What follows belongs to an exercise in optimizing a design on an open flow for small area; a production flow would make more cautious choices. The RTL was checked by simulation tests, not by an equivalence proof against the original design. Some runs may be left out. An edit can pass the tests and still lose a function that they never use.

--- flow/design.v ---
`timescale 1ns / 1ps
module UART_TOP(
    input clk,
    input reset_p,
    input Rx_x,Rx_y,
    input  [15:0] value,
    output [3:0] com,
    output [7:0] seg_7,
    output hsync,
    output vsync,
    output [11:0] rgb);
    wire [7:0] Rx_data_position_x , Rx_data_position_y ;
    wire [15:0] Rx_data;
    UART_RX rx_x(
    .clk(clk),
    .reset_p(reset_p),
    .Rx(Rx_x),
    .Rx_data(Rx_data_position_x),
    .led_debug());
    UART_RX rx_y(
    .clk(clk),
    .reset_p(reset_p),
    .Rx(Rx_y),
    .Rx_data(Rx_data_position_y),
    .led_debug());
    vga_top vga(
    .clk(clk),
    .reset_p(reset_p),
    .position_x(Rx_data_position_x),
    .position_y(Rx_data_position_y),
    .hsync(hsync),
    .vsync(vsync),
    .rgb(rgb));
    assign Rx_data = {Rx_data_position_y, Rx_data_position_x};
    fnd_cntr fnd(.clk(clk), .reset_p(reset_p), .value(Rx_data), .com(com), .seg_7(seg_7));
endmodule
module UART_RX(
    input clk, reset_p,
    input Rx,
    output reg [7:0] Rx_data,
    output [4:0] led_debug);
    parameter S_IDLE = 3'b001;
    parameter S_DATA_BITS = 3'b010;
    parameter S_STOP_BIT = 3'b100;
    parameter BIT_PERIOD = 10417;
    reg [3:0] state;
    assign led_debug = state;
    reg [3:0] bit_index;
    reg [31:0] counter_q;
    reg counter_nsec_en;
    wire [31:0] counter_nsec = counter_nsec_en ? counter_q + 32'd1 : 32'd0;
    always @(posedge clk or posedge reset_p) begin
        if(reset_p) counter_q <= 0;
        else counter_q <= counter_nsec;
    end
    reg [3:0] state_n;
    reg counter_nsec_en_n;
    reg [3:0] bit_index_n;
    reg [7:0] Rx_data_n;
    always @(*) begin
        state_n = state;
        counter_nsec_en_n = counter_nsec_en;
        bit_index_n = bit_index;
        Rx_data_n = Rx_data;
        case(state)
            S_IDLE: begin
                bit_index_n = 0;
                counter_nsec_en_n = 0;
                if(counter_nsec <= BIT_PERIOD)begin
                    counter_nsec_en_n = 1;
                end else begin
                    counter_nsec_en_n = 0;
                    if(Rx == 1'd0)begin
                        state_n = S_DATA_BITS;
                    end else if(Rx == 1'd1) begin
                        state_n = S_IDLE;
                    end
                end
            end
            S_DATA_BITS: begin
                if(counter_nsec <= BIT_PERIOD)begin
                    counter_nsec_en_n = 1;
                    Rx_data_n[bit_index[2:0]] = Rx;
                end else begin
                    counter_nsec_en_n = 0;
                    bit_index_n = bit_index + 1;
                    if(bit_index_n == 8) begin
                        bit_index_n = 0;
                        state_n = S_STOP_BIT;
                    end
                end
            end
            S_STOP_BIT: begin
                if (counter_nsec <= BIT_PERIOD) begin
                    counter_nsec_en_n = 1;
                end
                else begin
                    counter_nsec_en_n = 0;
                    state_n = S_IDLE;
                end
            end
            default: state_n = S_IDLE;
        endcase
    end
    always @(posedge clk or posedge reset_p)begin
        if(reset_p)begin
            state <= S_IDLE;
            counter_nsec_en <= 0;
            bit_index <= 0;
            Rx_data <= 0;
        end
        else begin
            state <= state_n;
            counter_nsec_en <= counter_nsec_en_n;
            bit_index <= bit_index_n;
            Rx_data <= Rx_data_n;
        end
    end
endmodule
module vga_top(
    input clk,
    input reset_p,
    input [7:0] position_x,
    input [7:0] position_y,
    output hsync,
    output vsync,
    output [11:0] rgb
);
    wire video_on;
    wire [9:0] x, y;
    reg [11:0] rgb_reg;
    vga_controller vga_c(
        .clk(clk),
        .reset_p(reset_p),
        .hsync(hsync),
        .vsync(vsync),
        .video_on(video_on),
        .p_tick(),
        .x(x),
        .y(y)
    );
        always @(posedge clk or posedge reset_p) begin
        if (reset_p)
            rgb_reg <= 12'b0;
        else begin
            if ((x >= position_x * 40) && (x < position_x * 40 + 40) &&
                y >= (position_y * 30) && y < (position_y * 30 + 30)) begin
                rgb_reg <= 12'b111111111111;
            end else begin
                rgb_reg <= 0;
            end
        end
    end
    assign rgb = (video_on) ? rgb_reg : 12'b0;
endmodule
module vga_controller(
    input clk,    
    input reset_p,         
    output video_on,     
    output hsync,        
    output vsync,        
    output p_tick,       
    output [9:0] x,      
    output [9:0] y       
    );
    parameter HD = 640;              
    parameter HF = 48;               
    parameter HB = 16;               
    parameter HR = 96;               
    parameter HMAX = HD+HF+HB+HR-1;  
    parameter VD = 480;              
    parameter VF = 10;               
    parameter VB = 33;               
    parameter VR = 2;                
    parameter VMAX = VD+VF+VB+VR-1;  
	reg  [1:0] r_25MHz;
	wire w_25MHz;
	always @(posedge clk or posedge reset_p)
		if(reset_p)
		  r_25MHz <= 0;
		else
		  r_25MHz <= r_25MHz + 1;
	assign w_25MHz = (r_25MHz == 0) ? 1 : 0;  
    wire tick = (r_25MHz == 2'd3);
    reg [9:0] h_count_reg, h_count_next;
    reg [9:0] v_count_reg, v_count_next;
    reg v_sync_reg, h_sync_reg;
    wire v_sync_next, h_sync_next;
    always @(posedge clk or posedge reset_p)
        if(reset_p) begin
            v_count_reg <= 0;
            h_count_reg <= 0;
            v_sync_reg  <= 1'b0;
            h_sync_reg  <= 1'b0;
        end
        else begin
            v_count_reg <= v_count_next;
            h_count_reg <= h_count_next;
            v_sync_reg  <= v_sync_next;
            h_sync_reg  <= h_sync_next;
        end
    always @(posedge clk or posedge reset_p)       
        if(reset_p)
            h_count_next <= 0;
        else if(tick)
            if(h_count_next == HMAX)                  
                h_count_next <= 0;
            else
                h_count_next <= h_count_next + 1;
    always @(posedge clk or posedge reset_p)
        if(reset_p)
            v_count_next <= 0;
        else if(tick)
            if(h_count_next == HMAX)                  
                if((v_count_next == VMAX))            
                    v_count_next <= 0;
                else
                    v_count_next <= v_count_next + 1;
    assign h_sync_next = (h_count_reg >= (HD+HB) && h_count_reg <= (HD+HB+HR-1));
    assign v_sync_next = (v_count_reg >= (VD+VB) && v_count_reg <= (VD+VB+VR-1));
    assign video_on = (h_count_reg < HD) && (v_count_reg < VD);  
    assign hsync  = h_sync_reg;
    assign vsync  = v_sync_reg;
    assign x      = h_count_reg;
    assign y      = v_count_reg;
    assign p_tick = w_25MHz;
endmodule
module ring_counter_fnd(
          input clk, reset_p,
          output reg [3:0] com);
          reg [20:0] clk_div;
          always @(posedge clk or posedge reset_p)
                  if(reset_p) clk_div <= 0;
                  else clk_div <= clk_div  + 1;
          wire clk_div_nedge;
          edge_detector_p ed(.clk(clk), .reset_p(reset_p), .cp(clk_div[16]), .p_edge(), .n_edge(clk_div_nedge));
          always @(posedge clk or posedge reset_p)begin
                  if(reset_p)com <= 4'b1110;
                  else if(clk_div_nedge)begin
                        if(com ==  4'b0111)com <= 4'b1110;
                        else com <= {com[2:0], 1'b1};
                   end
            end
   endmodule
module fnd_cntr(
          input clk, reset_p,
          input  [15:0] value,
          output [3:0] com,
          output [7:0] seg_7);
          ring_counter_fnd rc(clk, reset_p, com) ;
        reg [3:0] hex_value;
         always @(posedge clk)begin
                 case(com)
                       4'b1110: hex_value <= value[3:0];
                       4'b1101: hex_value <= value[7:4];
                       4'b1011: hex_value <= value[11:8];
                       4'b0111: hex_value <= value[15:12];
                       default: hex_value <= hex_value;
                 endcase
         end
          decoder_7seg dec_7seg(.hex_value(hex_value),  .seg_7(seg_7));
    endmodule
module decoder_7seg(
    input [3:0] hex_value,
    output reg [7:0] seg_7);
    always @(hex_value)begin
        case(hex_value)
            0  : seg_7 = 8'b0000_0011;   
            1  : seg_7 = 8'b1001_1111;   
            2  : seg_7 = 8'b0010_0101;   
            3  : seg_7 = 8'b0000_1101;   
            4  : seg_7 = 8'b1001_1001;   
            5  : seg_7 = 8'b0100_1001;   
            6  : seg_7 = 8'b0100_0001;   
            7  : seg_7 = 8'b0001_1111;   
            8  : seg_7 = 8'b0000_0001;   
            9  : seg_7 = 8'b0000_1001;   
            10 : seg_7 = 8'b0000_0101;   
            11 : seg_7 = 8'b1100_0001;   
            12 : seg_7 = 8'b0110_0011;   
            13 : seg_7 = 8'b1000_0101;   
            14 : seg_7 = 8'b0110_0001;   
            15 : seg_7 = 8'b0111_0001;   
        endcase
    end
endmodule
module edge_detector_p(
    input clk, reset_p,
    input cp,
    output p_edge, n_edge);
    reg ff_cur, ff_old;
    always @(posedge clk or posedge reset_p)begin
        if(reset_p)begin
            ff_cur <= 0;
            ff_old <= 0;
        end
        else begin
            ff_cur <= cp;
            ff_old <= ff_cur;
        end
    end
    assign p_edge = ({ff_cur, ff_old} == 2'b10) ? 1 : 0;
    assign n_edge = ({ff_cur, ff_old} == 2'b01) ? 1 : 0;
endmodule
--- flow/run.sh ---
#!/bin/bash
# synth_recipe.tcl (not shown) runs the flow's synth.tcl, then flattens the netlist and writes it again
# the make line also repeats each setting of config.mk as NAME=value (left out here)
make -C /OpenROAD-flow-scripts/flow DESIGN_CONFIG=/design/flow/config.mk WORK_HOME=/design/flow/orfs CLKGATE_MAP_FILE= SYNTH_SCRIPT=/design/flow/synth_recipe.tcl finish
--- flow/config.mk ---
export PLATFORM = sky130hd
export DESIGN_NAME = UART_TOP
export DESIGN_NICKNAME = UART_TOP
export VERILOG_FILES = /design/flow/design.v
export SDC_FILE = /design/flow/constraint.sdc
export NUM_CORES = 4
export LEC_CHECK = 0
export CAP_MARGIN = 20
export CORE_MARGIN = 2
export CORE_UTILIZATION = 40
export SLEW_MARGIN = 20
--- flow/constraint.sdc ---
create_clock -name core_clock -period 10.0 [get_ports {clk}]
set_input_delay 2.0000 -clock core_clock [delete_from_list [all_inputs] [get_ports {clk}]]
set_output_delay 2.0000 -clock core_clock [all_outputs]
set_load 0.01 [all_outputs]
**Run 1: supply network**

Scale bar: 50 microns. Pins as bars on the die edge. Tap cells in gray.
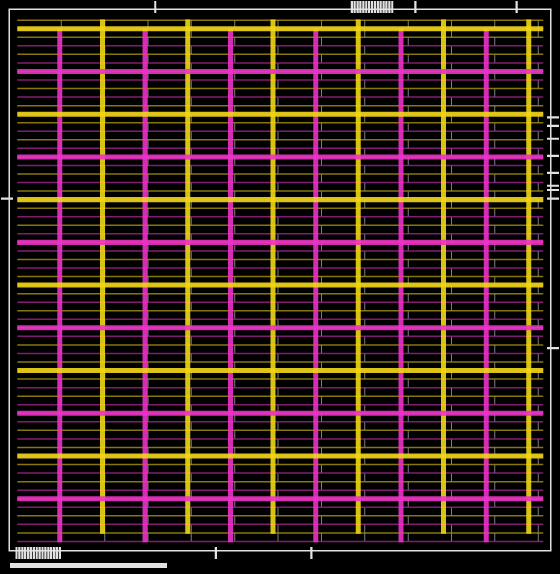
[magenta] VSS
[yellow] VDD
signal pins: 46
met1 rails: 62
die width: 172 microns
core area: 27800 sq um
DIE HEIGHT: 172 microns

**Run 1: placed cells, one color a class**

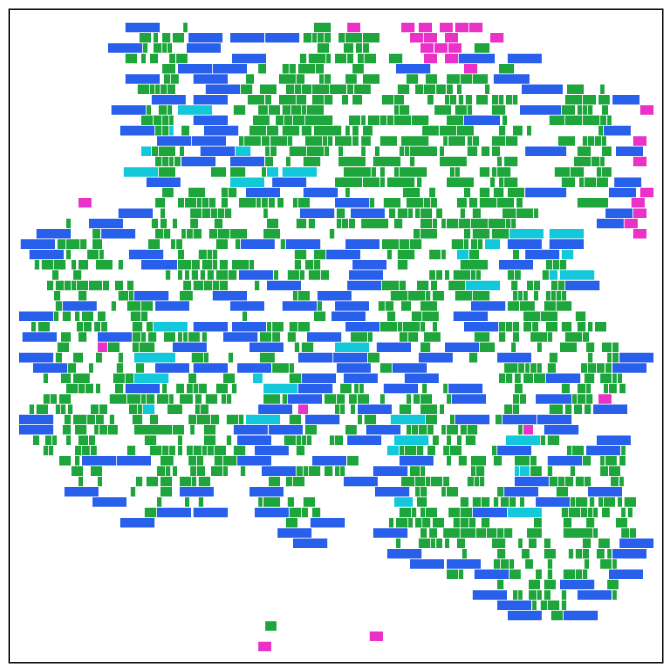
[blue] registers | cells: 175 | share of their area: 37%
[green] remaining logic cells | cells: 980 | share of their area: 56%
[magenta] remaining buffers and delay cells | cells: 31 | share of their area: 2.5%
[cyan] clock drivers and dummy loads | cells: 32 | share of their area: 4.8%
post-layout util: 0.445
row count: 61
Seq area share: 0.353
post-route cell area: 12400 sq um

==> impl_metrics.py, run 1 <==
metrics = {
    "outcome": {
        "outcome": "complete, no violations",
    },
    "yosys": {
        "synth_nets": 1325,
        "syn_area_sq_um": 11300,
        "synth_cells": 1207,
        "synth_top_area_frac": 0.353,
        "ys_warn_count": 7,
        "synth-seq-cells": 175,
        "synthFlopType": "dfrtp_1",
        "synth.largest_area_cell": "dfrtp_1",
        "syn_area_per_cell_sq_um": 9.34,
        "yosysSeqAreaShare": 0.388,
        "synth_area_leaders": "dfrtp_1 35%, ha_1 9.3%, xnor2_1 5.8%, nor2_1 3.6%, xor2_1 3.2%",
    },
    "final_layout": {
        "final_common_cell": "dfrtp_1",
        "drive_gt1_frac": 0.0591,
        "antennaDiodeCount": 0,
        "reg.largest.list": "rx_x.counter_q (32), rx_y.counter_q (32), fnd.rc.clk_div (17)",
        "area_growth_pct": 9.72,
        "final.fill_count": 2704,
        "final_cell_mix": "159 x dfrtp_1, 109 x nor2_1, 86 x nand2_1, 84 x ha_1, 83 x inv_1",
    },
    "worst_setup_path": {
        "crit_chain": "fa_1 > fa_1 > ha_1 > a21o_1 > a21oi_1 > o21bai_1 > a21oi_1 > xnor2_1 > ha_1 > nand4_1 > nor4b_1 > o21a_1 > a311oi_1 > o21ai_0 > nand4_1 > a2111oi_0",
        "crit_slowest_cell": "fa_1",
        "path_max_fanout": 7,
        "critPathKind": "flip-flop to flip-flop",
        "worst_ep_arrival_time_ns": 4.72,
        "slowest_delay_ns": 0.63,
        "worstSetupStartpointType": "flip-flop",
        "worstSetupEndpointType": "flip-flop",
        "cp.required_ns": 10.31,
    },
    "clock_tree": {
        "cts_buffer_depth": 2,
        "cts_hold_buf": 0,
        "cts_buffers": 17,
        "cts.root.buffer_cell": "clkbuf_16",
        "post_cts_buffers": 0,
        "insertion_delay_ns": 0.44,
        "clkTransAtPathRegs_ns": 0.07,
    },
    "grt": {
        "grt_overflow": 0,
        "antenna_found_initial": 0,
        "grt_pass1_vias": 8144,
        "grt_max_degree": 88,
        "grt_pass1_wl_microns": 38800,
    },
    "timing": {
        "report.final.slew_viol_count": 0,
        "finalHoldViolCount": 0,
        "hold_ws_ns": 0.370,
        "relSlewSlack": 0.374,
        "fin_tns_setup_ns": 0,
        "period_minus_slack_ns": 4.41,
        "worst_pin_slew_ns": 0.939,
        "fmax_mhz": 227,
    },
    "placed_design": {
        "hpwl_microns": 15800,
        "io_buffers": 28,
    },
    "detailed_routing": {
        "routed_via_density": 5.21,
        "drt_iter0_drc": 418,
        "drc": 0,
        "final_antenna_net_count": 0,
    },
    "hold_path": {
        "hold_path.class": "flip-flop to flip-flop",
    },
    "die": {
        "dieArea_sq_um": 29500,
        "ios": 46,
        "initial_core_util": 0.406,
    },
}
**Run 1: clock distribution**

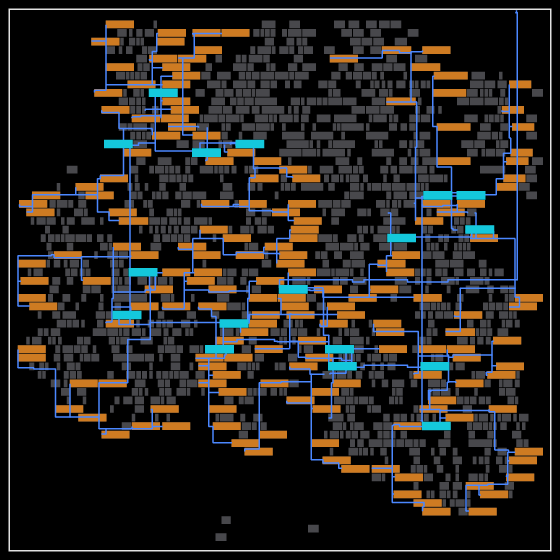
[cyan] clock-net drivers | count: 17
[orange] flip-flops | count: 175
[blue] clock wires | length: 2360 microns
routed clock nets: 18
clk_skew: 0.0129 ns

**Run 1: signal wires by layer**

Scale bar: 50 microns.
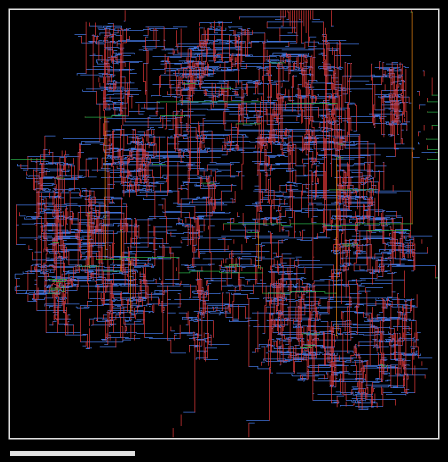
[orange] M4 | wire length: 286 microns
[green] M3 | wire length: 478 microns
[blue] M1 | wire length: 10900 microns
[red] M2 | wire length: 10200 microns
All-Layer GR Usage: 0.160
Routed wire per std cell: 13.7 microns
final WL: 21900 microns
routed vias: 8323

==> run 1: cell usage after synthesis (all sizes together), types with 11 or more instances <==
master	instances
a21oi	44
and2	15
and3	23
buf	19
clkbuf	33
dfrtp	159
fa	14
ha	84
inv	84
mux2	12
nand2	86
nand2b	12
nand3	55
nand4	26
nor2	109
nor2b	11
nor3	34
nor4	22
o21a	11
o21ai	60
or3	20
xnor2	75
xor2	41
==> run 1: layer usage <==
layer,share of wire,GRT usage
met3,0.022,0.0270
met2,0.47,0.263
met1,0.50,0.218
met4,0.013,0.0449
met5,0,0
==> run 1: logic make-up (layout without fill, tap and decap cells) <==
| group | Yosys count | in the layout | synth area share |
|---|---|---|---|
| AO/OA/AOI/OAI | 207 | 207 | 0.122 |
| XOR/XNOR | 116 | 116 | 0.0901 |
| adder cells (fa/ha/maj) | 98 | 98 | 0.118 |
| buffers and inverters | 136 | 147 | 0.0513 |
| flip-flops | 175 | 175 | 0.388 |
| multiplexers | 22 | 22 | 0.0220 |
| other | 1 | 1 | 0.000333 |
| AND/OR/NAND/NOR | 452 | 452 | 0.208 |
==> run 1: per-stage QoR <==
stage,instance area (sq um),worst slack [ns],std cells
finish,12400,5.59,1596
global route,12400,5.17,1596
CTS,12400,5.54,1596
detailed placement,11800,5.51,1564
global placement,11800,5.56,1564
floorplan,11300,3.57,1207
==> run 1: final timing paths <==
kind / start / endpoint / slack, ns / cells past startpoint
worst max-delay path: rx_y.Rx_data[0]$_DFFE_PP0P_ / vga.rgb_reg[10]$_DFF_PP0_ / 5.59 / 16
worst min-delay path: fnd.rc.ed.ff_cur$_DFF_PP0_ / fnd.rc.ed.ff_old$_DFF_PP0_ / 0.37 / 0
worst max register to register: rx_y.Rx_data[0]$_DFFE_PP0P_ / vga.rgb_reg[10]$_DFF_PP0_ / 5.59 / 16
worst min register to register: fnd.rc.ed.ff_cur$_DFF_PP0_ / fnd.rc.ed.ff_old$_DFF_PP0_ / 0.37 / 0
max in group asynchronous: reset_p / vga.vga_c.v_count_reg[6]$_DFF_PP0_ / 6.45 / 3
min in group asynchronous: reset_p / rx_y.counter_q[31]$_DFF_PP0_ / 2.09 / 2
==> run 1: final cells by class <==
| cell class | instances | area (sq um) | share of cell area |
|---|---|---|---|
| repair buffers | 31 | 303 | 0.0245 |
| well taps | 378 | 473 | 0.0382 |
| inverters | 84 | 320 | 0.0259 |
| clock inverters | 12 | 125 | 0.0101 |
| flip-flops and latches | 175 | 4370 | 0.353 |
| clock buffers | 20 | 447 | 0.0361 |
| multi-input cells | 896 | 6330 | 0.512 |
==> run 1: critical path: cells and delay by family, from the launching register on <==
kind	cells	cell delay [ns]
XOR/XNOR	1	0.18
adder cells (fa/ha/maj)	4	1.72
flip-flops	1	0.48
AO/OA/AOI/OAI	8	1.35
AND/OR/NAND/NOR	3	0.54
**Run 1: final layout**

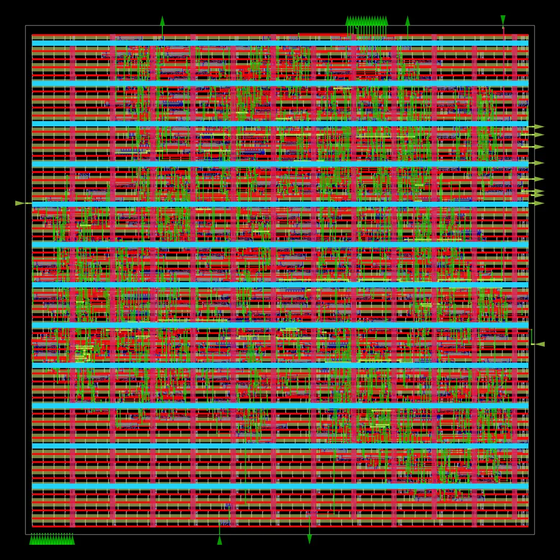

==> run 2: changes to the inputs <==
==> flow/design.v (replaced) <==
`timescale 1ns / 1ps
module UART_TOP(
    input clk,
    input reset_p,
    input Rx_x,Rx_y,
    input  [15:0] value,
    output [3:0] com,
    output [7:0] seg_7,
    output hsync,
    output vsync,
    output [11:0] rgb);
    reg [13:0] s;
    wire w = s[12] & s[11] & ~s[8] & s[7] & ~s[6] & ~s[5] & ~s[4]
           & s[3] & ~s[2] & ~s[1] & s[0];
    always @(posedge clk or posedge reset_p)
        if (reset_p) s <= 14'h3912;
        else         s <= {s[12:0], s[13] ^ (s[0] | s[3]) ^ w};
    wire [7:0] pos_x, pos_y;
    UART_RX rx_x(.clk(clk), .reset_p(reset_p), .Rx(Rx_x), .w(w), .Rx_data(pos_x));
    UART_RX rx_y(.clk(clk), .reset_p(reset_p), .Rx(Rx_y), .w(w), .Rx_data(pos_y));
    reg [16:0] d;
    reg first;
    always @(posedge clk or posedge reset_p)
        if (reset_p) begin
            d     <= 17'h1fffe;
            first <= 1'b1;
        end else begin
            d     <= d + 17'd1;
            first <= first & ~d[0];
        end
    wire ev_col = (d[4:0] == 5'd30) & ~first;
    wire ev_com = (&d) & ~first;
    reg [2:0] hm;
    reg [4:0] hq;
    reg [4:0] vr;
    reg [4:0] vq;
    reg hs, vs, box;
    always @(posedge clk or posedge reset_p)
        if (reset_p) begin
            hm <= 0; hq <= 0; vr <= 0; vq <= 0;
        end else if (ev_col) begin
            if (hm != 3'd4) hm <= hm + 3'd1;
            else begin
                hm <= 0;
                if (hq != 5'd19) hq <= hq + 5'd1;
                else begin
                    hq <= 0;
                    if (vq == 5'd17 && vr == 5'd14) begin
                        vq <= 0; vr <= 0;
                    end else if (vr == 5'd29) begin
                        vr <= 0; vq <= vq + 5'd1;
                    end else
                        vr <= vr + 5'd1;
                end
            end
        end
    always @(posedge clk or posedge reset_p)
        if (reset_p) begin
            hs <= 0; vs <= 0; box <= 0;
        end else begin
            hs  <= (hq == 5'd16 && hm >= 3'd2) || hq == 5'd17 || (hq == 5'd18 && hm <= 3'd3);
            vs  <= vq == 5'd17 && (vr == 5'd3 || vr == 5'd4);
            box <= pos_x == {3'd0, hq} && pos_y == {3'd0, vq};
        end
    wire video_on = ~hq[4] & ~vq[4];
    assign hsync = hs;
    assign vsync = vs;
    assign rgb = {12{video_on & box}};
    reg [1:0] digit;
    always @(posedge clk or posedge reset_p)
        if (reset_p)     digit <= 0;
        else if (ev_com) digit <= digit + 2'd1;
    assign com = ~(4'b0001 << digit);
    reg [3:0] hex_value;
    always @(posedge clk)
        case (digit)
            2'd0: hex_value <= pos_x[3:0];
            2'd1: hex_value <= pos_x[7:4];
            2'd2: hex_value <= pos_y[3:0];
            2'd3: hex_value <= pos_y[7:4];
        endcase
    decoder_7seg dec_7seg(.hex_value(hex_value), .seg_7(seg_7));
endmodule
module UART_RX(
    input clk, reset_p,
    input Rx,
    input w,
    output reg [7:0] Rx_data);
    reg [3:0] st;
    always @(posedge clk or posedge reset_p)
        if (reset_p) st <= 4'd15;
        else if (w) begin
            if (st == 4'd8)      st <= 4'd15;
            else if (st != 4'd15 || !Rx) st <= st + 4'd1;
        end
    always @(posedge clk or posedge reset_p)
        if (reset_p) Rx_data <= 0;
        else if (!w && !st[3]) Rx_data[st[2:0]] <= Rx;
endmodule
module decoder_7seg(
    input [3:0] hex_value,
    output reg [7:0] seg_7);
    always @(*) begin
        case(hex_value)
            0  : seg_7 = 8'b0000_0011;   
            1  : seg_7 = 8'b1001_1111;   
            2  : seg_7 = 8'b0010_0101;   
            3  : seg_7 = 8'b0000_1101;   
            4  : seg_7 = 8'b1001_1001;   
            5  : seg_7 = 8'b0100_1001;   
            6  : seg_7 = 8'b0100_0001;   
            7  : seg_7 = 8'b0001_1111;   
            8  : seg_7 = 8'b0000_0001;   
            9  : seg_7 = 8'b0000_1001;   
            10 : seg_7 = 8'b0000_0101;   
            11 : seg_7 = 8'b1100_0001;   
            12 : seg_7 = 8'b0110_0011;   
            13 : seg_7 = 8'b1000_0101;   
            14 : seg_7 = 8'b0110_0001;   
            15 : seg_7 = 8'b0111_0001;   
        endcase
    end
endmodule
--- a/flow/config.mk
+++ b/flow/config.mk
@@ -5,6 +5,7 @@
 export SDC_FILE = /design/flow/constraint.sdc
 export NUM_CORES = 4
 export LEC_CHECK = 0
+export ABC_AREA = 1
 export CAP_MARGIN = 20
 export CORE_MARGIN = 2
 export CORE_UTILIZATION = 40
**Run 2: final layout**

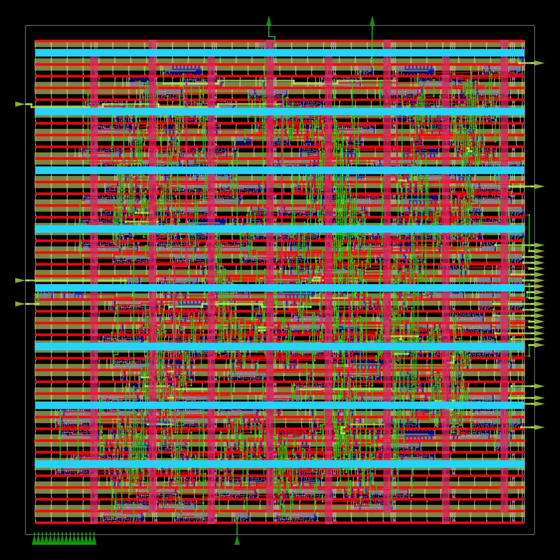
post-layout util: 0.464
DIE HEIGHT: 118 microns
Total Die Area: 13900 sq um
die width: 118 microns

**Run 2: placed cells, one color a class**

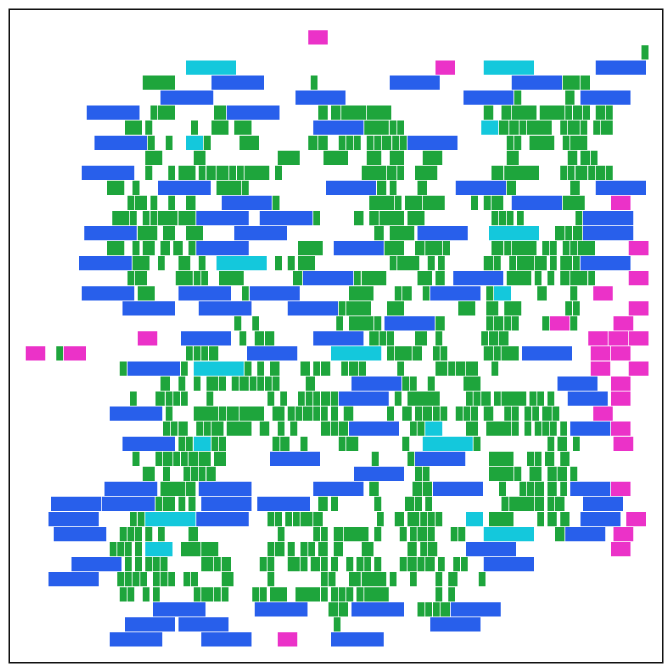
[magenta] remaining buffers and delay cells | cells: 29 | share of their area: 5.2%
[green] remaining logic cells | cells: 551 | share of their area: 51%
[blue] registers | cells: 86 | share of their area: 38%
[cyan] clock drivers and dummy loads | cells: 16 | share of their area: 5.2%
post-route cell area: 5850 sq um
row count: 41
Seq area share: 0.368

==> run 2 against run 1 <==
  * Still clean on timing, DRC and antenna
  * Largest cell class unchanged
  * Critical endpoint is now rgb[11]
  * Die area decreased by 53%
  * Synthesized cell count decreased by 46%
  * Area after synthesis decreased by 54%
==> impl_metrics.py, run 2 <==
metrics = {
    "worst_setup_path": {
        "path_max_fanout": 12,
        "critPathKind": "flip-flop to primary output",
        "worstSetupStartpointType": "flip-flop",
        "critical_path_buf_inv_count": 2,
        "cp.required_ns": 8.00,
        "reg2reg_slack_ns": 7.66,
        "worst_ep_arrival_time_ns": 2.12,
        "crit_slowest_cell": "clkdlybuf4s50_1",
        "cpLargestDelayFamily": "buffers and inverters",
        "worstSetupEndpointType": "primary output",
        "slowest_delay_ns": 0.67,
        "crit_chain": "inv_1 > nand2_1 > nor2_1 > clkdlybuf4s50_1",
    },
    "placed_design": {
        "io_buffers": 28,
        "placed_cells": 838,
        "place_ws_ns": 6.22,
        "hpwl_microns": 7200,
    },
    "yosys": {
        "synthFlopType": "dfrtp_1",
        "synth.largest_area_cell": "dfrtp_1",
        "synthMostInstantiatedCell": "nand2_1",
        "syn_area_per_cell_sq_um": 7.94,
        "yosys-top-cells-count": "167 x nand2_1, 85 x inv_1, 58 x nor2_1",
        "synth_cells": 653,
        "syn_area_sq_um": 5180,
        "ys_warn_count": 3,
        "yosysSeqAreaShare": 0.416,
        "synth_top_area_frac": 0.232,
        "synth-seq-cells": 86,
        "synth_area_leaders": "dfrtp_1 23%, dfstp_2 16%, nand2_1 12%, ha_1 8.7%, inv_1 6.2%",
    },
    "clock_tree": {
        "cts_buffer_depth": 2,
        "cts.root.buffer_cell": "clkbuf_16",
        "post_cts_buffers": 0,
        "cts_hold_buf": 0,
        "insertion_delay_ns": 0.35,
        "cts_buffers": 9,
    },
    "timing": {
        "period_minus_slack_ns": 4.12,
        "timing.final.ws_setup_ns": 5.88,
        "report.final.slew_viol_count": 0,
        "fin_skew_ns": 0.00590,
        "fmax_mhz": 243,
        "rsz0062_at_grt": "no",
        "worst_pin_slew_ns": 0.729,
        "fin_tns_setup_ns": 0,
    },
    "grt": {
        "grt_max_degree": 80,
        "antenna_found_initial": 0,
        "grt_overflow": 0,
        "grt_pass1_wl_microns": 18100,
        "grt_pass1_vias": 4002,
        "track_usage": 0.157,
    },
    "final_layout": {
        "stdcell_count": 854,
        "antennaDiodeCount": 0,
        "final.fill_count": 1266,
        "multiInputGateArea_sq_um": 2540,
        "ff_latch_area_sq_um": 2160,
        "final_common_cell": "nand2_1",
        "drive_gt1_frac": 0.133,
        "reg.largest.list": "d (17), s (14)",
        "final_cell_mix": "167 x nand2_1, 84 x inv_1, 58 x nor2_1, 48 x dfrtp_1, 45 x nand3_1",
    },
    "detailed_routing": {
        "final_antenna_net_count": 0,
        "wirelength_microns": 10000,
        "drt_iter0_drc": 217,
        "routed_via_density": 4.78,
        "dr_total_vias": 4086,
        "drc": 0,
    },
    "hold_path": {
        "hold_path.class": "flip-flop to flip-flop",
    },
    "die": {
        "ios": 46,
        "core_region_area_sq_um": 12600,
        "initial_core_util": 0.411,
    },
    "outcome": {
        "outcome": "complete, no violations",
    },
}
[run 2: area by class of cell]
type                       instances  share of cell area
multi-input combinational        456               0.433
sequential                        86               0.368
inverter                          95              0.0620
timing repair buffer              29              0.0498
clock buffer                      10              0.0408
tap                              172              0.0368
clock inverter                     6             0.00898
[run 2: final timing paths]
path	from	to	depth (start not counted)
max in group asynchronous	reset_p	rx_y.Rx_data[1]$_DFFE_PP0P_	3
worst max register to register	digit[0]$_DFFE_PP0P_	seg_7[4]$_DFF_P_	11
worst min-delay path	s[9]$_DFF_PP0_	s[10]$_DFF_PP0_	0
worst max-delay path	vq[4]$_DFFE_PP0P_	rgb[11]	4
worst min register to register	s[9]$_DFF_PP0_	s[10]$_DFF_PP0_	0
min in group asynchronous	reset_p	s[10]$_DFF_PP0_	3
[run 2: cells by family (layout without fill, tap and decap cells)]
kind of cell | Yosys count | after routing | share of synthesized area
other cells | 1 | 1 | 0.000723
buf+inv | 111 | 140 | 0.0949
simple gates | 328 | 328 | 0.288
fa+ha+maj | 36 | 36 | 0.0869
flops | 86 | 86 | 0.416
compound gates | 65 | 65 | 0.0695
xor+xnor | 26 | 26 | 0.0439
[run 2: stage by stage]
| step | cell area, sq um | utilization | hold slack, ns |
|---|---|---|---|
| 2_1_floorplan | 5180 | - | 0.331 |
| 3_3_place_gp | 5560 | 0.440 | 0.337 |
| 3_5_place_dp | 5560 | 0.440 | 0.339 |
| 4_1_cts | 5850 | 0.464 | 0.358 |
| 5_1_grt | 5850 | 0.464 | 0.360 |
| 6_report | 5850 | 0.464 | 0.355 |
[run 2: per-layer routing]
metal / vias up / share of wire / global-route usage
li1: 2101 / - / -
met1: 1891 / 0.49 / 0.204
met2: 76 / 0.45 / 0.247
met3: 18 / 0.038 / 0.0426
met4: 0 / 0.020 / 0.0663
met5: - / 0 / 0
**Run 2: clock distribution**

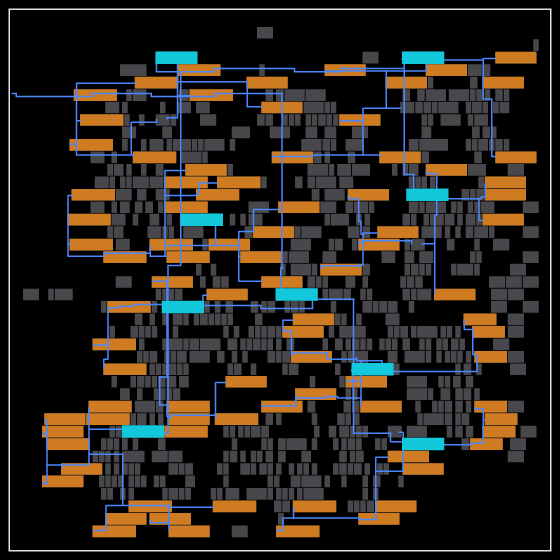

==> run 3: changes to the inputs <==
--- a/flow/config.mk
+++ b/flow/config.mk
@@ -5,8 +5,7 @@
 export SDC_FILE = /design/flow/constraint.sdc
 export NUM_CORES = 4
 export LEC_CHECK = 0
-export ABC_AREA = 1
 export CAP_MARGIN = 20
 export CORE_MARGIN = 2
-export CORE_UTILIZATION = 40
+export CORE_UTILIZATION = 70
 export SLEW_MARGIN = 20
**Run 3: clock distribution**

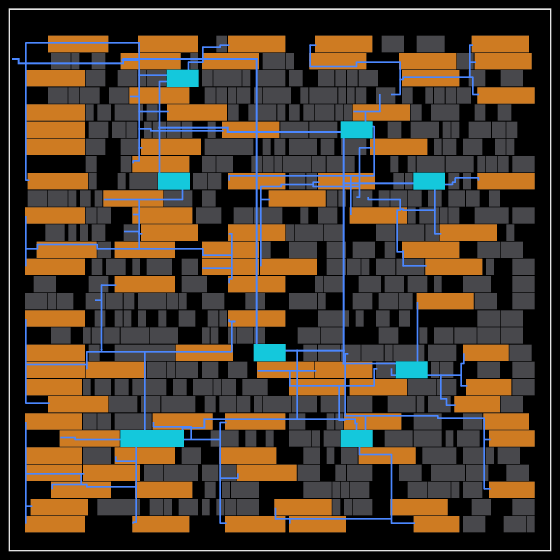
[cyan] clock-net drivers | count: 9
[orange] flip-flops | count: 86
[blue] clock wires | length: 1000 microns
routed clock nets: 10
clk_skew: 0.00670 ns
Clock Latency Late Sink: 0.36 ns

**Run 3: signal wires by layer**

Scale bar: 20 microns.
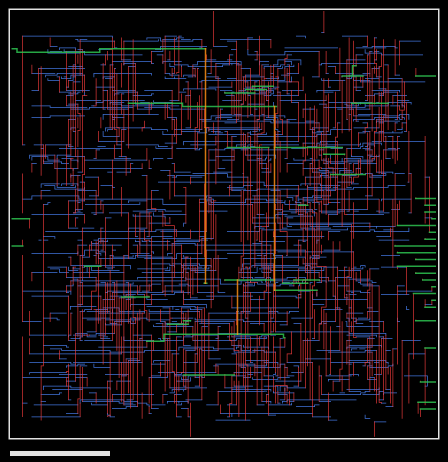
[orange] M4 | wire length: 94.5 microns
[red] M2 | wire length: 3900 microns
[blue] M1 | wire length: 3810 microns
[green] M3 | wire length: 302 microns
All-Layer GR Usage: 0.243
routed vias: 3163
final WL: 8100 microns
Routed wire per std cell: 15.3 microns

==> run 3 against run 2 <==
  * Global-route usage grew 8.6 points
  * Clock skew rose by 0.00079 ns
  * Register-to-register slack worse by 0.03 ns
  * Critical path type unchanged
  * Highest routed layer unchanged
==> impl_metrics.py, run 3 <==
metrics = {
    "outcome": {
        "outcome": "complete, no violations",
    },
    "die": {
        "ios": 46,
        "initial_core_util": 0.730,
        "fp.dieW_microns": 85.6,
        "dieArea_sq_um": 7330,
        "row_count": 29,
        "core_region_area_sq_um": 6390,
        "chipHeight_microns": 85.6,
    },
    "grt": {
        "antenna_found_initial": 0,
        "grt_overflow": 0,
        "grt_pass1_wl_microns": 14100,
        "grt_max_degree": 80,
        "grt_pass1_vias": 3004,
    },
    "timing": {
        "setup_viol": 0,
        "finalHoldViolCount": 0,
        "fin_tns_setup_ns": 0,
        "relSlewSlack": 0.357,
        "fmax_mhz": 248,
        "period_minus_slack_ns": 4.03,
        "report.final.slew_viol_count": 0,
        "timing.final.ws_setup_ns": 5.97,
        "fin_crit_sh": 0.403,
        "worst_pin_slew_ns": 0.965,
        "rsz0062_at_grt": "no",
    },
    "worst_setup_path": {
        "worstSetupStartpointType": "flip-flop",
        "r2r_end": "seg_7[4]$_DFF_P_",
        "path_max_fanout": 12,
        "crit_slowest_cell": "clkdlybuf4s50_1",
        "cp.required_ns": 8.00,
        "reg2reg_slack_ns": 7.63,
        "worstSetupEndpointType": "primary output",
        "worst_ep_arrival_time_ns": 2.03,
        "slowest_delay_ns": 0.65,
        "critPathKind": "flip-flop to primary output",
        "regToRegStartpoint": "digit[0]$_DFFE_PP0P_",
        "reg2regPathDepth": 8,
        "crit_chain": "nor3b_2 > clkdlybuf4s50_1",
    },
    "final_layout": {
        "largest_register_ff_count": 17,
        "drive_gt1_frac": 0.166,
        "area_growth_pct": 9.17,
        "fin_nets": 503,
        "max_flop_register": "d",
        "final_util": 0.797,
        "final_cell_mix": "48 x dfrtp_1, 36 x ha_1, 33 x inv_1, 31 x dfstp_2, 28 x clkdlybuf4s50_1",
        "reg.largest.list": "d (17), s (14)",
        "antennaDiodeCount": 0,
        "final_common_cell": "dfrtp_1",
    },
    "clock_tree": {
        "htreeDepth": 3,
        "cts.root.buffer_cell": "clkbuf_8",
        "cts_resized": 0,
        "cts_hold_buf": 0,
        "post_cts_buffers": 0,
        "cts_buffer_depth": 2,
        "cts_tree": "built",
        "clkTransAtPathRegs_ns": 0.09,
        "clock_sinks": 86,
        "cts_buffers": 9,
    },
    "placed_design": {
        "io_buffers": 28,
        "hpwl_microns": 5740,
        "place_congestion": 0.804,
        "place_ws_ns": 5.92,
    },
    "yosys": {
        "synth_cell_types": 58,
        "synth-edff-count": 0,
        "synth-seq-cells": 86,
        "synth.largest_area_cell": "dfrtp_1",
        "synth_top_area_frac": 0.258,
        "synth_cells": 430,
        "ys_async_sr_fraction": 0.919,
        "yosysSeqAreaShare": 0.462,
        "yosys-top-cells-count": "48 x dfrtp_1, 36 x ha_1, 34 x inv_1",
        "synth_area_leaders": "dfrtp_1 26%, dfstp_2 17%, ha_1 9.7%, xnor2_1 5.1%, dfxtp_1 3.0%",
        "syn_area_sq_um": 4660,
        "synthFlopType": "dfrtp_1",
        "synthMostInstantiatedCell": "dfrtp_1",
        "syn_area_per_cell_sq_um": 10.8,
        "synth_nets": 486,
        "ys_warn_count": 3,
    },
    "detailed_routing": {
        "drt-pass1-iter-count": 6,
        "routed_via_density": 5.98,
        "drc": 0,
        "drt_iter0_drc": 247,
        "final_antenna_net_count": 0,
    },
    "hold_path": {
        "whs_path_depth": 0,
        "min_to": "s[11]$_DFF_PP1_",
        "hold_path.class": "flip-flop to flip-flop",
        "hp-start": "s[10]$_DFF_PP0_",
    },
    "job": {
        "cap_violations": 0,
    },
}
-- run 3: cell types whose count changed in the layout (fill, tap and decap cells not counted), moves of 8 or more --
cell,change
a21oi_1,+11
clkbuf_16,-9
clkbuf_8,+8
inv_1,-51
mux2_2,+8
mux2i_1,+8
nand2_1,-142
nand2_2,-9
nand3_1,-21
nor2_1,-36
o21ai_0,-34
o21ai_1,-9
xnor2_1,+20
xor2_1,-12
-- run 3: logic make-up (layout without fill, tap and decap cells) --
logic type      after synthesis  in the layout  share of synthesized area
mux                          20             20                     0.0480
flops                        86             86                      0.462
xor+xnor                     34             34                     0.0638
compound gates               69             69                      0.115
simple gates                127            127                      0.156
fa+ha+maj                    36             36                     0.0966
buf+inv                      57             79                     0.0582
other cells                   1              1                   0.000804
-- run 3: worst max-delay path: cells and delay by family, from the launching register on --
kind	cells	cell delay [ns]
flip-flops	1	0.47
buffers and inverters	1	0.65
AND/OR/NAND/NOR	1	0.54
-- run 3: area by class of cell --
cell class              instances  area, sq um
inverters                      34          128
fillers                       396         1290
clock inverters                 6         51.3
multi-input cells             287         2250
flip-flops and latches         86         2160
well taps                      77         96.3
clock buffers                  10          128
repair buffers                 29          288
-- run 3: metrics by stage --
step                area [sq um]  hold slack (ns)  cells
floorplan                   4660            0.331    430
global placement            4900            0.339    513
detailed placement          4900            0.343    513
CTS                         5080            0.364    529
global route                5090            0.366    529
finish                      5090            0.361    529
-- run 3: worst max path at each step --
stage               depth (start not counted)  slack (ns)             to               from
finish                                      2        5.97         rgb[9]  hq[4]$_DFFE_PP0P_
global route                                2        5.83         rgb[3]  hq[4]$_DFFE_PP0P_
CTS                                         2        5.51         rgb[3]  hq[4]$_DFFE_PP0P_
detailed placement                          2        5.92         rgb[3]  hq[4]$_DFFE_PP0P_
global placement                            2        6.06        rgb[10]  hq[4]$_DFFE_PP0P_
floorplan                                   1        6.03  box$_DFF_PP0_            reset_p
-- run 3: routing by layer --
metal	global-route usage	part of all wire	wire length [microns]
met1	0.338	0.47	3810
met2	0.381	0.48	3900
met3	0.0558	0.037	301
met4	0.0823	0.012	94
met5	0	0	0
**Run 3: final layout**

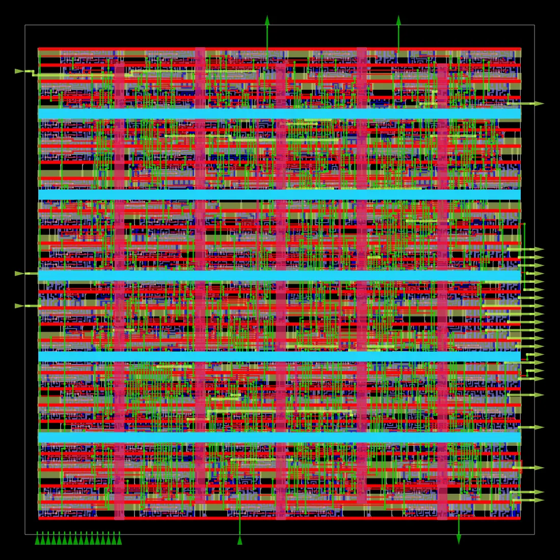

==> run 4: changes to the inputs <==
--- a/flow/config.mk
+++ b/flow/config.mk
@@ -8,4 +8,5 @@
 export CAP_MARGIN = 20
 export CORE_MARGIN = 2
 export CORE_UTILIZATION = 70
+export CTS_BUF_LIST = sky130_fd_sc_hd__clkbuf_8
 export SLEW_MARGIN = 20
**Run 4: final layout**

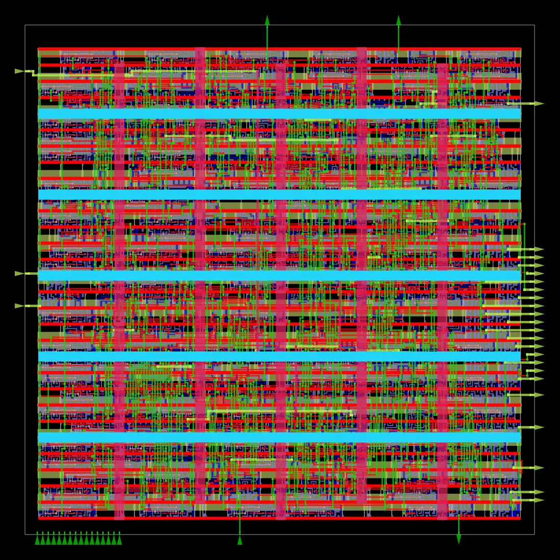
DIE HEIGHT: 85.6 microns
Non-Filler Instances: 529

==> run 4 against run 3 <==
  * Final area is the same
  * Critical path depth unchanged
  * Final cell count is the same
  * Critical path type unchanged
==> impl_metrics.py, run 4 <==
metrics = {
    "placed_design": {
        "place_ws_ns": 5.92,
        "hpwl_microns": 5740,
        "placed_cells": 513,
        "io_buffers": 28,
        "place_congestion": 0.804,
    },
    "yosys": {
        "synth.largest_area_cell": "dfrtp_1",
        "yosysSeqAreaShare": 0.462,
        "synthMostInstantiatedCell": "dfrtp_1",
        "synth_top_area_frac": 0.258,
        "synthFlopType": "dfrtp_1",
        "synth_nets": 486,
        "syn_area_per_cell_sq_um": 10.8,
        "ys_async_sr_fraction": 0.919,
        "ys_warn_count": 3,
        "synth-edff-count": 0,
        "syn_area_sq_um": 4660,
        "synth_cells": 430,
        "synth_area_leaders": "dfrtp_1 26%, dfstp_2 17%, ha_1 9.7%, xnor2_1 5.1%, dfxtp_1 3.0%",
    },
    "grt": {
        "gr-usage-met2": 0.381,
        "busiest_layer": "met2",
        "grt_pass1_wl_microns": 14100,
        "track_usage": 0.243,
        "grt_pass1_vias": 3004,
        "antenna_found_initial": 0,
        "met3_usage": 0.0558,
        "grt_overflow": 0,
        "grt_max_degree": 80,
    },
    "timing": {
        "timing.final.ws_setup_ns": 5.97,
        "fin_skew_ns": 0.00670,
        "fin_crit_sh": 0.403,
        "fmax_mhz": 248,
        "worst_pin_slew_ns": 0.965,
        "setup_viol": 0,
        "period_minus_slack_ns": 4.03,
        "relSlewSlack": 0.357,
        "fin_tns_setup_ns": 0,
        "report.final.slew_viol_count": 0,
        "finalHoldViolCount": 0,
    },
    "final_layout": {
        "largest_register_ff_count": 17,
        "max_flop_register": "d",
        "fin_nets": 503,
        "multiInputGateArea_sq_um": 2250,
        "drive_gt1_frac": 0.166,
        "final_cell_mix": "48 x dfrtp_1, 36 x ha_1, 34 x inv_1, 31 x dfstp_2, 28 x clkdlybuf4s50_1",
        "final.fill_count": 396,
        "reg.largest.list": "d (17), s (14)",
        "area_growth_pct": 9.17,
    },
    "worst_setup_path": {
        "crit_slowest_cell": "clkdlybuf4s50_1",
        "worstSetupEndpointType": "primary output",
        "path_max_fanout": 12,
        "crit_chain": "nor3b_2 > clkdlybuf4s50_1",
        "worstSetupStartpointType": "flip-flop",
        "worst_ep_arrival_time_ns": 2.03,
        "cp.required_ns": 8.00,
        "slowest_delay_ns": 0.65,
    },
    "detailed_routing": {
        "drt_iter0_drc": 247,
        "wirelength_microns": 8110,
        "final_antenna_net_count": 0,
        "drt-pass1-iter-count": 5,
        "dr_total_vias": 3159,
        "routed_via_density": 5.97,
    },
    "die": {
        "dieArea_sq_um": 7330,
        "fp.dieW_microns": 85.6,
        "initial_core_util": 0.730,
        "ios": 46,
    },
    "clock_tree": {
        "cts_buffer_depth": 2,
        "cts_buffers": 9,
        "clkTransAtPathRegs_ns": 0.09,
        "cts_tree": "built",
        "post_cts_buffers": 0,
        "clock_sinks": 86,
        "insertion_delay_ns": 0.36,
        "cts.root.buffer_cell": "clkbuf_8",
        "cts_hold_buf": 0,
    },
    "job": {
        "cap_violations": 0,
    },
    "hold_path": {
        "hold_path.class": "flip-flop to flip-flop",
    },
    "outcome": {
        "outcome": "complete, no violations",
    },
}
**Run 4: placed cells, one color a class**

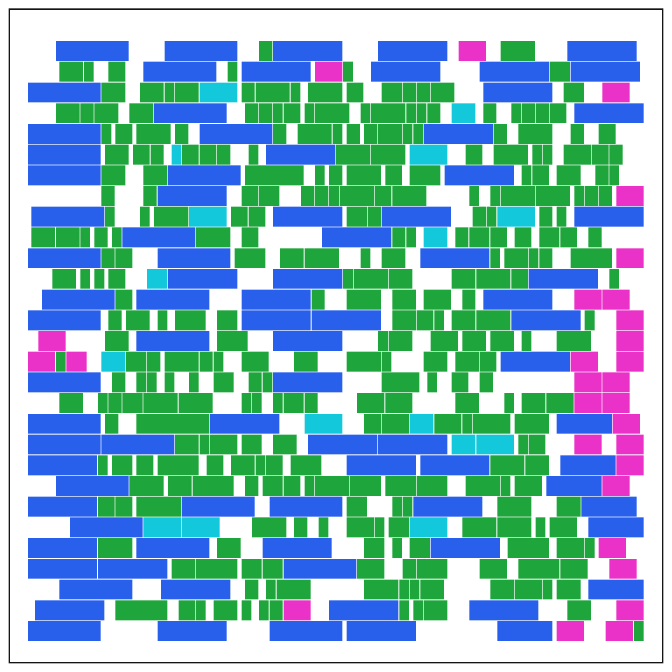
[magenta] remaining buffers and delay cells | cells: 29 | share of their area: 5.8%
[cyan] clock drivers and dummy loads | cells: 16 | share of their area: 3.6%
[green] remaining logic cells | cells: 321 | share of their area: 48%
[blue] registers | cells: 86 | share of their area: 43%
post-route cell area: 5090 sq um
core area: 6390 sq um
row count: 29
Seq area share: 0.423
post-layout util: 0.797

-- run 4: worst max-delay path, delay by kind of cell, from the launching register on --
kind	cells	cell delay, ns
AND/OR/NAND/NOR	1	0.54
flip-flops	1	0.47
buffers and inverters	1	0.65
-- run 4: layout make-up --
cell class / instances / share of cell area
Sequential cell: 86 / 0.423
Timing Repair Buffer: 29 / 0.0565
Clock buffer: 9 / 0.0243
Tap cell: 77 / 0.0189
Inverter: 34 / 0.0251
Multi-Input combinational cell: 287 / 0.441
Clock inverter: 7 / 0.0108
-- run 4: cell families (layout without fill, tap and decap cells) --
| kind of cell | Yosys count | in the layout | share of synthesized area |
|---|---|---|---|
| and+or+nand+nor | 127 | 127 | 0.156 |
| DFF | 86 | 86 | 0.462 |
| AOI/OAI and AO/OA | 69 | 69 | 0.115 |
| buffers and inverters | 57 | 79 | 0.0582 |
| adders and majority gates | 36 | 36 | 0.0966 |
| xor gates and xnor gates | 34 | 34 | 0.0638 |
| muxes | 20 | 20 | 0.0480 |
| other | 1 | 1 | 0.000804 |
-- run 4: layer usage --
layer / up-vias / routed length (microns)
met2: 56 / 3900
met4: 0 / 94
met1: 1549 / 3830
met5: - / 0
li1: 1546 / -
met3: 8 / 278
-- run 4: path summary, 6_finish.rpt --
kind                                      startpoint                to  slack, ns  cells past startpoint
worst max register to register  digit[0]$_DFFE_PP0P_  seg_7[4]$_DFF_P_       7.62                      8
min in group asynchronous                    reset_p    s[9]$_DFF_PP0_       2.23                      3
worst max-delay path               hq[4]$_DFFE_PP0P_            rgb[9]       5.97                      2
max in group asynchronous                    reset_p     box$_DFF_PP0_       7.12                      3
worst min register to register       s[10]$_DFF_PP0_   s[11]$_DFF_PP1_       0.36                      0
worst min-delay path                 s[10]$_DFF_PP0_   s[11]$_DFF_PP1_       0.36                      0
-- run 4: through the flow --
step                      instance area, sq um  utilization  hold WS (ns)
final                                     5090        0.797         0.361
after global routing                      5090        0.797         0.366
after CTS                                 5080        0.796         0.364
after detailed placement                  4900        0.768         0.343
after global placement                    4900        0.768         0.339
after floorplan                           4660            -         0.331
==> run 5: changes to the inputs <==
--- a/flow/config.mk
+++ b/flow/config.mk
@@ -8,5 +8,6 @@
 export CAP_MARGIN = 20
 export CORE_MARGIN = 2
 export CORE_UTILIZATION = 70
-export CTS_BUF_LIST = sky130_fd_sc_hd__clkbuf_8
+export CTS_CLUSTER_DIAMETER = 100
+export CTS_CLUSTER_SIZE = 40
 export SLEW_MARGIN = 20
**Run 5: supply network**

Scale bar: 20 microns. Pins as bars on the die edge. Tap cells in gray.
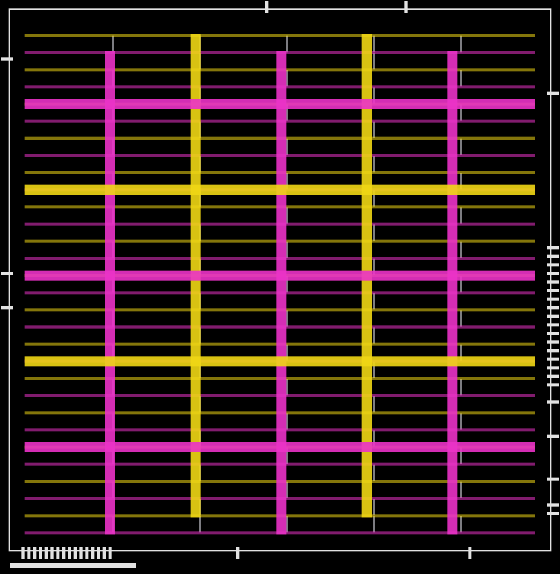
[magenta] VSS
[yellow] VDD
met1 rails: 30
met4 straps: 5
tap cells: 77
die width: 85.6 microns

==> run 5 against run 4 <==
  * Worst setup slack gained 0.0011 ns
  * Worst hold slack is essentially flat
  * Clock skew is essentially flat
  * Sequential cell count is the same
  * Area after synthesis is the same
  * Critical path depth is the same
  * Core utilization is the same
  * Register-to-register slack is essentially flat
  * Final area is the same
  * Highest routed layer unchanged
==> impl_metrics.py, run 5 <==
metrics = {
    "die": {
        "ios": 46,
        "dieArea_sq_um": 7330,
        "initial_core_util": 0.730,
        "core_region_area_sq_um": 6390,
        "row_count": 29,
    },
    "timing": {
        "report.final.slew_viol_count": 0,
        "timing.final.ws_setup_ns": 5.97,
        "fin_skew_ns": 0.00670,
        "period_minus_slack_ns": 4.03,
        "fin_crit_sh": 0.403,
        "finalHoldViolCount": 0,
        "rsz0062_at_grt": "no",
        "setup_viol": 0,
        "relSlewSlack": 0.357,
        "worst_pin_slew_ns": 0.965,
        "fmax_mhz": 248,
        "fin_tns_setup_ns": 0,
    },
    "clock_tree": {
        "clock_sinks": 86,
        "cts_hold_buf": 0,
        "cts_buffers": 9,
        "clkTransAtPathRegs_ns": 0.09,
        "htreeDepth": 3,
        "cts_buffer_depth": 2,
        "cts_resized": 0,
        "cts_tree": "built",
        "insertion_delay_ns": 0.36,
        "post_cts_buffers": 0,
        "cts.root.buffer_cell": "clkbuf_8",
    },
    "final_layout": {
        "reg.largest.list": "d (17), s (14)",
        "largest_register_ff_count": 17,
        "antennaDiodeCount": 0,
        "area_growth_pct": 9.17,
        "fin_nets": 503,
        "max_flop_register": "d",
        "drive_gt1_frac": 0.166,
        "final_util": 0.797,
        "stdcell_count": 529,
        "final_cell_mix": "48 x dfrtp_1, 36 x ha_1, 33 x inv_1, 31 x dfstp_2, 28 x clkdlybuf4s50_1",
        "final_common_cell": "dfrtp_1",
    },
    "worst_setup_path": {
        "cp.required_ns": 8.00,
        "reg2reg_slack_ns": 7.63,
        "worst_ep_arrival_time_ns": 2.03,
        "cpLargestDelayFamily": "buffers and inverters",
        "slowest_delay_ns": 0.65,
        "worstSetupStartpointType": "flip-flop",
        "critical_path_buf_inv_count": 1,
        "reg2regPathDepth": 8,
        "path_max_fanout": 12,
        "critPathKind": "flip-flop to primary output",
        "regToRegStartpoint": "digit[0]$_DFFE_PP0P_",
        "worstSetupEndpointType": "primary output",
        "setup.worst_path.start": "hq[4]$_DFFE_PP0P_",
        "path_depth": 2,
        "crit_chain": "nor3b_2 > clkdlybuf4s50_1",
        "crit_slowest_cell": "clkdlybuf4s50_1",
    },
    "placed_design": {
        "place_congestion": 0.804,
        "hpwl_microns": 5740,
        "place_ws_ns": 5.92,
        "io_buffers": 28,
        "placed_cells": 513,
    },
    "hold_path": {
        "whs_path_depth": 0,
        "hold_path.class": "flip-flop to flip-flop",
        "hp-start": "s[10]$_DFF_PP0_",
    },
    "yosys": {
        "synth_nets": 486,
        "synth-edff-count": 0,
        "synth-seq-cells": 86,
        "ys_async_sr_fraction": 0.919,
        "synthFlopType": "dfrtp_1",
        "yosysSeqAreaShare": 0.462,
        "syn_area_per_cell_sq_um": 10.8,
        "syn_area_sq_um": 4660,
        "synth_top_area_frac": 0.258,
        "ys_warn_count": 3,
        "yosys-top-cells-count": "48 x dfrtp_1, 36 x ha_1, 34 x inv_1",
        "synth_cells": 430,
        "synth_cell_types": 58,
        "synth_area_leaders": "dfrtp_1 26%, dfstp_2 17%, ha_1 9.7%, xnor2_1 5.1%, dfxtp_1 3.0%",
        "synthMostInstantiatedCell": "dfrtp_1",
        "synth.largest_area_cell": "dfrtp_1",
    },
    "detailed_routing": {
        "final_antenna_net_count": 0,
        "drt_iter0_drc": 247,
        "dr_total_vias": 3163,
        "wl_per_cell_microns": 15.3,
        "drc": 0,
        "routed_via_density": 5.98,
        "drt-pass1-iter-count": 6,
        "wirelength_microns": 8100,
    },
    "grt": {
        "grt_pass1_vias": 3004,
        "antenna_found_initial": 0,
        "track_usage": 0.243,
        "grt_max_degree": 80,
        "grt_overflow": 0,
        "grt_pass1_wl_microns": 14100,
    },
    "outcome": {
        "outcome": "complete, no violations",
    },
    "job": {
        "cap_violations": 0,
    },
}
run 5: cell counts after synthesis:
No cell type changed its count.
run 5: path summary, 6_finish.rpt:
check / end
max in group asynchronous: box$_DFF_PP0_
hold reg to reg: s[11]$_DFF_PP1_
min in group asynchronous: s[9]$_DFF_PP0_
hold / removal: s[11]$_DFF_PP1_
setup reg to reg: seg_7[4]$_DFF_P_
setup / recovery: rgb[9]
run 5: kinds of logic after synthesis:
group / after synthesis / synth area share
flip-flops: 86 / 0.462
multiplexers: 20 / 0.0480
adder cells (fa/ha/maj): 36 / 0.0966
other: 1 / 0.000804
XOR/XNOR: 34 / 0.0638
AO/OA/AOI/OAI: 69 / 0.115
AND/OR/NAND/NOR: 127 / 0.156
buffers and inverters: 57 / 0.0582
run 5: metal layers:
layer	up-vias	part of all wire	GRT usage
met2	67	0.48	0.381
met3	8	0.037	0.0558
met5	-	0	0
met1	1542	0.47	0.338
met4	0	0.012	0.0823
li1	1546	-	-
run 5: area by class of cell:
type                    count  area (sq um)
multi-input cells         287          2250
flip-flops and latches     86          2160
fillers                   396          1290
repair buffers             29           288
clock buffers              10           128
inverters                  34           128
well taps                  77          96.3
clock inverters             6          51.3
run 5: per-stage QoR:
step	hold slack (ns)	cell area, sq um
2_1_floorplan	0.331	4660
3_3_place_gp	0.339	4900
3_5_place_dp	0.343	4900
4_1_cts	0.364	5080
5_1_grt	0.366	5090
6_report	0.361	5090
==> run 6: changes to the inputs <==
--- a/flow/config.mk
+++ b/flow/config.mk
@@ -7,7 +7,5 @@
 export LEC_CHECK = 0
 export CAP_MARGIN = 20
 export CORE_MARGIN = 2
-export CORE_UTILIZATION = 70
-export CTS_CLUSTER_DIAMETER = 100
-export CTS_CLUSTER_SIZE = 40
+export CORE_UTILIZATION = 40
 export SLEW_MARGIN = 20
**Run 6: signal wires by layer**

Scale bar: 20 microns.
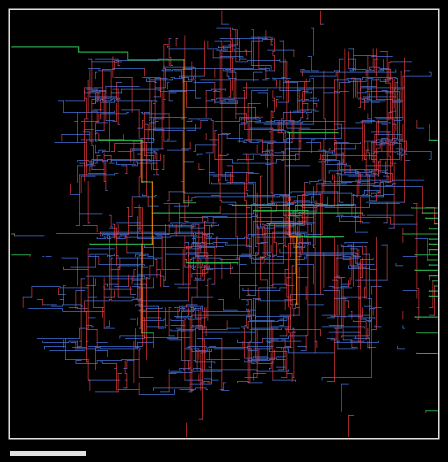
[blue] M1 | wire length: 4050 microns
[green] M3 | wire length: 300 microns
[red] M2 | wire length: 3870 microns
[orange] M4 | wire length: 134 microns
routed vias: 3108
final WL: 8350 microns

**Run 6: supply network**

Scale bar: 20 microns. Pins as bars on the die edge. Tap cells in gray.
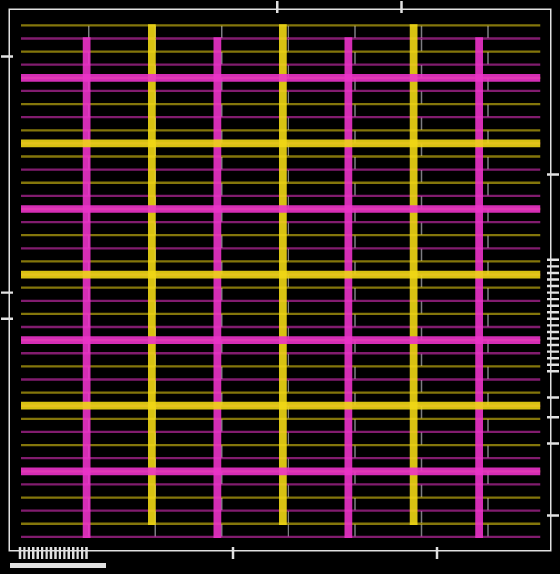
[yellow] VDD
[magenta] VSS
met4 straps: 7
met5 straps: 7
signal pins: 46
die width: 112 microns
DIE HEIGHT: 112 microns

==> run 6 against run 5 <==
  * Area after synthesis did not move
  * Worst setup slack improved by 0.029 ns
  * Clock skew increased by 0.0022 ns
  * Core utilization shrank 33 points
  * Wire length grew 3.0%
  * Via count is 1.7% lower
  * Sequential cell count unchanged
  * Count of clock-buffer cells in the layout did not move
==> impl_metrics.py, run 6 <==
metrics = {
    "grt": {
        "antenna_found_initial": 0,
        "grt_pass1_wl_microns": 14700,
        "grt_pass1_vias": 3052,
        "track_usage": 0.144,
        "grt_max_degree": 80,
        "grt_overflow": 0,
    },
    "die": {
        "core_region_area_sq_um": 11400,
        "initial_core_util": 0.409,
        "dieArea_sq_um": 12500,
        "ios": 46,
        "row_count": 39,
    },
    "timing": {
        "fmax_mhz": 250,
        "setup_viol": 0,
        "fin_tns_setup_ns": 0,
        "worst_pin_slew_ns": 0.761,
        "fin_crit_sh": 0.400,
        "fin_skew_ns": 0.00892,
        "timing.final.ws_setup_ns": 6.00,
        "period_minus_slack_ns": 4.00,
        "rsz0062_at_grt": "no",
        "report.final.slew_viol_count": 0,
        "relSlewSlack": 0.483,
        "finalHoldViolCount": 0,
    },
    "yosys": {
        "synthMostInstantiatedCell": "dfrtp_1",
        "synth_top_area_frac": 0.258,
        "synth_area_leaders": "dfrtp_1 26%, dfstp_2 17%, ha_1 9.7%, xnor2_1 5.1%, dfxtp_1 3.0%",
        "yosys-top-cells-count": "48 x dfrtp_1, 36 x ha_1, 34 x inv_1",
        "ys_warn_count": 3,
        "synthFlopType": "dfrtp_1",
        "synth-seq-cells": 86,
        "syn_area_sq_um": 4660,
        "yosysSeqAreaShare": 0.462,
        "synth_nets": 486,
        "synth_cells": 430,
        "synth_cell_types": 58,
        "syn_area_per_cell_sq_um": 10.8,
        "synth-edff-count": 0,
        "ys_async_sr_fraction": 0.919,
        "synth.largest_area_cell": "dfrtp_1",
    },
    "clock_tree": {
        "cts_buffers": 9,
        "cts.root.buffer_cell": "clkbuf_16",
        "post_cts_buffers": 0,
        "clock_sinks": 86,
        "cts_buffer_depth": 2,
        "htreeDepth": 3,
        "insertion_delay_ns": 0.34,
        "cts_hold_buf": 0,
        "clkTransAtPathRegs_ns": 0.06,
        "cts_resized": 0,
        "cts_tree": "built",
    },
    "placed_design": {
        "hpwl_microns": 5870,
        "io_buffers": 28,
        "place_ws_ns": 5.92,
        "placed_cells": 579,
        "place_congestion": 0.798,
        "placed_area_sq_um": 4990,
    },
    "outcome": {
        "outcome": "complete, no violations",
    },
    "final_layout": {
        "final_util": 0.464,
        "reg.largest.list": "d (17), s (14)",
        "antennaDiodeCount": 0,
        "area_growth_pct": 13.6,
        "stdcell_count": 595,
        "largest_register_ff_count": 17,
        "final_common_cell": "dfrtp_1",
        "final_cell_mix": "48 x dfrtp_1, 36 x ha_1, 33 x inv_1, 31 x dfstp_2, 28 x clkdlybuf4s50_1",
        "drive_gt1_frac": 0.166,
        "max_flop_register": "d",
        "design_area_sq_um": 5300,
        "fin_nets": 503,
    },
    "worst_setup_path": {
        "worstSetupStartpointType": "flip-flop",
        "path_max_fanout": 12,
        "cp.required_ns": 8.00,
        "worst_ep_arrival_time_ns": 2.00,
        "critPathKind": "flip-flop to primary output",
        "worstSetupEndpointType": "primary output",
    },
    "detailed_routing": {
        "drt_iter0_drc": 233,
        "final_antenna_net_count": 0,
        "drc": 0,
        "drt-pass1-iter-count": 5,
        "routed_via_density": 5.22,
        "wl_per_cell_microns": 14.0,
    },
    "job": {
        "cap_violations": 0,
    },
    "hold_path": {
        "hold_path.class": "flip-flop to flip-flop",
    },
}
## run 6: changes by cell type in the layout (fill, tap and decap cells not counted)
cell / previous run / this run
buf_6: 0 / 1
bufinv_16: 0 / 1
clkbuf_16: 0 / 9
clkbuf_8: 9 / 0
inv_6: 4 / 1
buf_4: 1 / 0
clkinvlp_4: 1 / 2
clkinv_4: 1 / 2
## run 6: path summary, 6_finish.rpt
kind,startpoint,end,slack (ns),depth (start not counted)
worst max-delay path,hq[4]$_DFFE_PP0P_,rgb[8],6.00,2
min in group asynchronous,reset_p,s[10]$_DFF_PP0_,2.13,3
worst max register to register,digit[0]$_DFFE_PP0P_,seg_7[4]$_DFF_P_,7.58,7
max in group asynchronous,reset_p,vq[4]$_DFFE_PP0P_,7.34,3
worst min-delay path,s[10]$_DFF_PP0_,s[11]$_DFF_PP1_,0.35,0
worst min register to register,s[10]$_DFF_PP0_,s[11]$_DFF_PP1_,0.35,0
## run 6: kinds of logic (layout without fill, tap and decap cells)
kind of cell               count (synthesis)  count (layout)  synth area share
AOI/OAI and AO/OA                         69              69             0.115
xor gates and xnor gates                  34              34            0.0638
adders and majority gates                 36              36            0.0966
buffers and inverters                     57              79            0.0582
DFF                                       86              86             0.462
muxes                                     20              20            0.0480
other                                      1               1          0.000804
and+or+nand+nor                          127             127             0.156
## run 6: layout make-up
cell class | instances | area (sq um)
fillers | 1091 | 6120
multi-input cells | 287 | 2250
flip-flops and latches | 86 | 2160
repair buffers | 29 | 292
clock buffers | 10 | 229
well taps | 143 | 179
inverters | 34 | 128
clock inverters | 6 | 71.3
## run 6: metal layers
metal	up-vias	GRT usage	share of wire
met3	13	0.0338	0.036
li1	1535	-	-
met1	1510	0.192	0.48
met2	50	0.230	0.46
met4	0	0.0553	0.016
met5	-	0	0
## run 6: per-stage QoR
step	hold WS, ns
after floorplan	0.331
after global placement	0.338
after detailed placement	0.341
after CTS	0.357
after global routing	0.372
final	0.353
## run 6: critical path, stage by stage, from the launching register on
cell and delay (ns):
dfrtp_1 0.46, nor3b_2 0.55, clkdlybuf4s50_1 0.65
==> run 7: changes to the inputs <==
--- a/flow/config.mk
+++ b/flow/config.mk
@@ -7,5 +7,7 @@
 export LEC_CHECK = 0
 export CAP_MARGIN = 20
 export CORE_MARGIN = 2
-export CORE_UTILIZATION = 40
+export CORE_UTILIZATION = 85
+export CTS_CLUSTER_DIAMETER = 500
+export CTS_CLUSTER_SIZE = 100
 export SLEW_MARGIN = 20
==> run 7 against run 6 <==
  * The run now fails in global routing (5_1_grt)
  * Synthesized cell count stayed put
  * Area after synthesis stayed put
==> impl_metrics.py, run 7 <==
metrics = {
    "outcome": {
        "outcome": "did not finish",
        "stop_stage": "global routing (5_1_grt)",
        "first-error": "[ERROR GRT-0232] Routing congestion too high. Check the congestion heatmap in the GUI.",
    },
    "clock_tree": {
        "htreeDepth": 3,
        "clock_sinks": 86,
        "cts_buffers": 9,
        "post_cts_buffers": 0,
        "cts_hold_buf": 0,
        "cts_buffer_depth": 2,
        "cts_resized": 0,
        "cts.root.buffer_cell": "clkbuf_8",
    },
    "die": {
        "fp.dieW_microns": 78.1,
        "ios": 46,
        "chipHeight_microns": 78.1,
        "row_count": 26,
        "initial_core_util": 0.896,
    },
    "yosys": {
        "yosysSeqAreaShare": 0.462,
        "synthFlopType": "dfrtp_1",
        "ys_async_sr_fraction": 0.919,
        "synth_cells": 430,
        "ys_warn_count": 3,
        "synthMostInstantiatedCell": "dfrtp_1",
        "syn_area_per_cell_sq_um": 10.8,
        "synth_top_area_frac": 0.258,
        "synth.largest_area_cell": "dfrtp_1",
        "synth_cell_types": 58,
        "synth-edff-count": 0,
        "synth-seq-cells": 86,
        "synth_area_leaders": "dfrtp_1 26%, dfstp_2 17%, ha_1 9.7%, xnor2_1 5.1%, dfxtp_1 3.0%",
        "synth_nets": 486,
        "syn_area_sq_um": 4660,
        "yosys-top-cells-count": "48 x dfrtp_1, 36 x ha_1, 34 x inv_1",
    },
    "placed_design": {
        "place_congestion": 0.849,
        "hpwl_microns": 7560,
        "io_buffers": 28,
    },
    "grt": {
        "track_usage": 0.635,
        "grt_max_degree": 80,
        "grt_overflow": 3,
    },
}
[run 7: logic make-up after synthesis]
| family | count (synthesis) | share of synthesized area |
|---|---|---|
| AOI/OAI and AO/OA | 69 | 0.115 |
| xor gates and xnor gates | 34 | 0.0638 |
| adders and majority gates | 36 | 0.0966 |
| buffers and inverters | 57 | 0.0582 |
| DFF | 86 | 0.462 |
| muxes | 20 | 0.0480 |
| other | 1 | 0.000804 |
| and+or+nand+nor | 127 | 0.156 |
[run 7: metrics by stage]
step | instance area (sq um) | utilization | worst slack, ns | instances
after floorplan | 4660 | - | 6.03 | 430
after global placement | 4900 | 0.941 | 6.06 | 506
after detailed placement | 4900 | 0.941 | 5.83 | 506
after CTS | 5110 | 0.982 | 5.45 | 522
[run 7: worst max-delay path by stage]
stage / slack, ns / endpoint / cells past startpoint / startpoint
floorplan: 6.03 / box$_DFF_PP0_ / 1 / reset_p
global placement: 6.06 / rgb[10] / 2 / hq[4]$_DFFE_PP0P_
detailed placement: 5.83 / rgb[6] / 2 / hq[4]$_DFFE_PP0P_
CTS: 5.45 / rgb[6] / 2 / hq[4]$_DFFE_PP0P_
[run 7: layer usage]
| metal | GRT usage | overflow |
|---|---|---|
| met1 | 0.659 | 0 |
| met2 | 0.861 | 1 |
| met4 | 0.623 | 2 |
| met5 | 0.0909 | 0 |
| met3 | 0.377 | 0 |
==> run 8: changes to the inputs <==
--- a/flow/design.v
+++ b/flow/design.v
@@ -20,12 +20,22 @@
     UART_RX rx_y(.clk(clk), .reset_p(reset_p), .Rx(Rx_y), .w(w), .Rx_data(pos_y));
     reg [16:0] d;
     reg first;
+    reg [16:0] d_inc;
+    reg cy;
+    integer i;
+    always @(*) begin
+        cy = 1'b1;
+        for (i = 0; i < 17; i = i + 1) begin
+            d_inc[i] = d[i] ^ cy;
+            cy = cy & d[i];
+        end
+    end
     always @(posedge clk or posedge reset_p)
         if (reset_p) begin
             d     <= 17'h1fffe;
             first <= 1'b1;
         end else begin
-            d     <= d + 17'd1;
+            d     <= d_inc;
             first <= first & ~d[0];
         end
     wire ev_col = (d[4:0] == 5'd30) & ~first;
@@ -88,14 +98,26 @@
     output reg [7:0] Rx_data);
     reg [3:0] st;
     always @(posedge clk or posedge reset_p)
-        if (reset_p) st <= 4'd15;
+        if (reset_p) st <= 4'b1001;
         else if (w) begin
-            if (st == 4'd8)      st <= 4'd15;
-            else if (st != 4'd15 || !Rx) st <= st + 4'd1;
+            case (st)
+            4'b0000: st <= 4'b0001;
+            4'b0001: st <= 4'b0010;
+            4'b0010: st <= 4'b0011;
+            4'b0011: st <= 4'b0100;
+            4'b0100: st <= 4'b0101;
+            4'b0101: st <= 4'b0110;
+            4'b0110: st <= 4'b0111;
+            4'b0111: st <= 4'b1000;
+            4'b1000: st <= 4'b1001;
+            default: if (!Rx) st <= 4'b0000;
+            endcase
         end
+    integer i;
     always @(posedge clk or posedge reset_p)
         if (reset_p) Rx_data <= 0;
-        else if (!w && !st[3]) Rx_data[st[2:0]] <= Rx;
+        else for (i = 0; i < 8; i = i + 1)
+            if (!w && st == i) Rx_data[i] <= Rx;
 endmodule
 module decoder_7seg(
     input [3:0] hex_value,
--- a/flow/config.mk
+++ b/flow/config.mk
@@ -7,7 +7,5 @@
 export LEC_CHECK = 0
 export CAP_MARGIN = 20
 export CORE_MARGIN = 2
-export CORE_UTILIZATION = 85
-export CTS_CLUSTER_DIAMETER = 500
-export CTS_CLUSTER_SIZE = 100
+export CORE_UTILIZATION = 70
 export SLEW_MARGIN = 20
**Run 8: final layout**

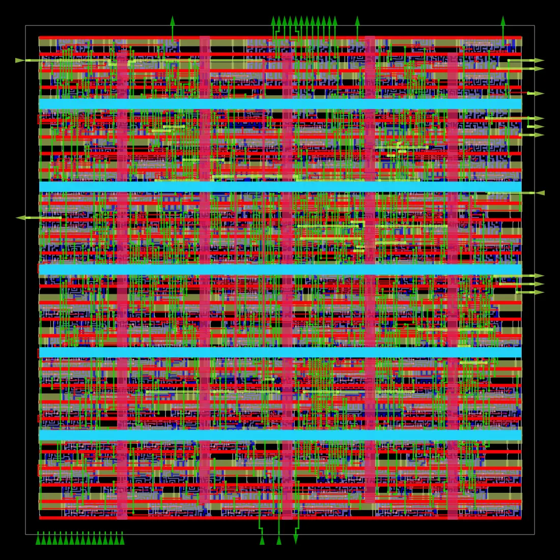
post-layout util: 0.780
post-route cell area: 4870 sq um
IO Pins: 46

**Run 8: placed cells, one color a class**

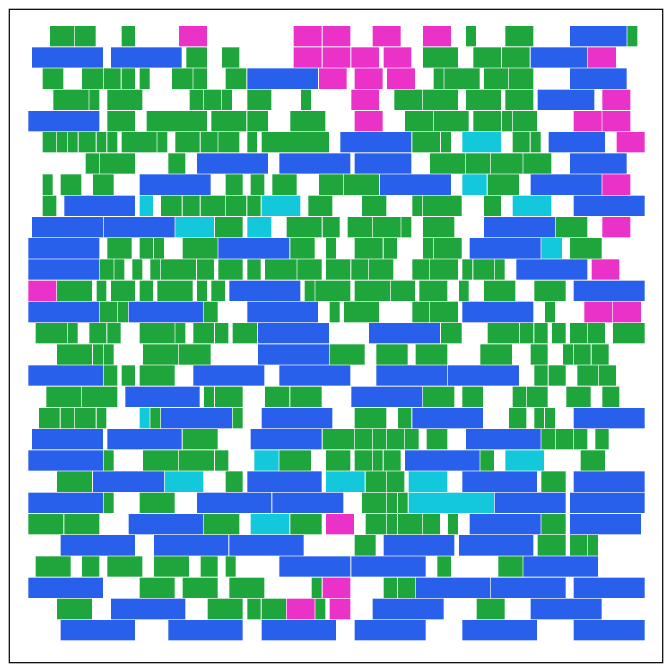
[green] remaining logic cells | cells: 275 | share of their area: 45%
[blue] registers | cells: 86 | share of their area: 45%
[magenta] remaining buffers and delay cells | cells: 29 | share of their area: 6.0%
[cyan] clock drivers and dummy loads | cells: 16 | share of their area: 4.1%
core area: 6240 sq um
Seq area share: 0.442

==> run 8 against run 7 <==
  * Now clean on timing, DRC and antenna
  * Synthesized cell count fell by 9.8%
  * Area after synthesis shrank 4.9%
==> impl_metrics.py, run 8 <==
metrics = {
    "outcome": {
        "outcome": "complete, no violations",
    },
    "die": {
        "fp.dieW_microns": 83.6,
        "row_count": 29,
        "chipHeight_microns": 83.6,
        "dieArea_sq_um": 6990,
        "initial_core_util": 0.711,
    },
    "clock_tree": {
        "cts_resized": 0,
        "post_cts_buffers": 0,
        "cts_buffers": 9,
        "cts_tree": "built",
        "clock_sinks": 86,
        "clkTransAtPathRegs_ns": 0.09,
        "cts.root.buffer_cell": "clkbuf_8",
        "cts_buffer_depth": 2,
        "htreeDepth": 3,
        "cts_hold_buf": 0,
        "insertion_delay_ns": 0.35,
    },
    "detailed_routing": {
        "final_antenna_net_count": 0,
        "drt_iter0_drc": 196,
        "routed_via_density": 5.96,
        "dr_total_vias": 2879,
        "wl_per_cell_microns": 16.0,
        "drc": 0,
        "wirelength_microns": 7730,
        "drt-pass1-iter-count": 4,
    },
    "final_layout": {
        "stdcell_count": 483,
        "final_cell_mix": "52 x dfrtp_1, 41 x ha_1, 28 x clkdlybuf4s50_1, 27 x dfstp_2, 26 x inv_1",
        "area_growth_pct": 9.82,
        "drive_gt1_frac": 0.172,
        "largest_register_ff_count": 17,
        "antennaDiodeCount": 0,
        "fin_nets": 462,
        "final_common_cell": "dfrtp_1",
        "reg.largest.list": "d (17), s (14)",
        "max_flop_register": "d",
    },
    "yosys": {
        "ys_warn_count": 3,
        "synth_cells": 388,
        "ys_async_sr_fraction": 0.919,
        "synth-edff-count": 0,
        "synthMostInstantiatedCell": "dfrtp_1",
        "synth.largest_area_cell": "dfrtp_1",
        "synth_nets": 449,
        "yosysSeqAreaShare": 0.485,
        "syn_area_sq_um": 4440,
        "syn_area_per_cell_sq_um": 11.4,
        "synth_area_leaders": "dfrtp_1 29%, dfstp_2 16%, ha_1 12%, mux2_2 5.1%, dfxtp_1 3.2%",
        "synth-seq-cells": 86,
        "synthFlopType": "dfrtp_1",
        "synth_top_area_frac": 0.293,
        "synth_cell_types": 59,
        "yosys-top-cells-count": "52 x dfrtp_1, 41 x ha_1, 27 x dfstp_2, 27 x inv_1, 20 x mux2_2",
    },
    "worst_setup_path": {
        "worst_ep_arrival_time_ns": 2.07,
        "critPathKind": "flip-flop to primary output",
        "path_max_fanout": 12,
        "cp.required_ns": 8.00,
        "worstSetupStartpointType": "flip-flop",
        "worstSetupEndpointType": "primary output",
    },
    "grt": {
        "antenna_found_initial": 0,
        "track_usage": 0.237,
        "grt_pass1_wl_microns": 13200,
        "grt_overflow": 0,
        "grt_max_degree": 80,
        "grt_pass1_vias": 2860,
    },
    "timing": {
        "rsz0062_at_grt": "no",
        "fin_skew_ns": 0.0119,
        "finalHoldViolCount": 0,
        "fin_tns_setup_ns": 0,
        "fin_crit_sh": 0.407,
        "report.final.slew_viol_count": 0,
        "period_minus_slack_ns": 4.07,
        "fmax_mhz": 246,
        "setup_viol": 0,
        "worst_pin_slew_ns": 0.968,
        "relSlewSlack": 0.355,
    },
    "placed_design": {
        "place_congestion": 0.812,
        "io_buffers": 28,
        "placed_cells": 467,
        "hpwl_microns": 5370,
    },
    "job": {
        "cap_violations": 0,
    },
    "hold_path": {
        "hold_path.class": "flip-flop to flip-flop",
    },
}
-- run 8: cell count changes after synthesis, sizes merged, moves of 6 or more --
cell | before | now
nor2 | 22 | 10
o31ai | 1 | 10
xnor2 | 27 | 13
nor3 | 5 | 14
a21oi | 16 | 6
nor4 | 2 | 11
nand3 | 24 | 7
inv | 34 | 27
a22o | 7 | 1
nand2 | 25 | 18
mux2 | 10 | 20
-- run 8: layout make-up --
cell class / instances / area, sq um
Sequential cell: 86 / 2150
Timing Repair Buffer: 29 / 288
Clock buffer: 10 / 128
Clock inverter: 6 / 68.8
Multi-Input combinational cell: 248 / 2040
Tap cell: 77 / 96.3
Fill cell: 400 / 1370
Inverter: 27 / 101
-- run 8: worst max-delay path: stages (launching register included) --
cell             delay, ns
dfrtp_1               0.52
nor3b_2               0.56
clkdlybuf4s50_1       0.65
-- run 8: final timing paths --
kind,from,endpoint,slack (ns),depth (start not counted)
max reg2reg,d[0]$_DFF_PP0_,d[16]$_DFF_PP1_,6.66,16
max in group asynchronous,reset_p,rx_x.Rx_data[3]$_DFFE_PP0P_,7.11,3
max,vq[4]$_DFFE_PP0P_,rgb[8],5.93,2
min reg2reg,s[9]$_DFF_PP0_,s[10]$_DFF_PP0_,0.36,0
min in group asynchronous,reset_p,s[5]$_DFF_PP0_,2.27,3
min,s[9]$_DFF_PP0_,s[10]$_DFF_PP0_,0.36,0
-- run 8: cells by family (layout without fill, tap and decap cells) --
group,Yosys count,in the layout,synth area share
adders and majority gates,41,41,0.116
AOI/OAI and AO/OA,58,58,0.0993
and+or+nand+nor,100,100,0.132
buffers and inverters,54,72,0.0575
muxes,32,32,0.0779
DFF,86,86,0.485
xor gates and xnor gates,16,16,0.0316
other,1,1,0.000845
-- run 8: per-layer routing --
| metal | wire (microns) | GRT usage | up-vias |
|---|---|---|---|
| met5 | 0 | 0 | - |
| met2 | 3860 | 0.391 | 56 |
| met4 | 104 | 0.0792 | 0 |
| li1 | - | - | 1408 |
| met1 | 3500 | 0.309 | 1409 |
| met3 | 260 | 0.0564 | 6 |
-- run 8: stage by stage --
stage	hold slack, ns	cell area (sq um)	util	worst slack (ns)
after floorplan	0.331	4440	-	6.02
after global placement	0.338	4670	0.748	5.98
after detailed placement	0.342	4670	0.748	5.90
after CTS	0.364	4860	0.779	5.49
after global routing	0.374	4870	0.780	5.77
final	0.358	4870	0.780	5.93
**Run 8: supply network**

Scale bar: 20 microns. Pins as bars on the die edge. Tap cells in gray.
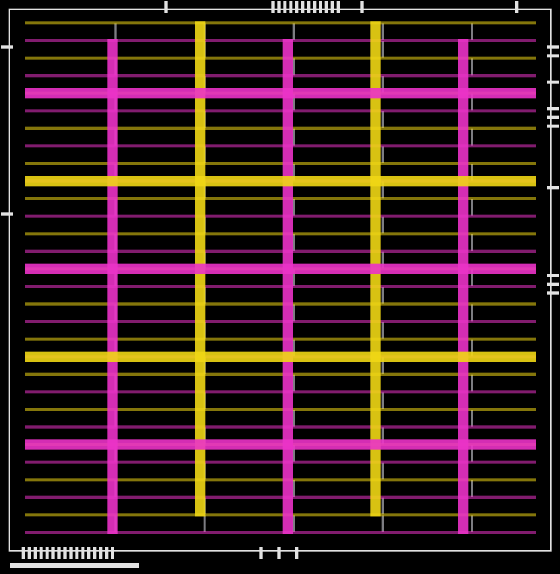

==> run 9: a larger rewrite; changed files in full <==
removed: flow/run.sh
==> flow/design.v <==
`timescale 1ns / 1ps
module UART_TOP(
    input clk,
    input reset_p,
    input Rx_x,Rx_y,
    input  [15:0] value,
    output [3:0] com,
    output [7:0] seg_7,
    output hsync,
    output vsync,
    output [11:0] rgb);
    reg [13:0] s;
    wire w = s[12] & s[11] & ~s[8] & s[7] & ~s[6] & ~s[5] & ~s[4]
           & s[3] & ~s[2] & ~s[1] & s[0];
    always @(posedge clk or posedge reset_p)
        if (reset_p) s <= 14'h3912;
        else         s <= {s[12:0], s[13] ^ (s[0] | s[3]) ^ w};
    wire [7:0] pos_x, pos_y;
    UART_RX rx_x(.clk(clk), .reset_p(reset_p), .Rx(Rx_x), .w(w), .Rx_data(pos_x));
    UART_RX rx_y(.clk(clk), .reset_p(reset_p), .Rx(Rx_y), .w(w), .Rx_data(pos_y));
    reg [16:0] d;
    reg first;
    reg [16:0] d_inc;
    reg cy;
    integer i;
    always @(*) begin
        cy = 1'b1;
        for (i = 0; i < 17; i = i + 1) begin
            d_inc[i] = d[i] ^ cy;
            cy = cy & d[i];
        end
    end
    always @(posedge clk or posedge reset_p)
        if (reset_p) begin
            d     <= 17'h1fffe;
            first <= 1'b1;
        end else begin
            d     <= d_inc;
            first <= first & ~d[0];
        end
    wire ev_col = (d[4:0] == 5'd30) & ~first;
    wire ev_com = (&d) & ~first;
    reg [2:0] hm;
    reg [4:0] hq;
    reg [4:0] vr;
    reg [4:0] vq;
    reg box;
    always @(posedge clk or posedge reset_p)
        if (reset_p) begin
            hm <= 0; hq <= 0; vr <= 0; vq <= 0;
        end else if (ev_col) begin
            if (hm != 3'd4) hm <= hm + 3'd1;
            else begin
                hm <= 0;
                if (hq != 5'd19) hq <= hq + 5'd1;
                else begin
                    hq <= 0;
                    if (vq == 5'd17 && vr == 5'd14) begin
                        vq <= 0; vr <= 0;
                    end else if (vr == 5'd29) begin
                        vr <= 0; vq <= vq + 5'd1;
                    end else
                        vr <= vr + 5'd1;
                end
            end
        end
    always @(posedge clk or posedge reset_p)
        if (reset_p) begin
            box <= 0;
        end else begin
            box <= pos_x == {3'd0, hq} && pos_y == {3'd0, vq};
        end
    wire video_on = ~hq[4] & ~vq[4];
    wire col_moved = &d[4:0];
    assign hsync = hq == 5'd17
                 || (hq == 5'd16 && (hm >= 3'd3 || (hm == 3'd2 && !col_moved)))
                 || (hq == 5'd18 && (hm <= 3'd3 || col_moved));
    wire line_moved = col_moved && hm == 3'd0 && hq == 5'd0;
    assign vsync = vq == 5'd17
                 && (vr == 5'd4 || (vr == 5'd3 && !line_moved) || (vr == 5'd5 && line_moved));
    assign rgb = {12{video_on & box}};
    reg [1:0] digit;
    always @(posedge clk or posedge reset_p)
        if (reset_p)     digit <= 0;
        else if (ev_com) digit <= digit + 2'd1;
    assign com = ~(4'b0001 << digit);
    reg [3:0] hex_value;
    always @(posedge clk)
        case (digit)
            2'd0: hex_value <= pos_x[3:0];
            2'd1: hex_value <= pos_x[7:4];
            2'd2: hex_value <= pos_y[3:0];
            2'd3: hex_value <= pos_y[7:4];
        endcase
    decoder_7seg dec_7seg(.hex_value(hex_value), .seg_7(seg_7));
endmodule
module UART_RX(
    input clk, reset_p,
    input Rx,
    input w,
    output reg [7:0] Rx_data);
    reg [3:0] st;
    always @(posedge clk or posedge reset_p)
        if (reset_p) st <= 4'b1001;
        else if (w) begin
            case (st)
            4'b0000: st <= 4'b0001;
            4'b0001: st <= 4'b0010;
            4'b0010: st <= 4'b0011;
            4'b0011: st <= 4'b0100;
            4'b0100: st <= 4'b0101;
            4'b0101: st <= 4'b0110;
            4'b0110: st <= 4'b0111;
            4'b0111: st <= 4'b1000;
            4'b1000: st <= 4'b1001;
            default: if (!Rx) st <= 4'b0000;
            endcase
        end
    integer i;
    always @(posedge clk or posedge reset_p)
        if (reset_p) Rx_data <= 0;
        else for (i = 0; i < 8; i = i + 1)
            if (!w && st == i) Rx_data[i] <= Rx;
endmodule
module decoder_7seg(
    input [3:0] hex_value,
    output [7:0] seg_7);
    wire [127:0] table_7seg = {
        8'b0111_0001, 8'b0110_0001, 8'b1000_0101, 8'b0110_0011,   
        8'b1100_0001, 8'b0000_0101, 8'b0000_1001, 8'b0000_0001,   
        8'b0001_1111, 8'b0100_0001, 8'b0100_1001, 8'b1001_1001,   
        8'b0000_1101, 8'b0010_0101, 8'b1001_1111, 8'b0000_0011};  
    assign seg_7 = table_7seg[hex_value*8 +: 8];
endmodule
==> flow/flow/run.sh <==
#!/bin/bash
# Standard ORFS layout, with three changes:
#  - after the standard synthesis, the combinational gates between the
#    flip-flops are re-mapped by ABC for area (flip-flops untouched),
#  - port buffers use the smallest buffer cell,
#  - clock tree synthesis adds no dummy loads.
set -euo pipefail
export BUFFER_PORTS_ARGS="-buffer_cell sky130_fd_sc_hd__buf_1"
export CTS_ARGS="-sink_clustering_enable -repair_clock_nets -dont_use_dummy_load"
bash standard.sh synth > standard_synth.log 2>&1
RES=$PWD/orfs/results/$FLOW_PLATFORM/UART_TOP/base
cp $RES/1_2_yosys.v $PWD/standard_netlist.v
export RESYN_LIB=$FLOW_HOME/platforms/$FLOW_PLATFORM/lib/sky130_fd_sc_hd__tt_025C_1v80.lib
export RESYN_IN=$PWD/standard_netlist.v
export RESYN_OUT=$PWD/resyn_netlist.v
export RESYN_TOP=$FLOW_TOP
export RESYN_ABC=$PWD/flow/resyn.abc
export RESYN_STAT0=$PWD/resyn_stat_before.txt
export RESYN_STAT1=$PWD/resyn_stat_after.txt
export RESYN_DONT_USE="$(sed -n 's/^export DONT_USE_CELLS += *//p; /^ *sky130_fd_sc_hd__/p' $FLOW_HOME/platforms/$FLOW_PLATFORM/config.mk | tr -d '\\' | tr -s ' \n' ' ')"
yosys -c flow/resyn.tcl > resyn.log 2>&1
cp $RESYN_OUT $RES/1_2_yosys.v
rm -f $RES/1_synth.odb $RES/1_synth.sdc
bash standard.sh > standard.log 2>&1
==> flow/flow/resyn.abc <==
strash
&get -n
&deepsyn -T 30
&put
dch -f
amap
topo
==> flow/flow/resyn.tcl <==
# Re-map the combinational logic of the standard synthesis netlist for area.
# The flip-flops (and the tie cell) are kept as they are: same instances,
# names and cell types; only the gates between them are re-synthesized.
yosys -import
set lib $::env(RESYN_LIB)
read_liberty -ignore_miss_func $lib
blackbox sky130_fd_sc_hd__df* sky130_fd_sc_hd__edf* sky130_fd_sc_hd__sdf* sky130_fd_sc_hd__dl* sky130_fd_sc_hd__conb_1
read_verilog $::env(RESYN_IN)
hierarchy -top $::env(RESYN_TOP)
flatten
delete sky130_fd_sc_hd__*
opt_clean -purge
tee -o $::env(RESYN_STAT0) stat -liberty $lib
set du {}
foreach c $::env(RESYN_DONT_USE) { lappend du -dont_use $c }
abc -liberty $lib {*}$du -script $::env(RESYN_ABC)
opt_clean -purge
hilomap -singleton -hicell sky130_fd_sc_hd__conb_1 HI -locell sky130_fd_sc_hd__conb_1 LO
splitnets
opt_clean -purge
insbuf -buf sky130_fd_sc_hd__buf_4 A X
yosys rename -enumerate -pattern rsyn_%_
check
tee -o $::env(RESYN_STAT1) stat -liberty $lib
write_verilog -noattr -noexpr -nohex -nodec $::env(RESYN_OUT)
==> flow/standard.sh <==
#!/bin/bash
# synth_recipe.tcl (not shown) runs the flow's synth.tcl, then flattens the netlist and writes it again
# the make line also repeats each setting of config.mk as NAME=value (left out here)
make -C /OpenROAD-flow-scripts/flow DESIGN_CONFIG=/design/flow/config.mk WORK_HOME=/design/flow/orfs CLKGATE_MAP_FILE= SYNTH_SCRIPT=/design/flow/synth_recipe.tcl "${@:-finish}"
**Run 9: supply network**

Scale bar: 20 microns. Pins as bars on the die edge. Tap cells in gray.
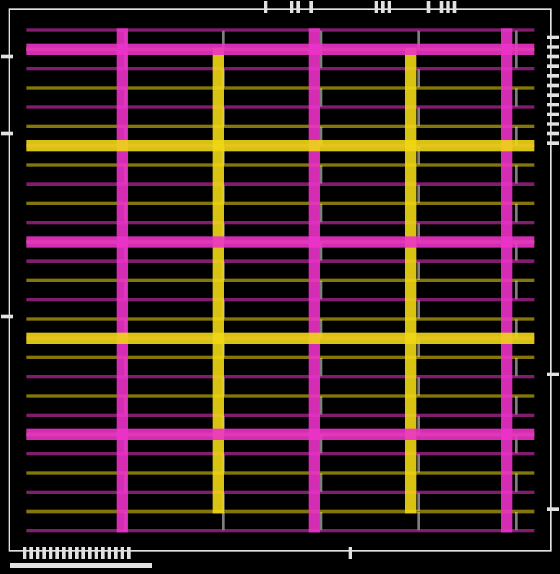
[magenta] VSS
[yellow] VDD
tap cells: 70
met4 straps: 5
die width: 76.3 microns

==> run 9 against run 8 <==
  * Sequential share of layout area increased by 8.3 points
  * Global-route usage is 0.88 points higher
  * Register-to-register slack about the same
  * Synthesized cell count up 5.2%
  * Critical endpoint is now vsync
  * Wire length decreased by 16%
  * Maximum frequency fell by 3.5%
==> impl_metrics.py, run 9 <==
metrics = {
    "outcome": {
        "outcome": "complete, no violations",
    },
    "worst_setup_path": {
        "reg2reg_slack_ns": 6.66,
        "path_max_fanout": 6,
        "cp.required_ns": 8.00,
        "worstSetupEndpointType": "primary output",
        "critPathKind": "flip-flop to primary output",
        "cpLargestDelayFamily": "simple AND/OR/NAND/NOR gates",
        "worstSetupStartpointType": "flip-flop",
        "slowest_delay_ns": 0.54,
        "critical_path_buf_inv_count": 2,
        "crit_chain": "clkinv_1 > nor2_1 > nand3_1 > nor2_1 > a41oi_1 > a211oi_1 > buf_1",
        "worst_ep_arrival_time_ns": 2.22,
        "crit_slowest_cell": "dfstp_2",
        "cpMostUsedCell": "nor2_1",
    },
    "grt": {
        "antenna_found_initial": 0,
        "grt_max_degree": 78,
        "track_usage": 0.245,
        "grt_pass1_wl_microns": 11400,
        "grt_overflow": 0,
        "grt_pass1_vias": 2635,
    },
    "final_layout": {
        "final_cell_mix": "80 x nor2_1, 58 x clkinv_1, 50 x dfrtp_1, 34 x a21oi_1, 28 x buf_1",
        "max_flop_register": "d",
        "reg.largest.list": "d (17), s (14)",
        "final_common_cell": "nor2_1",
        "area_growth_pct": 6.40,
        "largest_register_ff_count": 17,
        "drive_gt1_frac": 0.0876,
        "antennaDiodeCount": 0,
        "final_util": 0.767,
        "fin_nets": 456,
    },
    "detailed_routing": {
        "dr_total_vias": 2866,
        "wl_per_cell_microns": 12.9,
        "drt-pass1-iter-count": 5,
        "routed_via_density": 5.69,
        "drc": 0,
        "final_antenna_net_count": 0,
        "wirelength_microns": 6510,
        "drt_iter0_drc": 144,
    },
    "clock_tree": {
        "htreeDepth": 3,
        "clkTransAtPathRegs_ns": 0.08,
        "cts_tree": "built",
        "cts_resized": 0,
        "clock_sinks": 81,
        "post_cts_buffers": 0,
        "cts_hold_buf": 0,
        "cts_buffer_depth": 2,
        "cts.root.buffer_cell": "clkbuf_8",
        "cts_buffers": 9,
    },
    "yosys": {
        "syn_area_per_cell_sq_um": 8.96,
        "syn_area_sq_um": 3660,
        "ys_warn_count": 2,
        "synth_cells": 408,
        "synth_nets": 428,
    },
    "timing": {
        "finalHoldViolCount": 0,
        "worst_pin_slew_ns": 0.902,
        "period_minus_slack_ns": 4.22,
        "fin_crit_sh": 0.422,
        "rsz0062_at_grt": "no",
        "setup_viol": 0,
        "timing.final.ws_setup_ns": 5.78,
        "report.final.slew_viol_count": 0,
        "fmax_mhz": 237,
        "fin_tns_setup_ns": 0,
        "relSlewSlack": 0.399,
    },
    "placed_design": {
        "io_buffers": 28,
        "hpwl_microns": 4720,
        "place_ws_ns": 6.12,
        "place_congestion": 0.862,
    },
    "die": {
        "dieArea_sq_um": 5820,
        "core_region_area_sq_um": 5070,
        "initial_core_util": 0.721,
        "ios": 46,
        "row_count": 26,
    },
    "job": {
        "cap_violations": 0,
    },
    "hold_path": {
        "hold_path.class": "flip-flop to flip-flop",
    },
}
**Run 9: clock distribution**

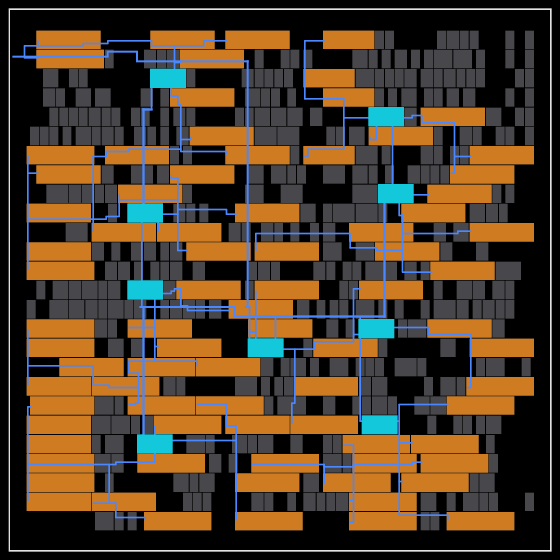
[cyan] clock-net drivers | count: 9
[blue] clock wires | length: 798 microns
[orange] flip-flops | count: 81
flops lie: all over the die
clk_skew: 0.0191 ns
Clock Latency Late Sink: 0.34 ns

[run 9: cell types whose count changed in the layout (fill, tap and decap cells not counted), sizes merged, moves of 13 or more]
cell,previous run,this run
ha,41,0
inv,29,1
xnor2,13,0
a21oi,6,34
nor2,10,80
buf,1,29
clkdlybuf4s50,28,0
mux2,20,0
clkinv,2,58
[run 9: worst paths after layout]
path	end	from	depth (start not counted)
setup / recovery	vsync	d[1]$_DFF_PP1_	7
hold / removal	s[11]$_DFF_PP1_	s[10]$_DFF_PP0_	0
setup reg to reg	vq[3]$_DFFE_PP0P_	d[2]$_DFF_PP1_	17
hold reg to reg	s[11]$_DFF_PP1_	s[10]$_DFF_PP0_	0
max in group asynchronous	vr[4]$_DFFE_PP0P_	reset_p	3
min in group asynchronous	s[9]$_DFF_PP0_	reset_p	3
[run 9: cell type report]
class | instances | area, sq um
flip-flops and latches | 81 | 2040
multi-input cells | 256 | 1310
fillers | 370 | 1180
inverters | 59 | 221
clock buffers | 9 | 124
repair buffers | 29 | 113
well taps | 70 | 87.6
[run 9: per-stage QoR]
stage	instances	cell area [sq um]	hold WS, ns
floorplan	408	3660	0.331
global placement	495	3770	0.336
detailed placement	495	3770	0.335
CTS	504	3890	0.367
global route	504	3890	0.376
finish	504	3890	0.362
[run 9: metal layers]
metal	up-vias	global-route usage	part of all wire
met4	0	0.115	0.016
met3	10	0.0320	0.043
met2	65	0.401	0.49
li1	1443	-	-
met1	1348	0.330	0.45
met5	-	0	0
**Run 9: final layout**

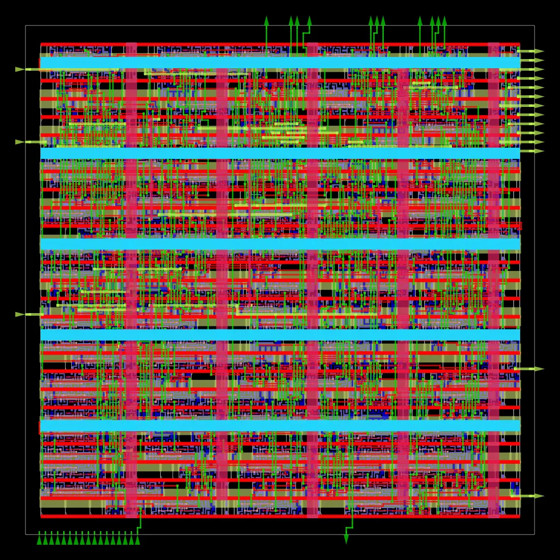

==> run 10: changes to the inputs <==
--- a/flow/design.v
+++ b/flow/design.v
@@ -9,17 +9,20 @@
     output hsync,
     output vsync,
     output [11:0] rgb);
-    reg [13:0] s;
+    reg [13:0] sx;
+    wire [13:0] s = sx ^ 14'h3912;
     wire w = s[12] & s[11] & ~s[8] & s[7] & ~s[6] & ~s[5] & ~s[4]
            & s[3] & ~s[2] & ~s[1] & s[0];
     always @(posedge clk or posedge reset_p)
-        if (reset_p) s <= 14'h3912;
-        else         s <= {s[12:0], s[13] ^ (s[0] | s[3]) ^ w};
+        if (reset_p) sx <= 14'h0;
+        else         sx <= {s[12:0], s[13] ^ (s[0] | s[3]) ^ w} ^ 14'h3912;
     wire [7:0] pos_x, pos_y;
     UART_RX rx_x(.clk(clk), .reset_p(reset_p), .Rx(Rx_x), .w(w), .Rx_data(pos_x));
     UART_RX rx_y(.clk(clk), .reset_p(reset_p), .Rx(Rx_y), .w(w), .Rx_data(pos_y));
-    reg [16:0] d;
-    reg first;
+    reg [16:0] dx;
+    reg nfirst;
+    wire [16:0] d = dx ^ 17'h1fffe;
+    wire first = ~nfirst;
     reg [16:0] d_inc;
     reg cy;
     integer i;
@@ -32,11 +35,11 @@
     end
     always @(posedge clk or posedge reset_p)
         if (reset_p) begin
-            d     <= 17'h1fffe;
-            first <= 1'b1;
+            dx     <= 17'h0;
+            nfirst <= 1'b0;
         end else begin
-            d     <= d_inc;
-            first <= first & ~d[0];
+            dx     <= d_inc ^ 17'h1fffe;
+            nfirst <= ~(first & ~d[0]);
         end
     wire ev_col = (d[4:0] == 5'd30) & ~first;
     wire ev_com = (&d) & ~first;
@@ -99,21 +102,22 @@
     input Rx,
     input w,
     output reg [7:0] Rx_data);
-    reg [3:0] st;
+    reg [3:0] stx;
+    wire [3:0] st = stx ^ 4'b1001;
     always @(posedge clk or posedge reset_p)
-        if (reset_p) st <= 4'b1001;
+        if (reset_p) stx <= 4'b0000;
         else if (w) begin
             case (st)
-            4'b0000: st <= 4'b0001;
-            4'b0001: st <= 4'b0010;
-            4'b0010: st <= 4'b0011;
-            4'b0011: st <= 4'b0100;
-            4'b0100: st <= 4'b0101;
-            4'b0101: st <= 4'b0110;
-            4'b0110: st <= 4'b0111;
-            4'b0111: st <= 4'b1000;
-            4'b1000: st <= 4'b1001;
-            default: if (!Rx) st <= 4'b0000;
+            4'b0000: stx <= 4'b0001 ^ 4'b1001;
+            4'b0001: stx <= 4'b0010 ^ 4'b1001;
+            4'b0010: stx <= 4'b0011 ^ 4'b1001;
+            4'b0011: stx <= 4'b0100 ^ 4'b1001;
+            4'b0100: stx <= 4'b0101 ^ 4'b1001;
+            4'b0101: stx <= 4'b0110 ^ 4'b1001;
+            4'b0110: stx <= 4'b0111 ^ 4'b1001;
+            4'b0111: stx <= 4'b1000 ^ 4'b1001;
+            4'b1000: stx <= 4'b1001 ^ 4'b1001;
+            default: if (!Rx) stx <= 4'b0000 ^ 4'b1001;
             endcase
         end
     integer i;
**Run 10: final layout**

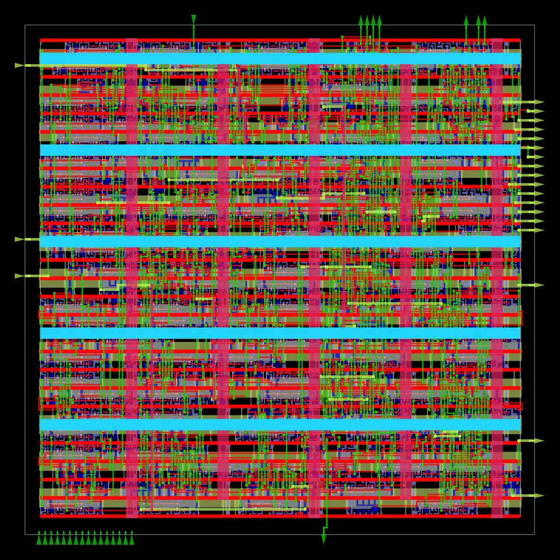
final WL: 6460 microns
row count: 26
DIE HEIGHT: 75.7 microns

**Run 10: supply network**

Scale bar: 20 microns. Pins as bars on the die edge. Tap cells in gray.
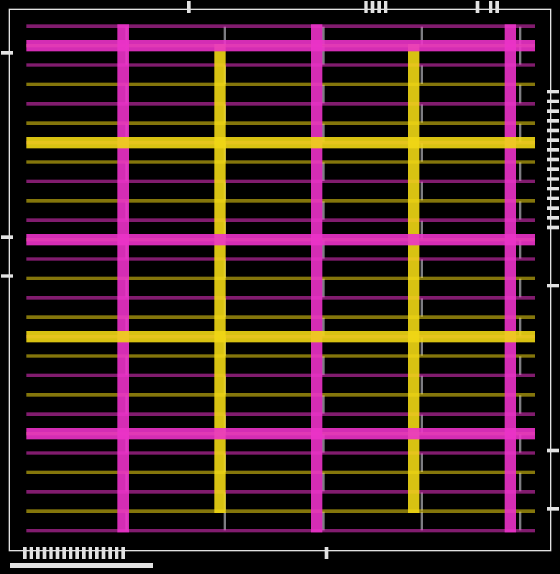
[magenta] VSS
[yellow] VDD
met4 straps: 5
tap cells: 70
met5 straps: 5
met1 rails: 27
die width: 75.7 microns
core area: 5040 sq um

==> run 10 against run 9 <==
  * Highest routed layer unchanged
  * Final area fell by 1.5%
  * First-iteration DRC count rose by 43%
  * Worst setup slack got worse by 0.054 ns
  * Clock skew fell by 0.0038 ns
  * Worst hold slack barely moved
==> impl_metrics.py, run 10 <==
metrics = {
    "yosys": {
        "synth_cells": 412,
        "syn_area_per_cell_sq_um": 8.74,
        "ys_warn_count": 2,
        "syn_area_sq_um": 3600,
        "synth_nets": 432,
    },
    "grt": {
        "grt_max_degree": 78,
        "use_met1": 0.293,
        "grt_pass1_wl_microns": 10300,
        "grt_pass1_vias": 2467,
        "gr-usage-met2": 0.418,
        "antenna_found_initial": 0,
        "busiest_layer": "met2",
        "track_usage": 0.244,
        "met3_usage": 0.0648,
        "grt_overflow": 0,
    },
    "final_layout": {
        "fin_nets": 460,
        "final_cell_mix": "79 x nor2_1, 77 x dfrtp_1, 55 x clkinv_1, 47 x nand2_1, 34 x a21oi_1",
        "drive_gt1_frac": 0.0251,
        "area_growth_pct": 6.50,
        "largest_register_ff_count": 17,
        "max_flop_register": "dx",
        "antennaDiodeCount": 0,
        "final_util": 0.760,
        "final_common_cell": "nor2_1",
        "reg.largest.list": "dx (17), sx (14)",
    },
    "hold_path": {
        "hold_path.class": "flip-flop to flip-flop",
        "whs_path_depth": 0,
    },
    "timing": {
        "report.final.slew_viol_count": 0,
        "fmax_mhz": 234,
        "finalHoldViolCount": 0,
        "fin_crit_sh": 0.427,
        "fin_skew_ns": 0.0153,
        "relSlewSlack": 0.390,
        "worst_pin_slew_ns": 0.915,
        "setup_viol": 0,
        "rsz0062_at_grt": "no",
        "period_minus_slack_ns": 4.27,
        "fin_tns_setup_ns": 0,
    },
    "outcome": {
        "outcome": "complete, no violations",
    },
    "detailed_routing": {
        "wl_per_cell_microns": 12.7,
        "routed_via_density": 5.49,
        "drc": 0,
        "drt_iter0_drc": 206,
        "dr_total_vias": 2787,
        "final_antenna_net_count": 0,
        "drt-pass1-iter-count": 5,
    },
    "worst_setup_path": {
        "worstSetupEndpointType": "primary output",
        "crit_chain": "clkinv_1 > nor2_1 > nand2_1 > clkinv_1 > nand3_1 > nor2_1 > a31oi_1 > o21a_1 > nor4_1 > buf_1",
        "path_max_fanout": 6,
        "slowest_delay_ns": 0.36,
        "worstSetupStartpointType": "flip-flop",
        "cp.required_ns": 8.00,
        "reg2regPathDepth": 17,
        "critPathKind": "flip-flop to primary output",
        "worst_ep_arrival_time_ns": 2.27,
        "crit_slowest_cell": "dfrtp_1",
    },
    "die": {
        "initial_core_util": 0.714,
        "dieArea_sq_um": 5730,
        "ios": 46,
    },
    "clock_tree": {
        "htreeDepth": 3,
        "post_cts_buffers": 0,
        "clock_sinks": 81,
        "cts_buffer_depth": 2,
        "cts.root.buffer_cell": "clkbuf_8",
        "clkTransAtPathRegs_ns": 0.07,
        "cts_buffers": 9,
        "cts_resized": 0,
        "cts_hold_buf": 0,
        "cts_tree": "built",
        "insertion_delay_ns": 0.35,
    },
    "job": {
        "cap_violations": 0,
    },
    "placed_design": {
        "hpwl_microns": 4710,
        "place_congestion": 0.832,
        "io_buffers": 28,
    },
}
run 10: layout make-up:
type	instances	area, sq um
inverter	56	210
timing repair buffer	29	113
clock buffer	9	124
multi-input combinational	263	1290
sequential	81	2010
tap	70	87.6
fill	352	1210
run 10: path summary, 6_finish.rpt:
check | from | to | slack (ns)
min in group asynchronous | reset_p | sx[12]$_DFF_PP0_ | 1.91
worst max-delay path | dx[0]$_DFF_PP0_ | vsync | 5.73
max in group asynchronous | reset_p | rx_x.Rx_data[7]$_DFFE_PP0P_ | 7.49
worst max register to register | dx[0]$_DFF_PP0_ | digit[1]$_DFFE_PP0P_ | 5.80
worst min-delay path | sx[9]$_DFF_PP0_ | sx[10]$_DFF_PP0_ | 0.36
worst min register to register | sx[9]$_DFF_PP0_ | sx[10]$_DFF_PP0_ | 0.36
run 10: layer usage:
metal | up-vias | routed length (microns)
met5 | - | 0
met4 | 0 | 96
met3 | 9 | 204
met2 | 55 | 3220
met1 | 1295 | 2940
li1 | 1428 | -
run 10: worst max-delay path: cells and delay by family, from the launching register on:
kind / cells / cell delay, ns
compound gates: 2 / 0.30
simple gates: 5 / 0.92
flops: 1 / 0.36
buf+inv: 3 / 0.35
run 10: per-stage QoR:
stage / instances / instance area [sq um] / hold slack (ns) / setup slack (ns)
detailed placement: 499 / 3710 / 0.342 / 5.81
finish: 508 / 3830 / 0.362 / 5.73
floorplan: 412 / 3600 / 0.331 / 6.06
global placement: 499 / 3710 / 0.350 / 5.94
CTS: 508 / 3830 / 0.364 / 5.72
global route: 508 / 3830 / 0.372 / 5.41

==> screenshots <==
Clock distribution.
Plate I
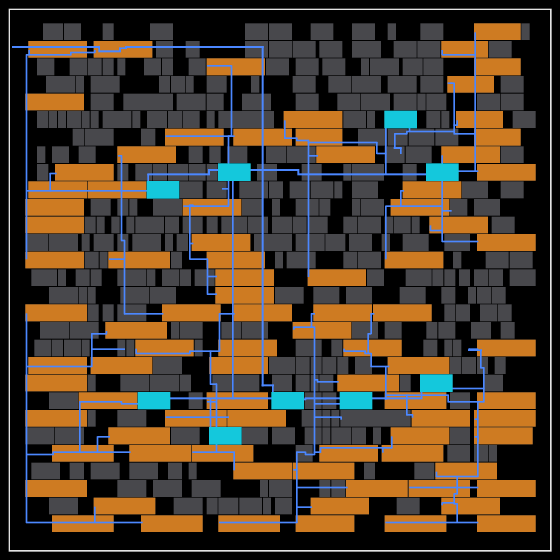
Plate II
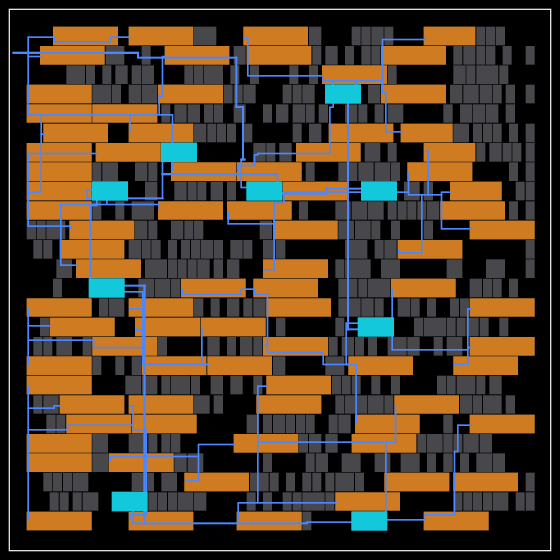
Plate III
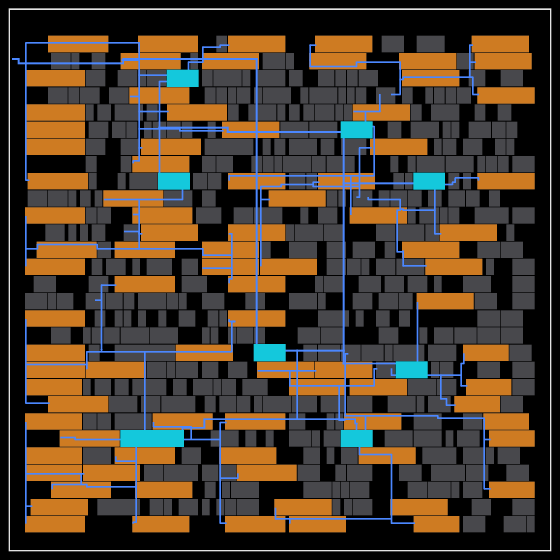
Plate IV
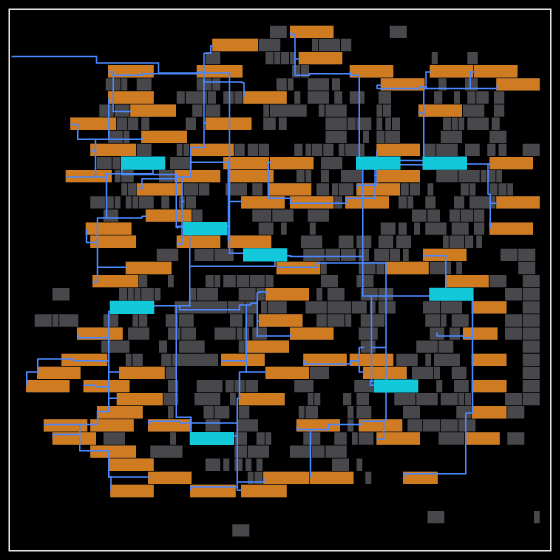
| picture | from |
|---|---|
| Plate III | run 4 |
| Plate IV | run 6 |
| Plate I | run 8 |
| Plate II | run 10 |

Key to Plate II:
[cyan] clock-net drivers | count: 9
[blue] clock wires | length: 853 microns
[orange] flip-flops | count: 81
routed clock nets: 10


==> notes/layouts.md <==
Pictures saved along the way, in no particular order.

Placed cells, one color a class.
(a)
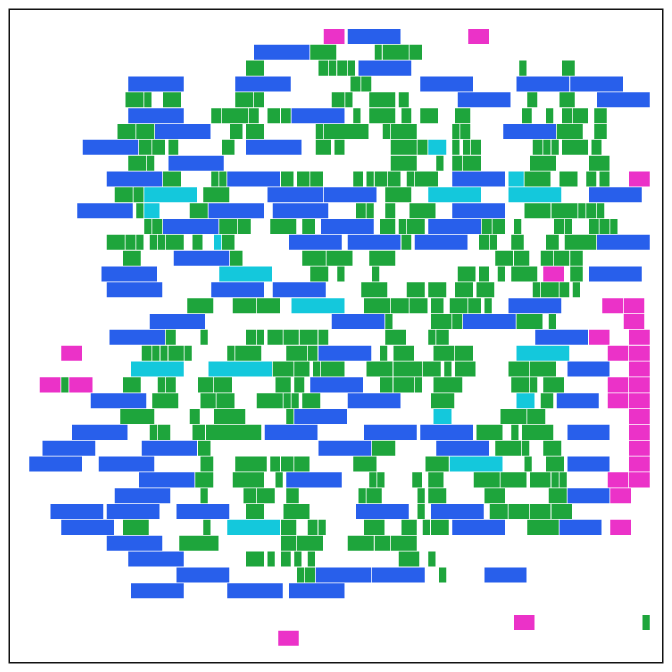
(b)
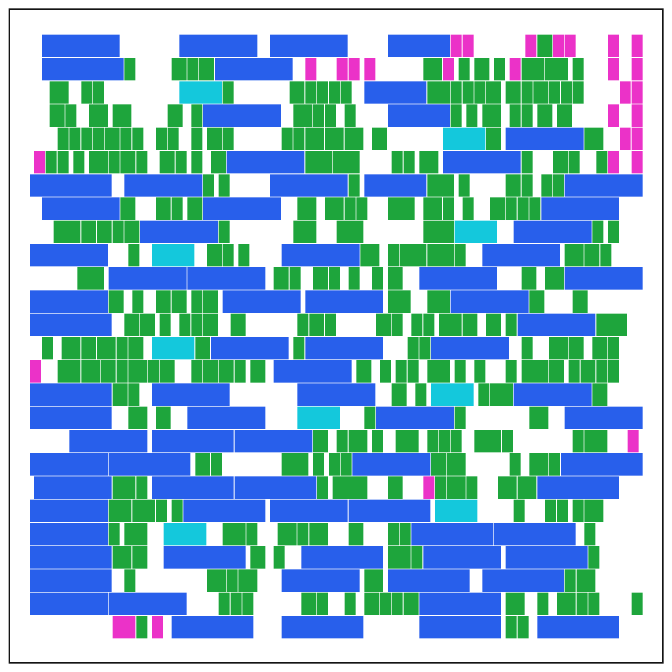
(c)
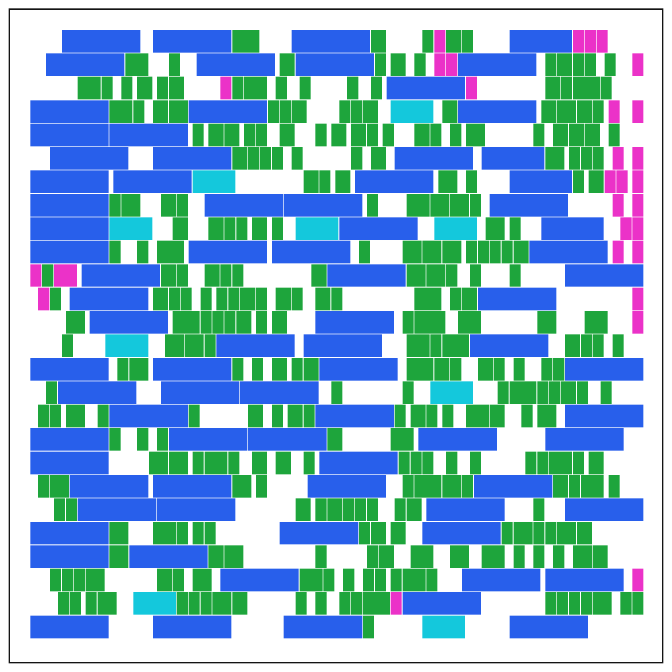
(b) is run 9.
(a) is run 6.
(c) is run 10.
Of these, lowest utilization: (a)
Of these, most cells: (a)

Key to (c):
[blue] registers | cells: 81 | share of their area: 54%
[cyan] clock-net drivers | cells: 9 | share of their area: 3.3%
[green] remaining logic cells | cells: 319 | share of their area: 40%
[magenta] remaining buffers and delay cells | cells: 29 | share of their area: 3.0%

separate check: timing with driven ports:
How much do the figures lean on ideal ports? The routed layouts below were timed once more, with nothing changed but the port constraints.
Step 1: set_driving_cell puts a clkbuf_16 on clk and a buf_2 on each other input, an assumption about the parent block.
Step 2 times the ports against the registers' clock, not the clock port: input delays grow and output delays shrink by t, the midpoint of the rising clock arrivals with the driver on.
Three values: ideal, step 1, step 2; two values: the first two.
| run | t (ns) | setup slack, ns | hold slack, ns | latest minus earliest clock arrival (ns) | pins driven straight from the clock port |
|---|---|---|---|---|---|
| run 1 | 0.479 | 5.592 / 5.592 / 5.592 | 0.370 / 0.370 / 0.370 | 0.013 / 0.013 | 1 |
| run 2 | 0.388 | 5.884 / 5.845 / 6.233 | 0.355 / 0.355 / 0.355 | 0.007 / 0.008 | 1 |
| run 3 | 0.389 | 5.974 / 5.942 / 6.331 | 0.361 / 0.361 / 0.361 | 0.007 / 0.008 | 1 |
| run 4 | 0.390 | 5.973 / 5.940 / 6.330 | 0.361 / 0.361 / 0.361 | 0.008 / 0.007 | 1 |
| run 5 | 0.389 | 5.974 / 5.942 / 6.331 | 0.361 / 0.361 / 0.361 | 0.007 / 0.008 | 1 |
| run 6 | 0.372 | 6.003 / 5.967 / 6.340 | 0.353 / 0.353 / 0.353 | 0.009 / 0.009 | 1 |
| run 8 | 0.375 | 5.929 / 5.896 / 6.271 | 0.358 / 0.358 / 0.358 | 0.012 / 0.012 | 1 |
| run 9 | 0.360 | 5.780 / 5.749 / 6.109 | 0.362 / 0.362 / 0.362 | 0.020 / 0.020 | 1 |
| run 10 | 0.364 | 5.726 / 5.700 / 5.799 | 0.362 / 0.362 / 0.362 | 0.015 / 0.016 | 1 |
After both steps setup and hold are still met in every run listed.
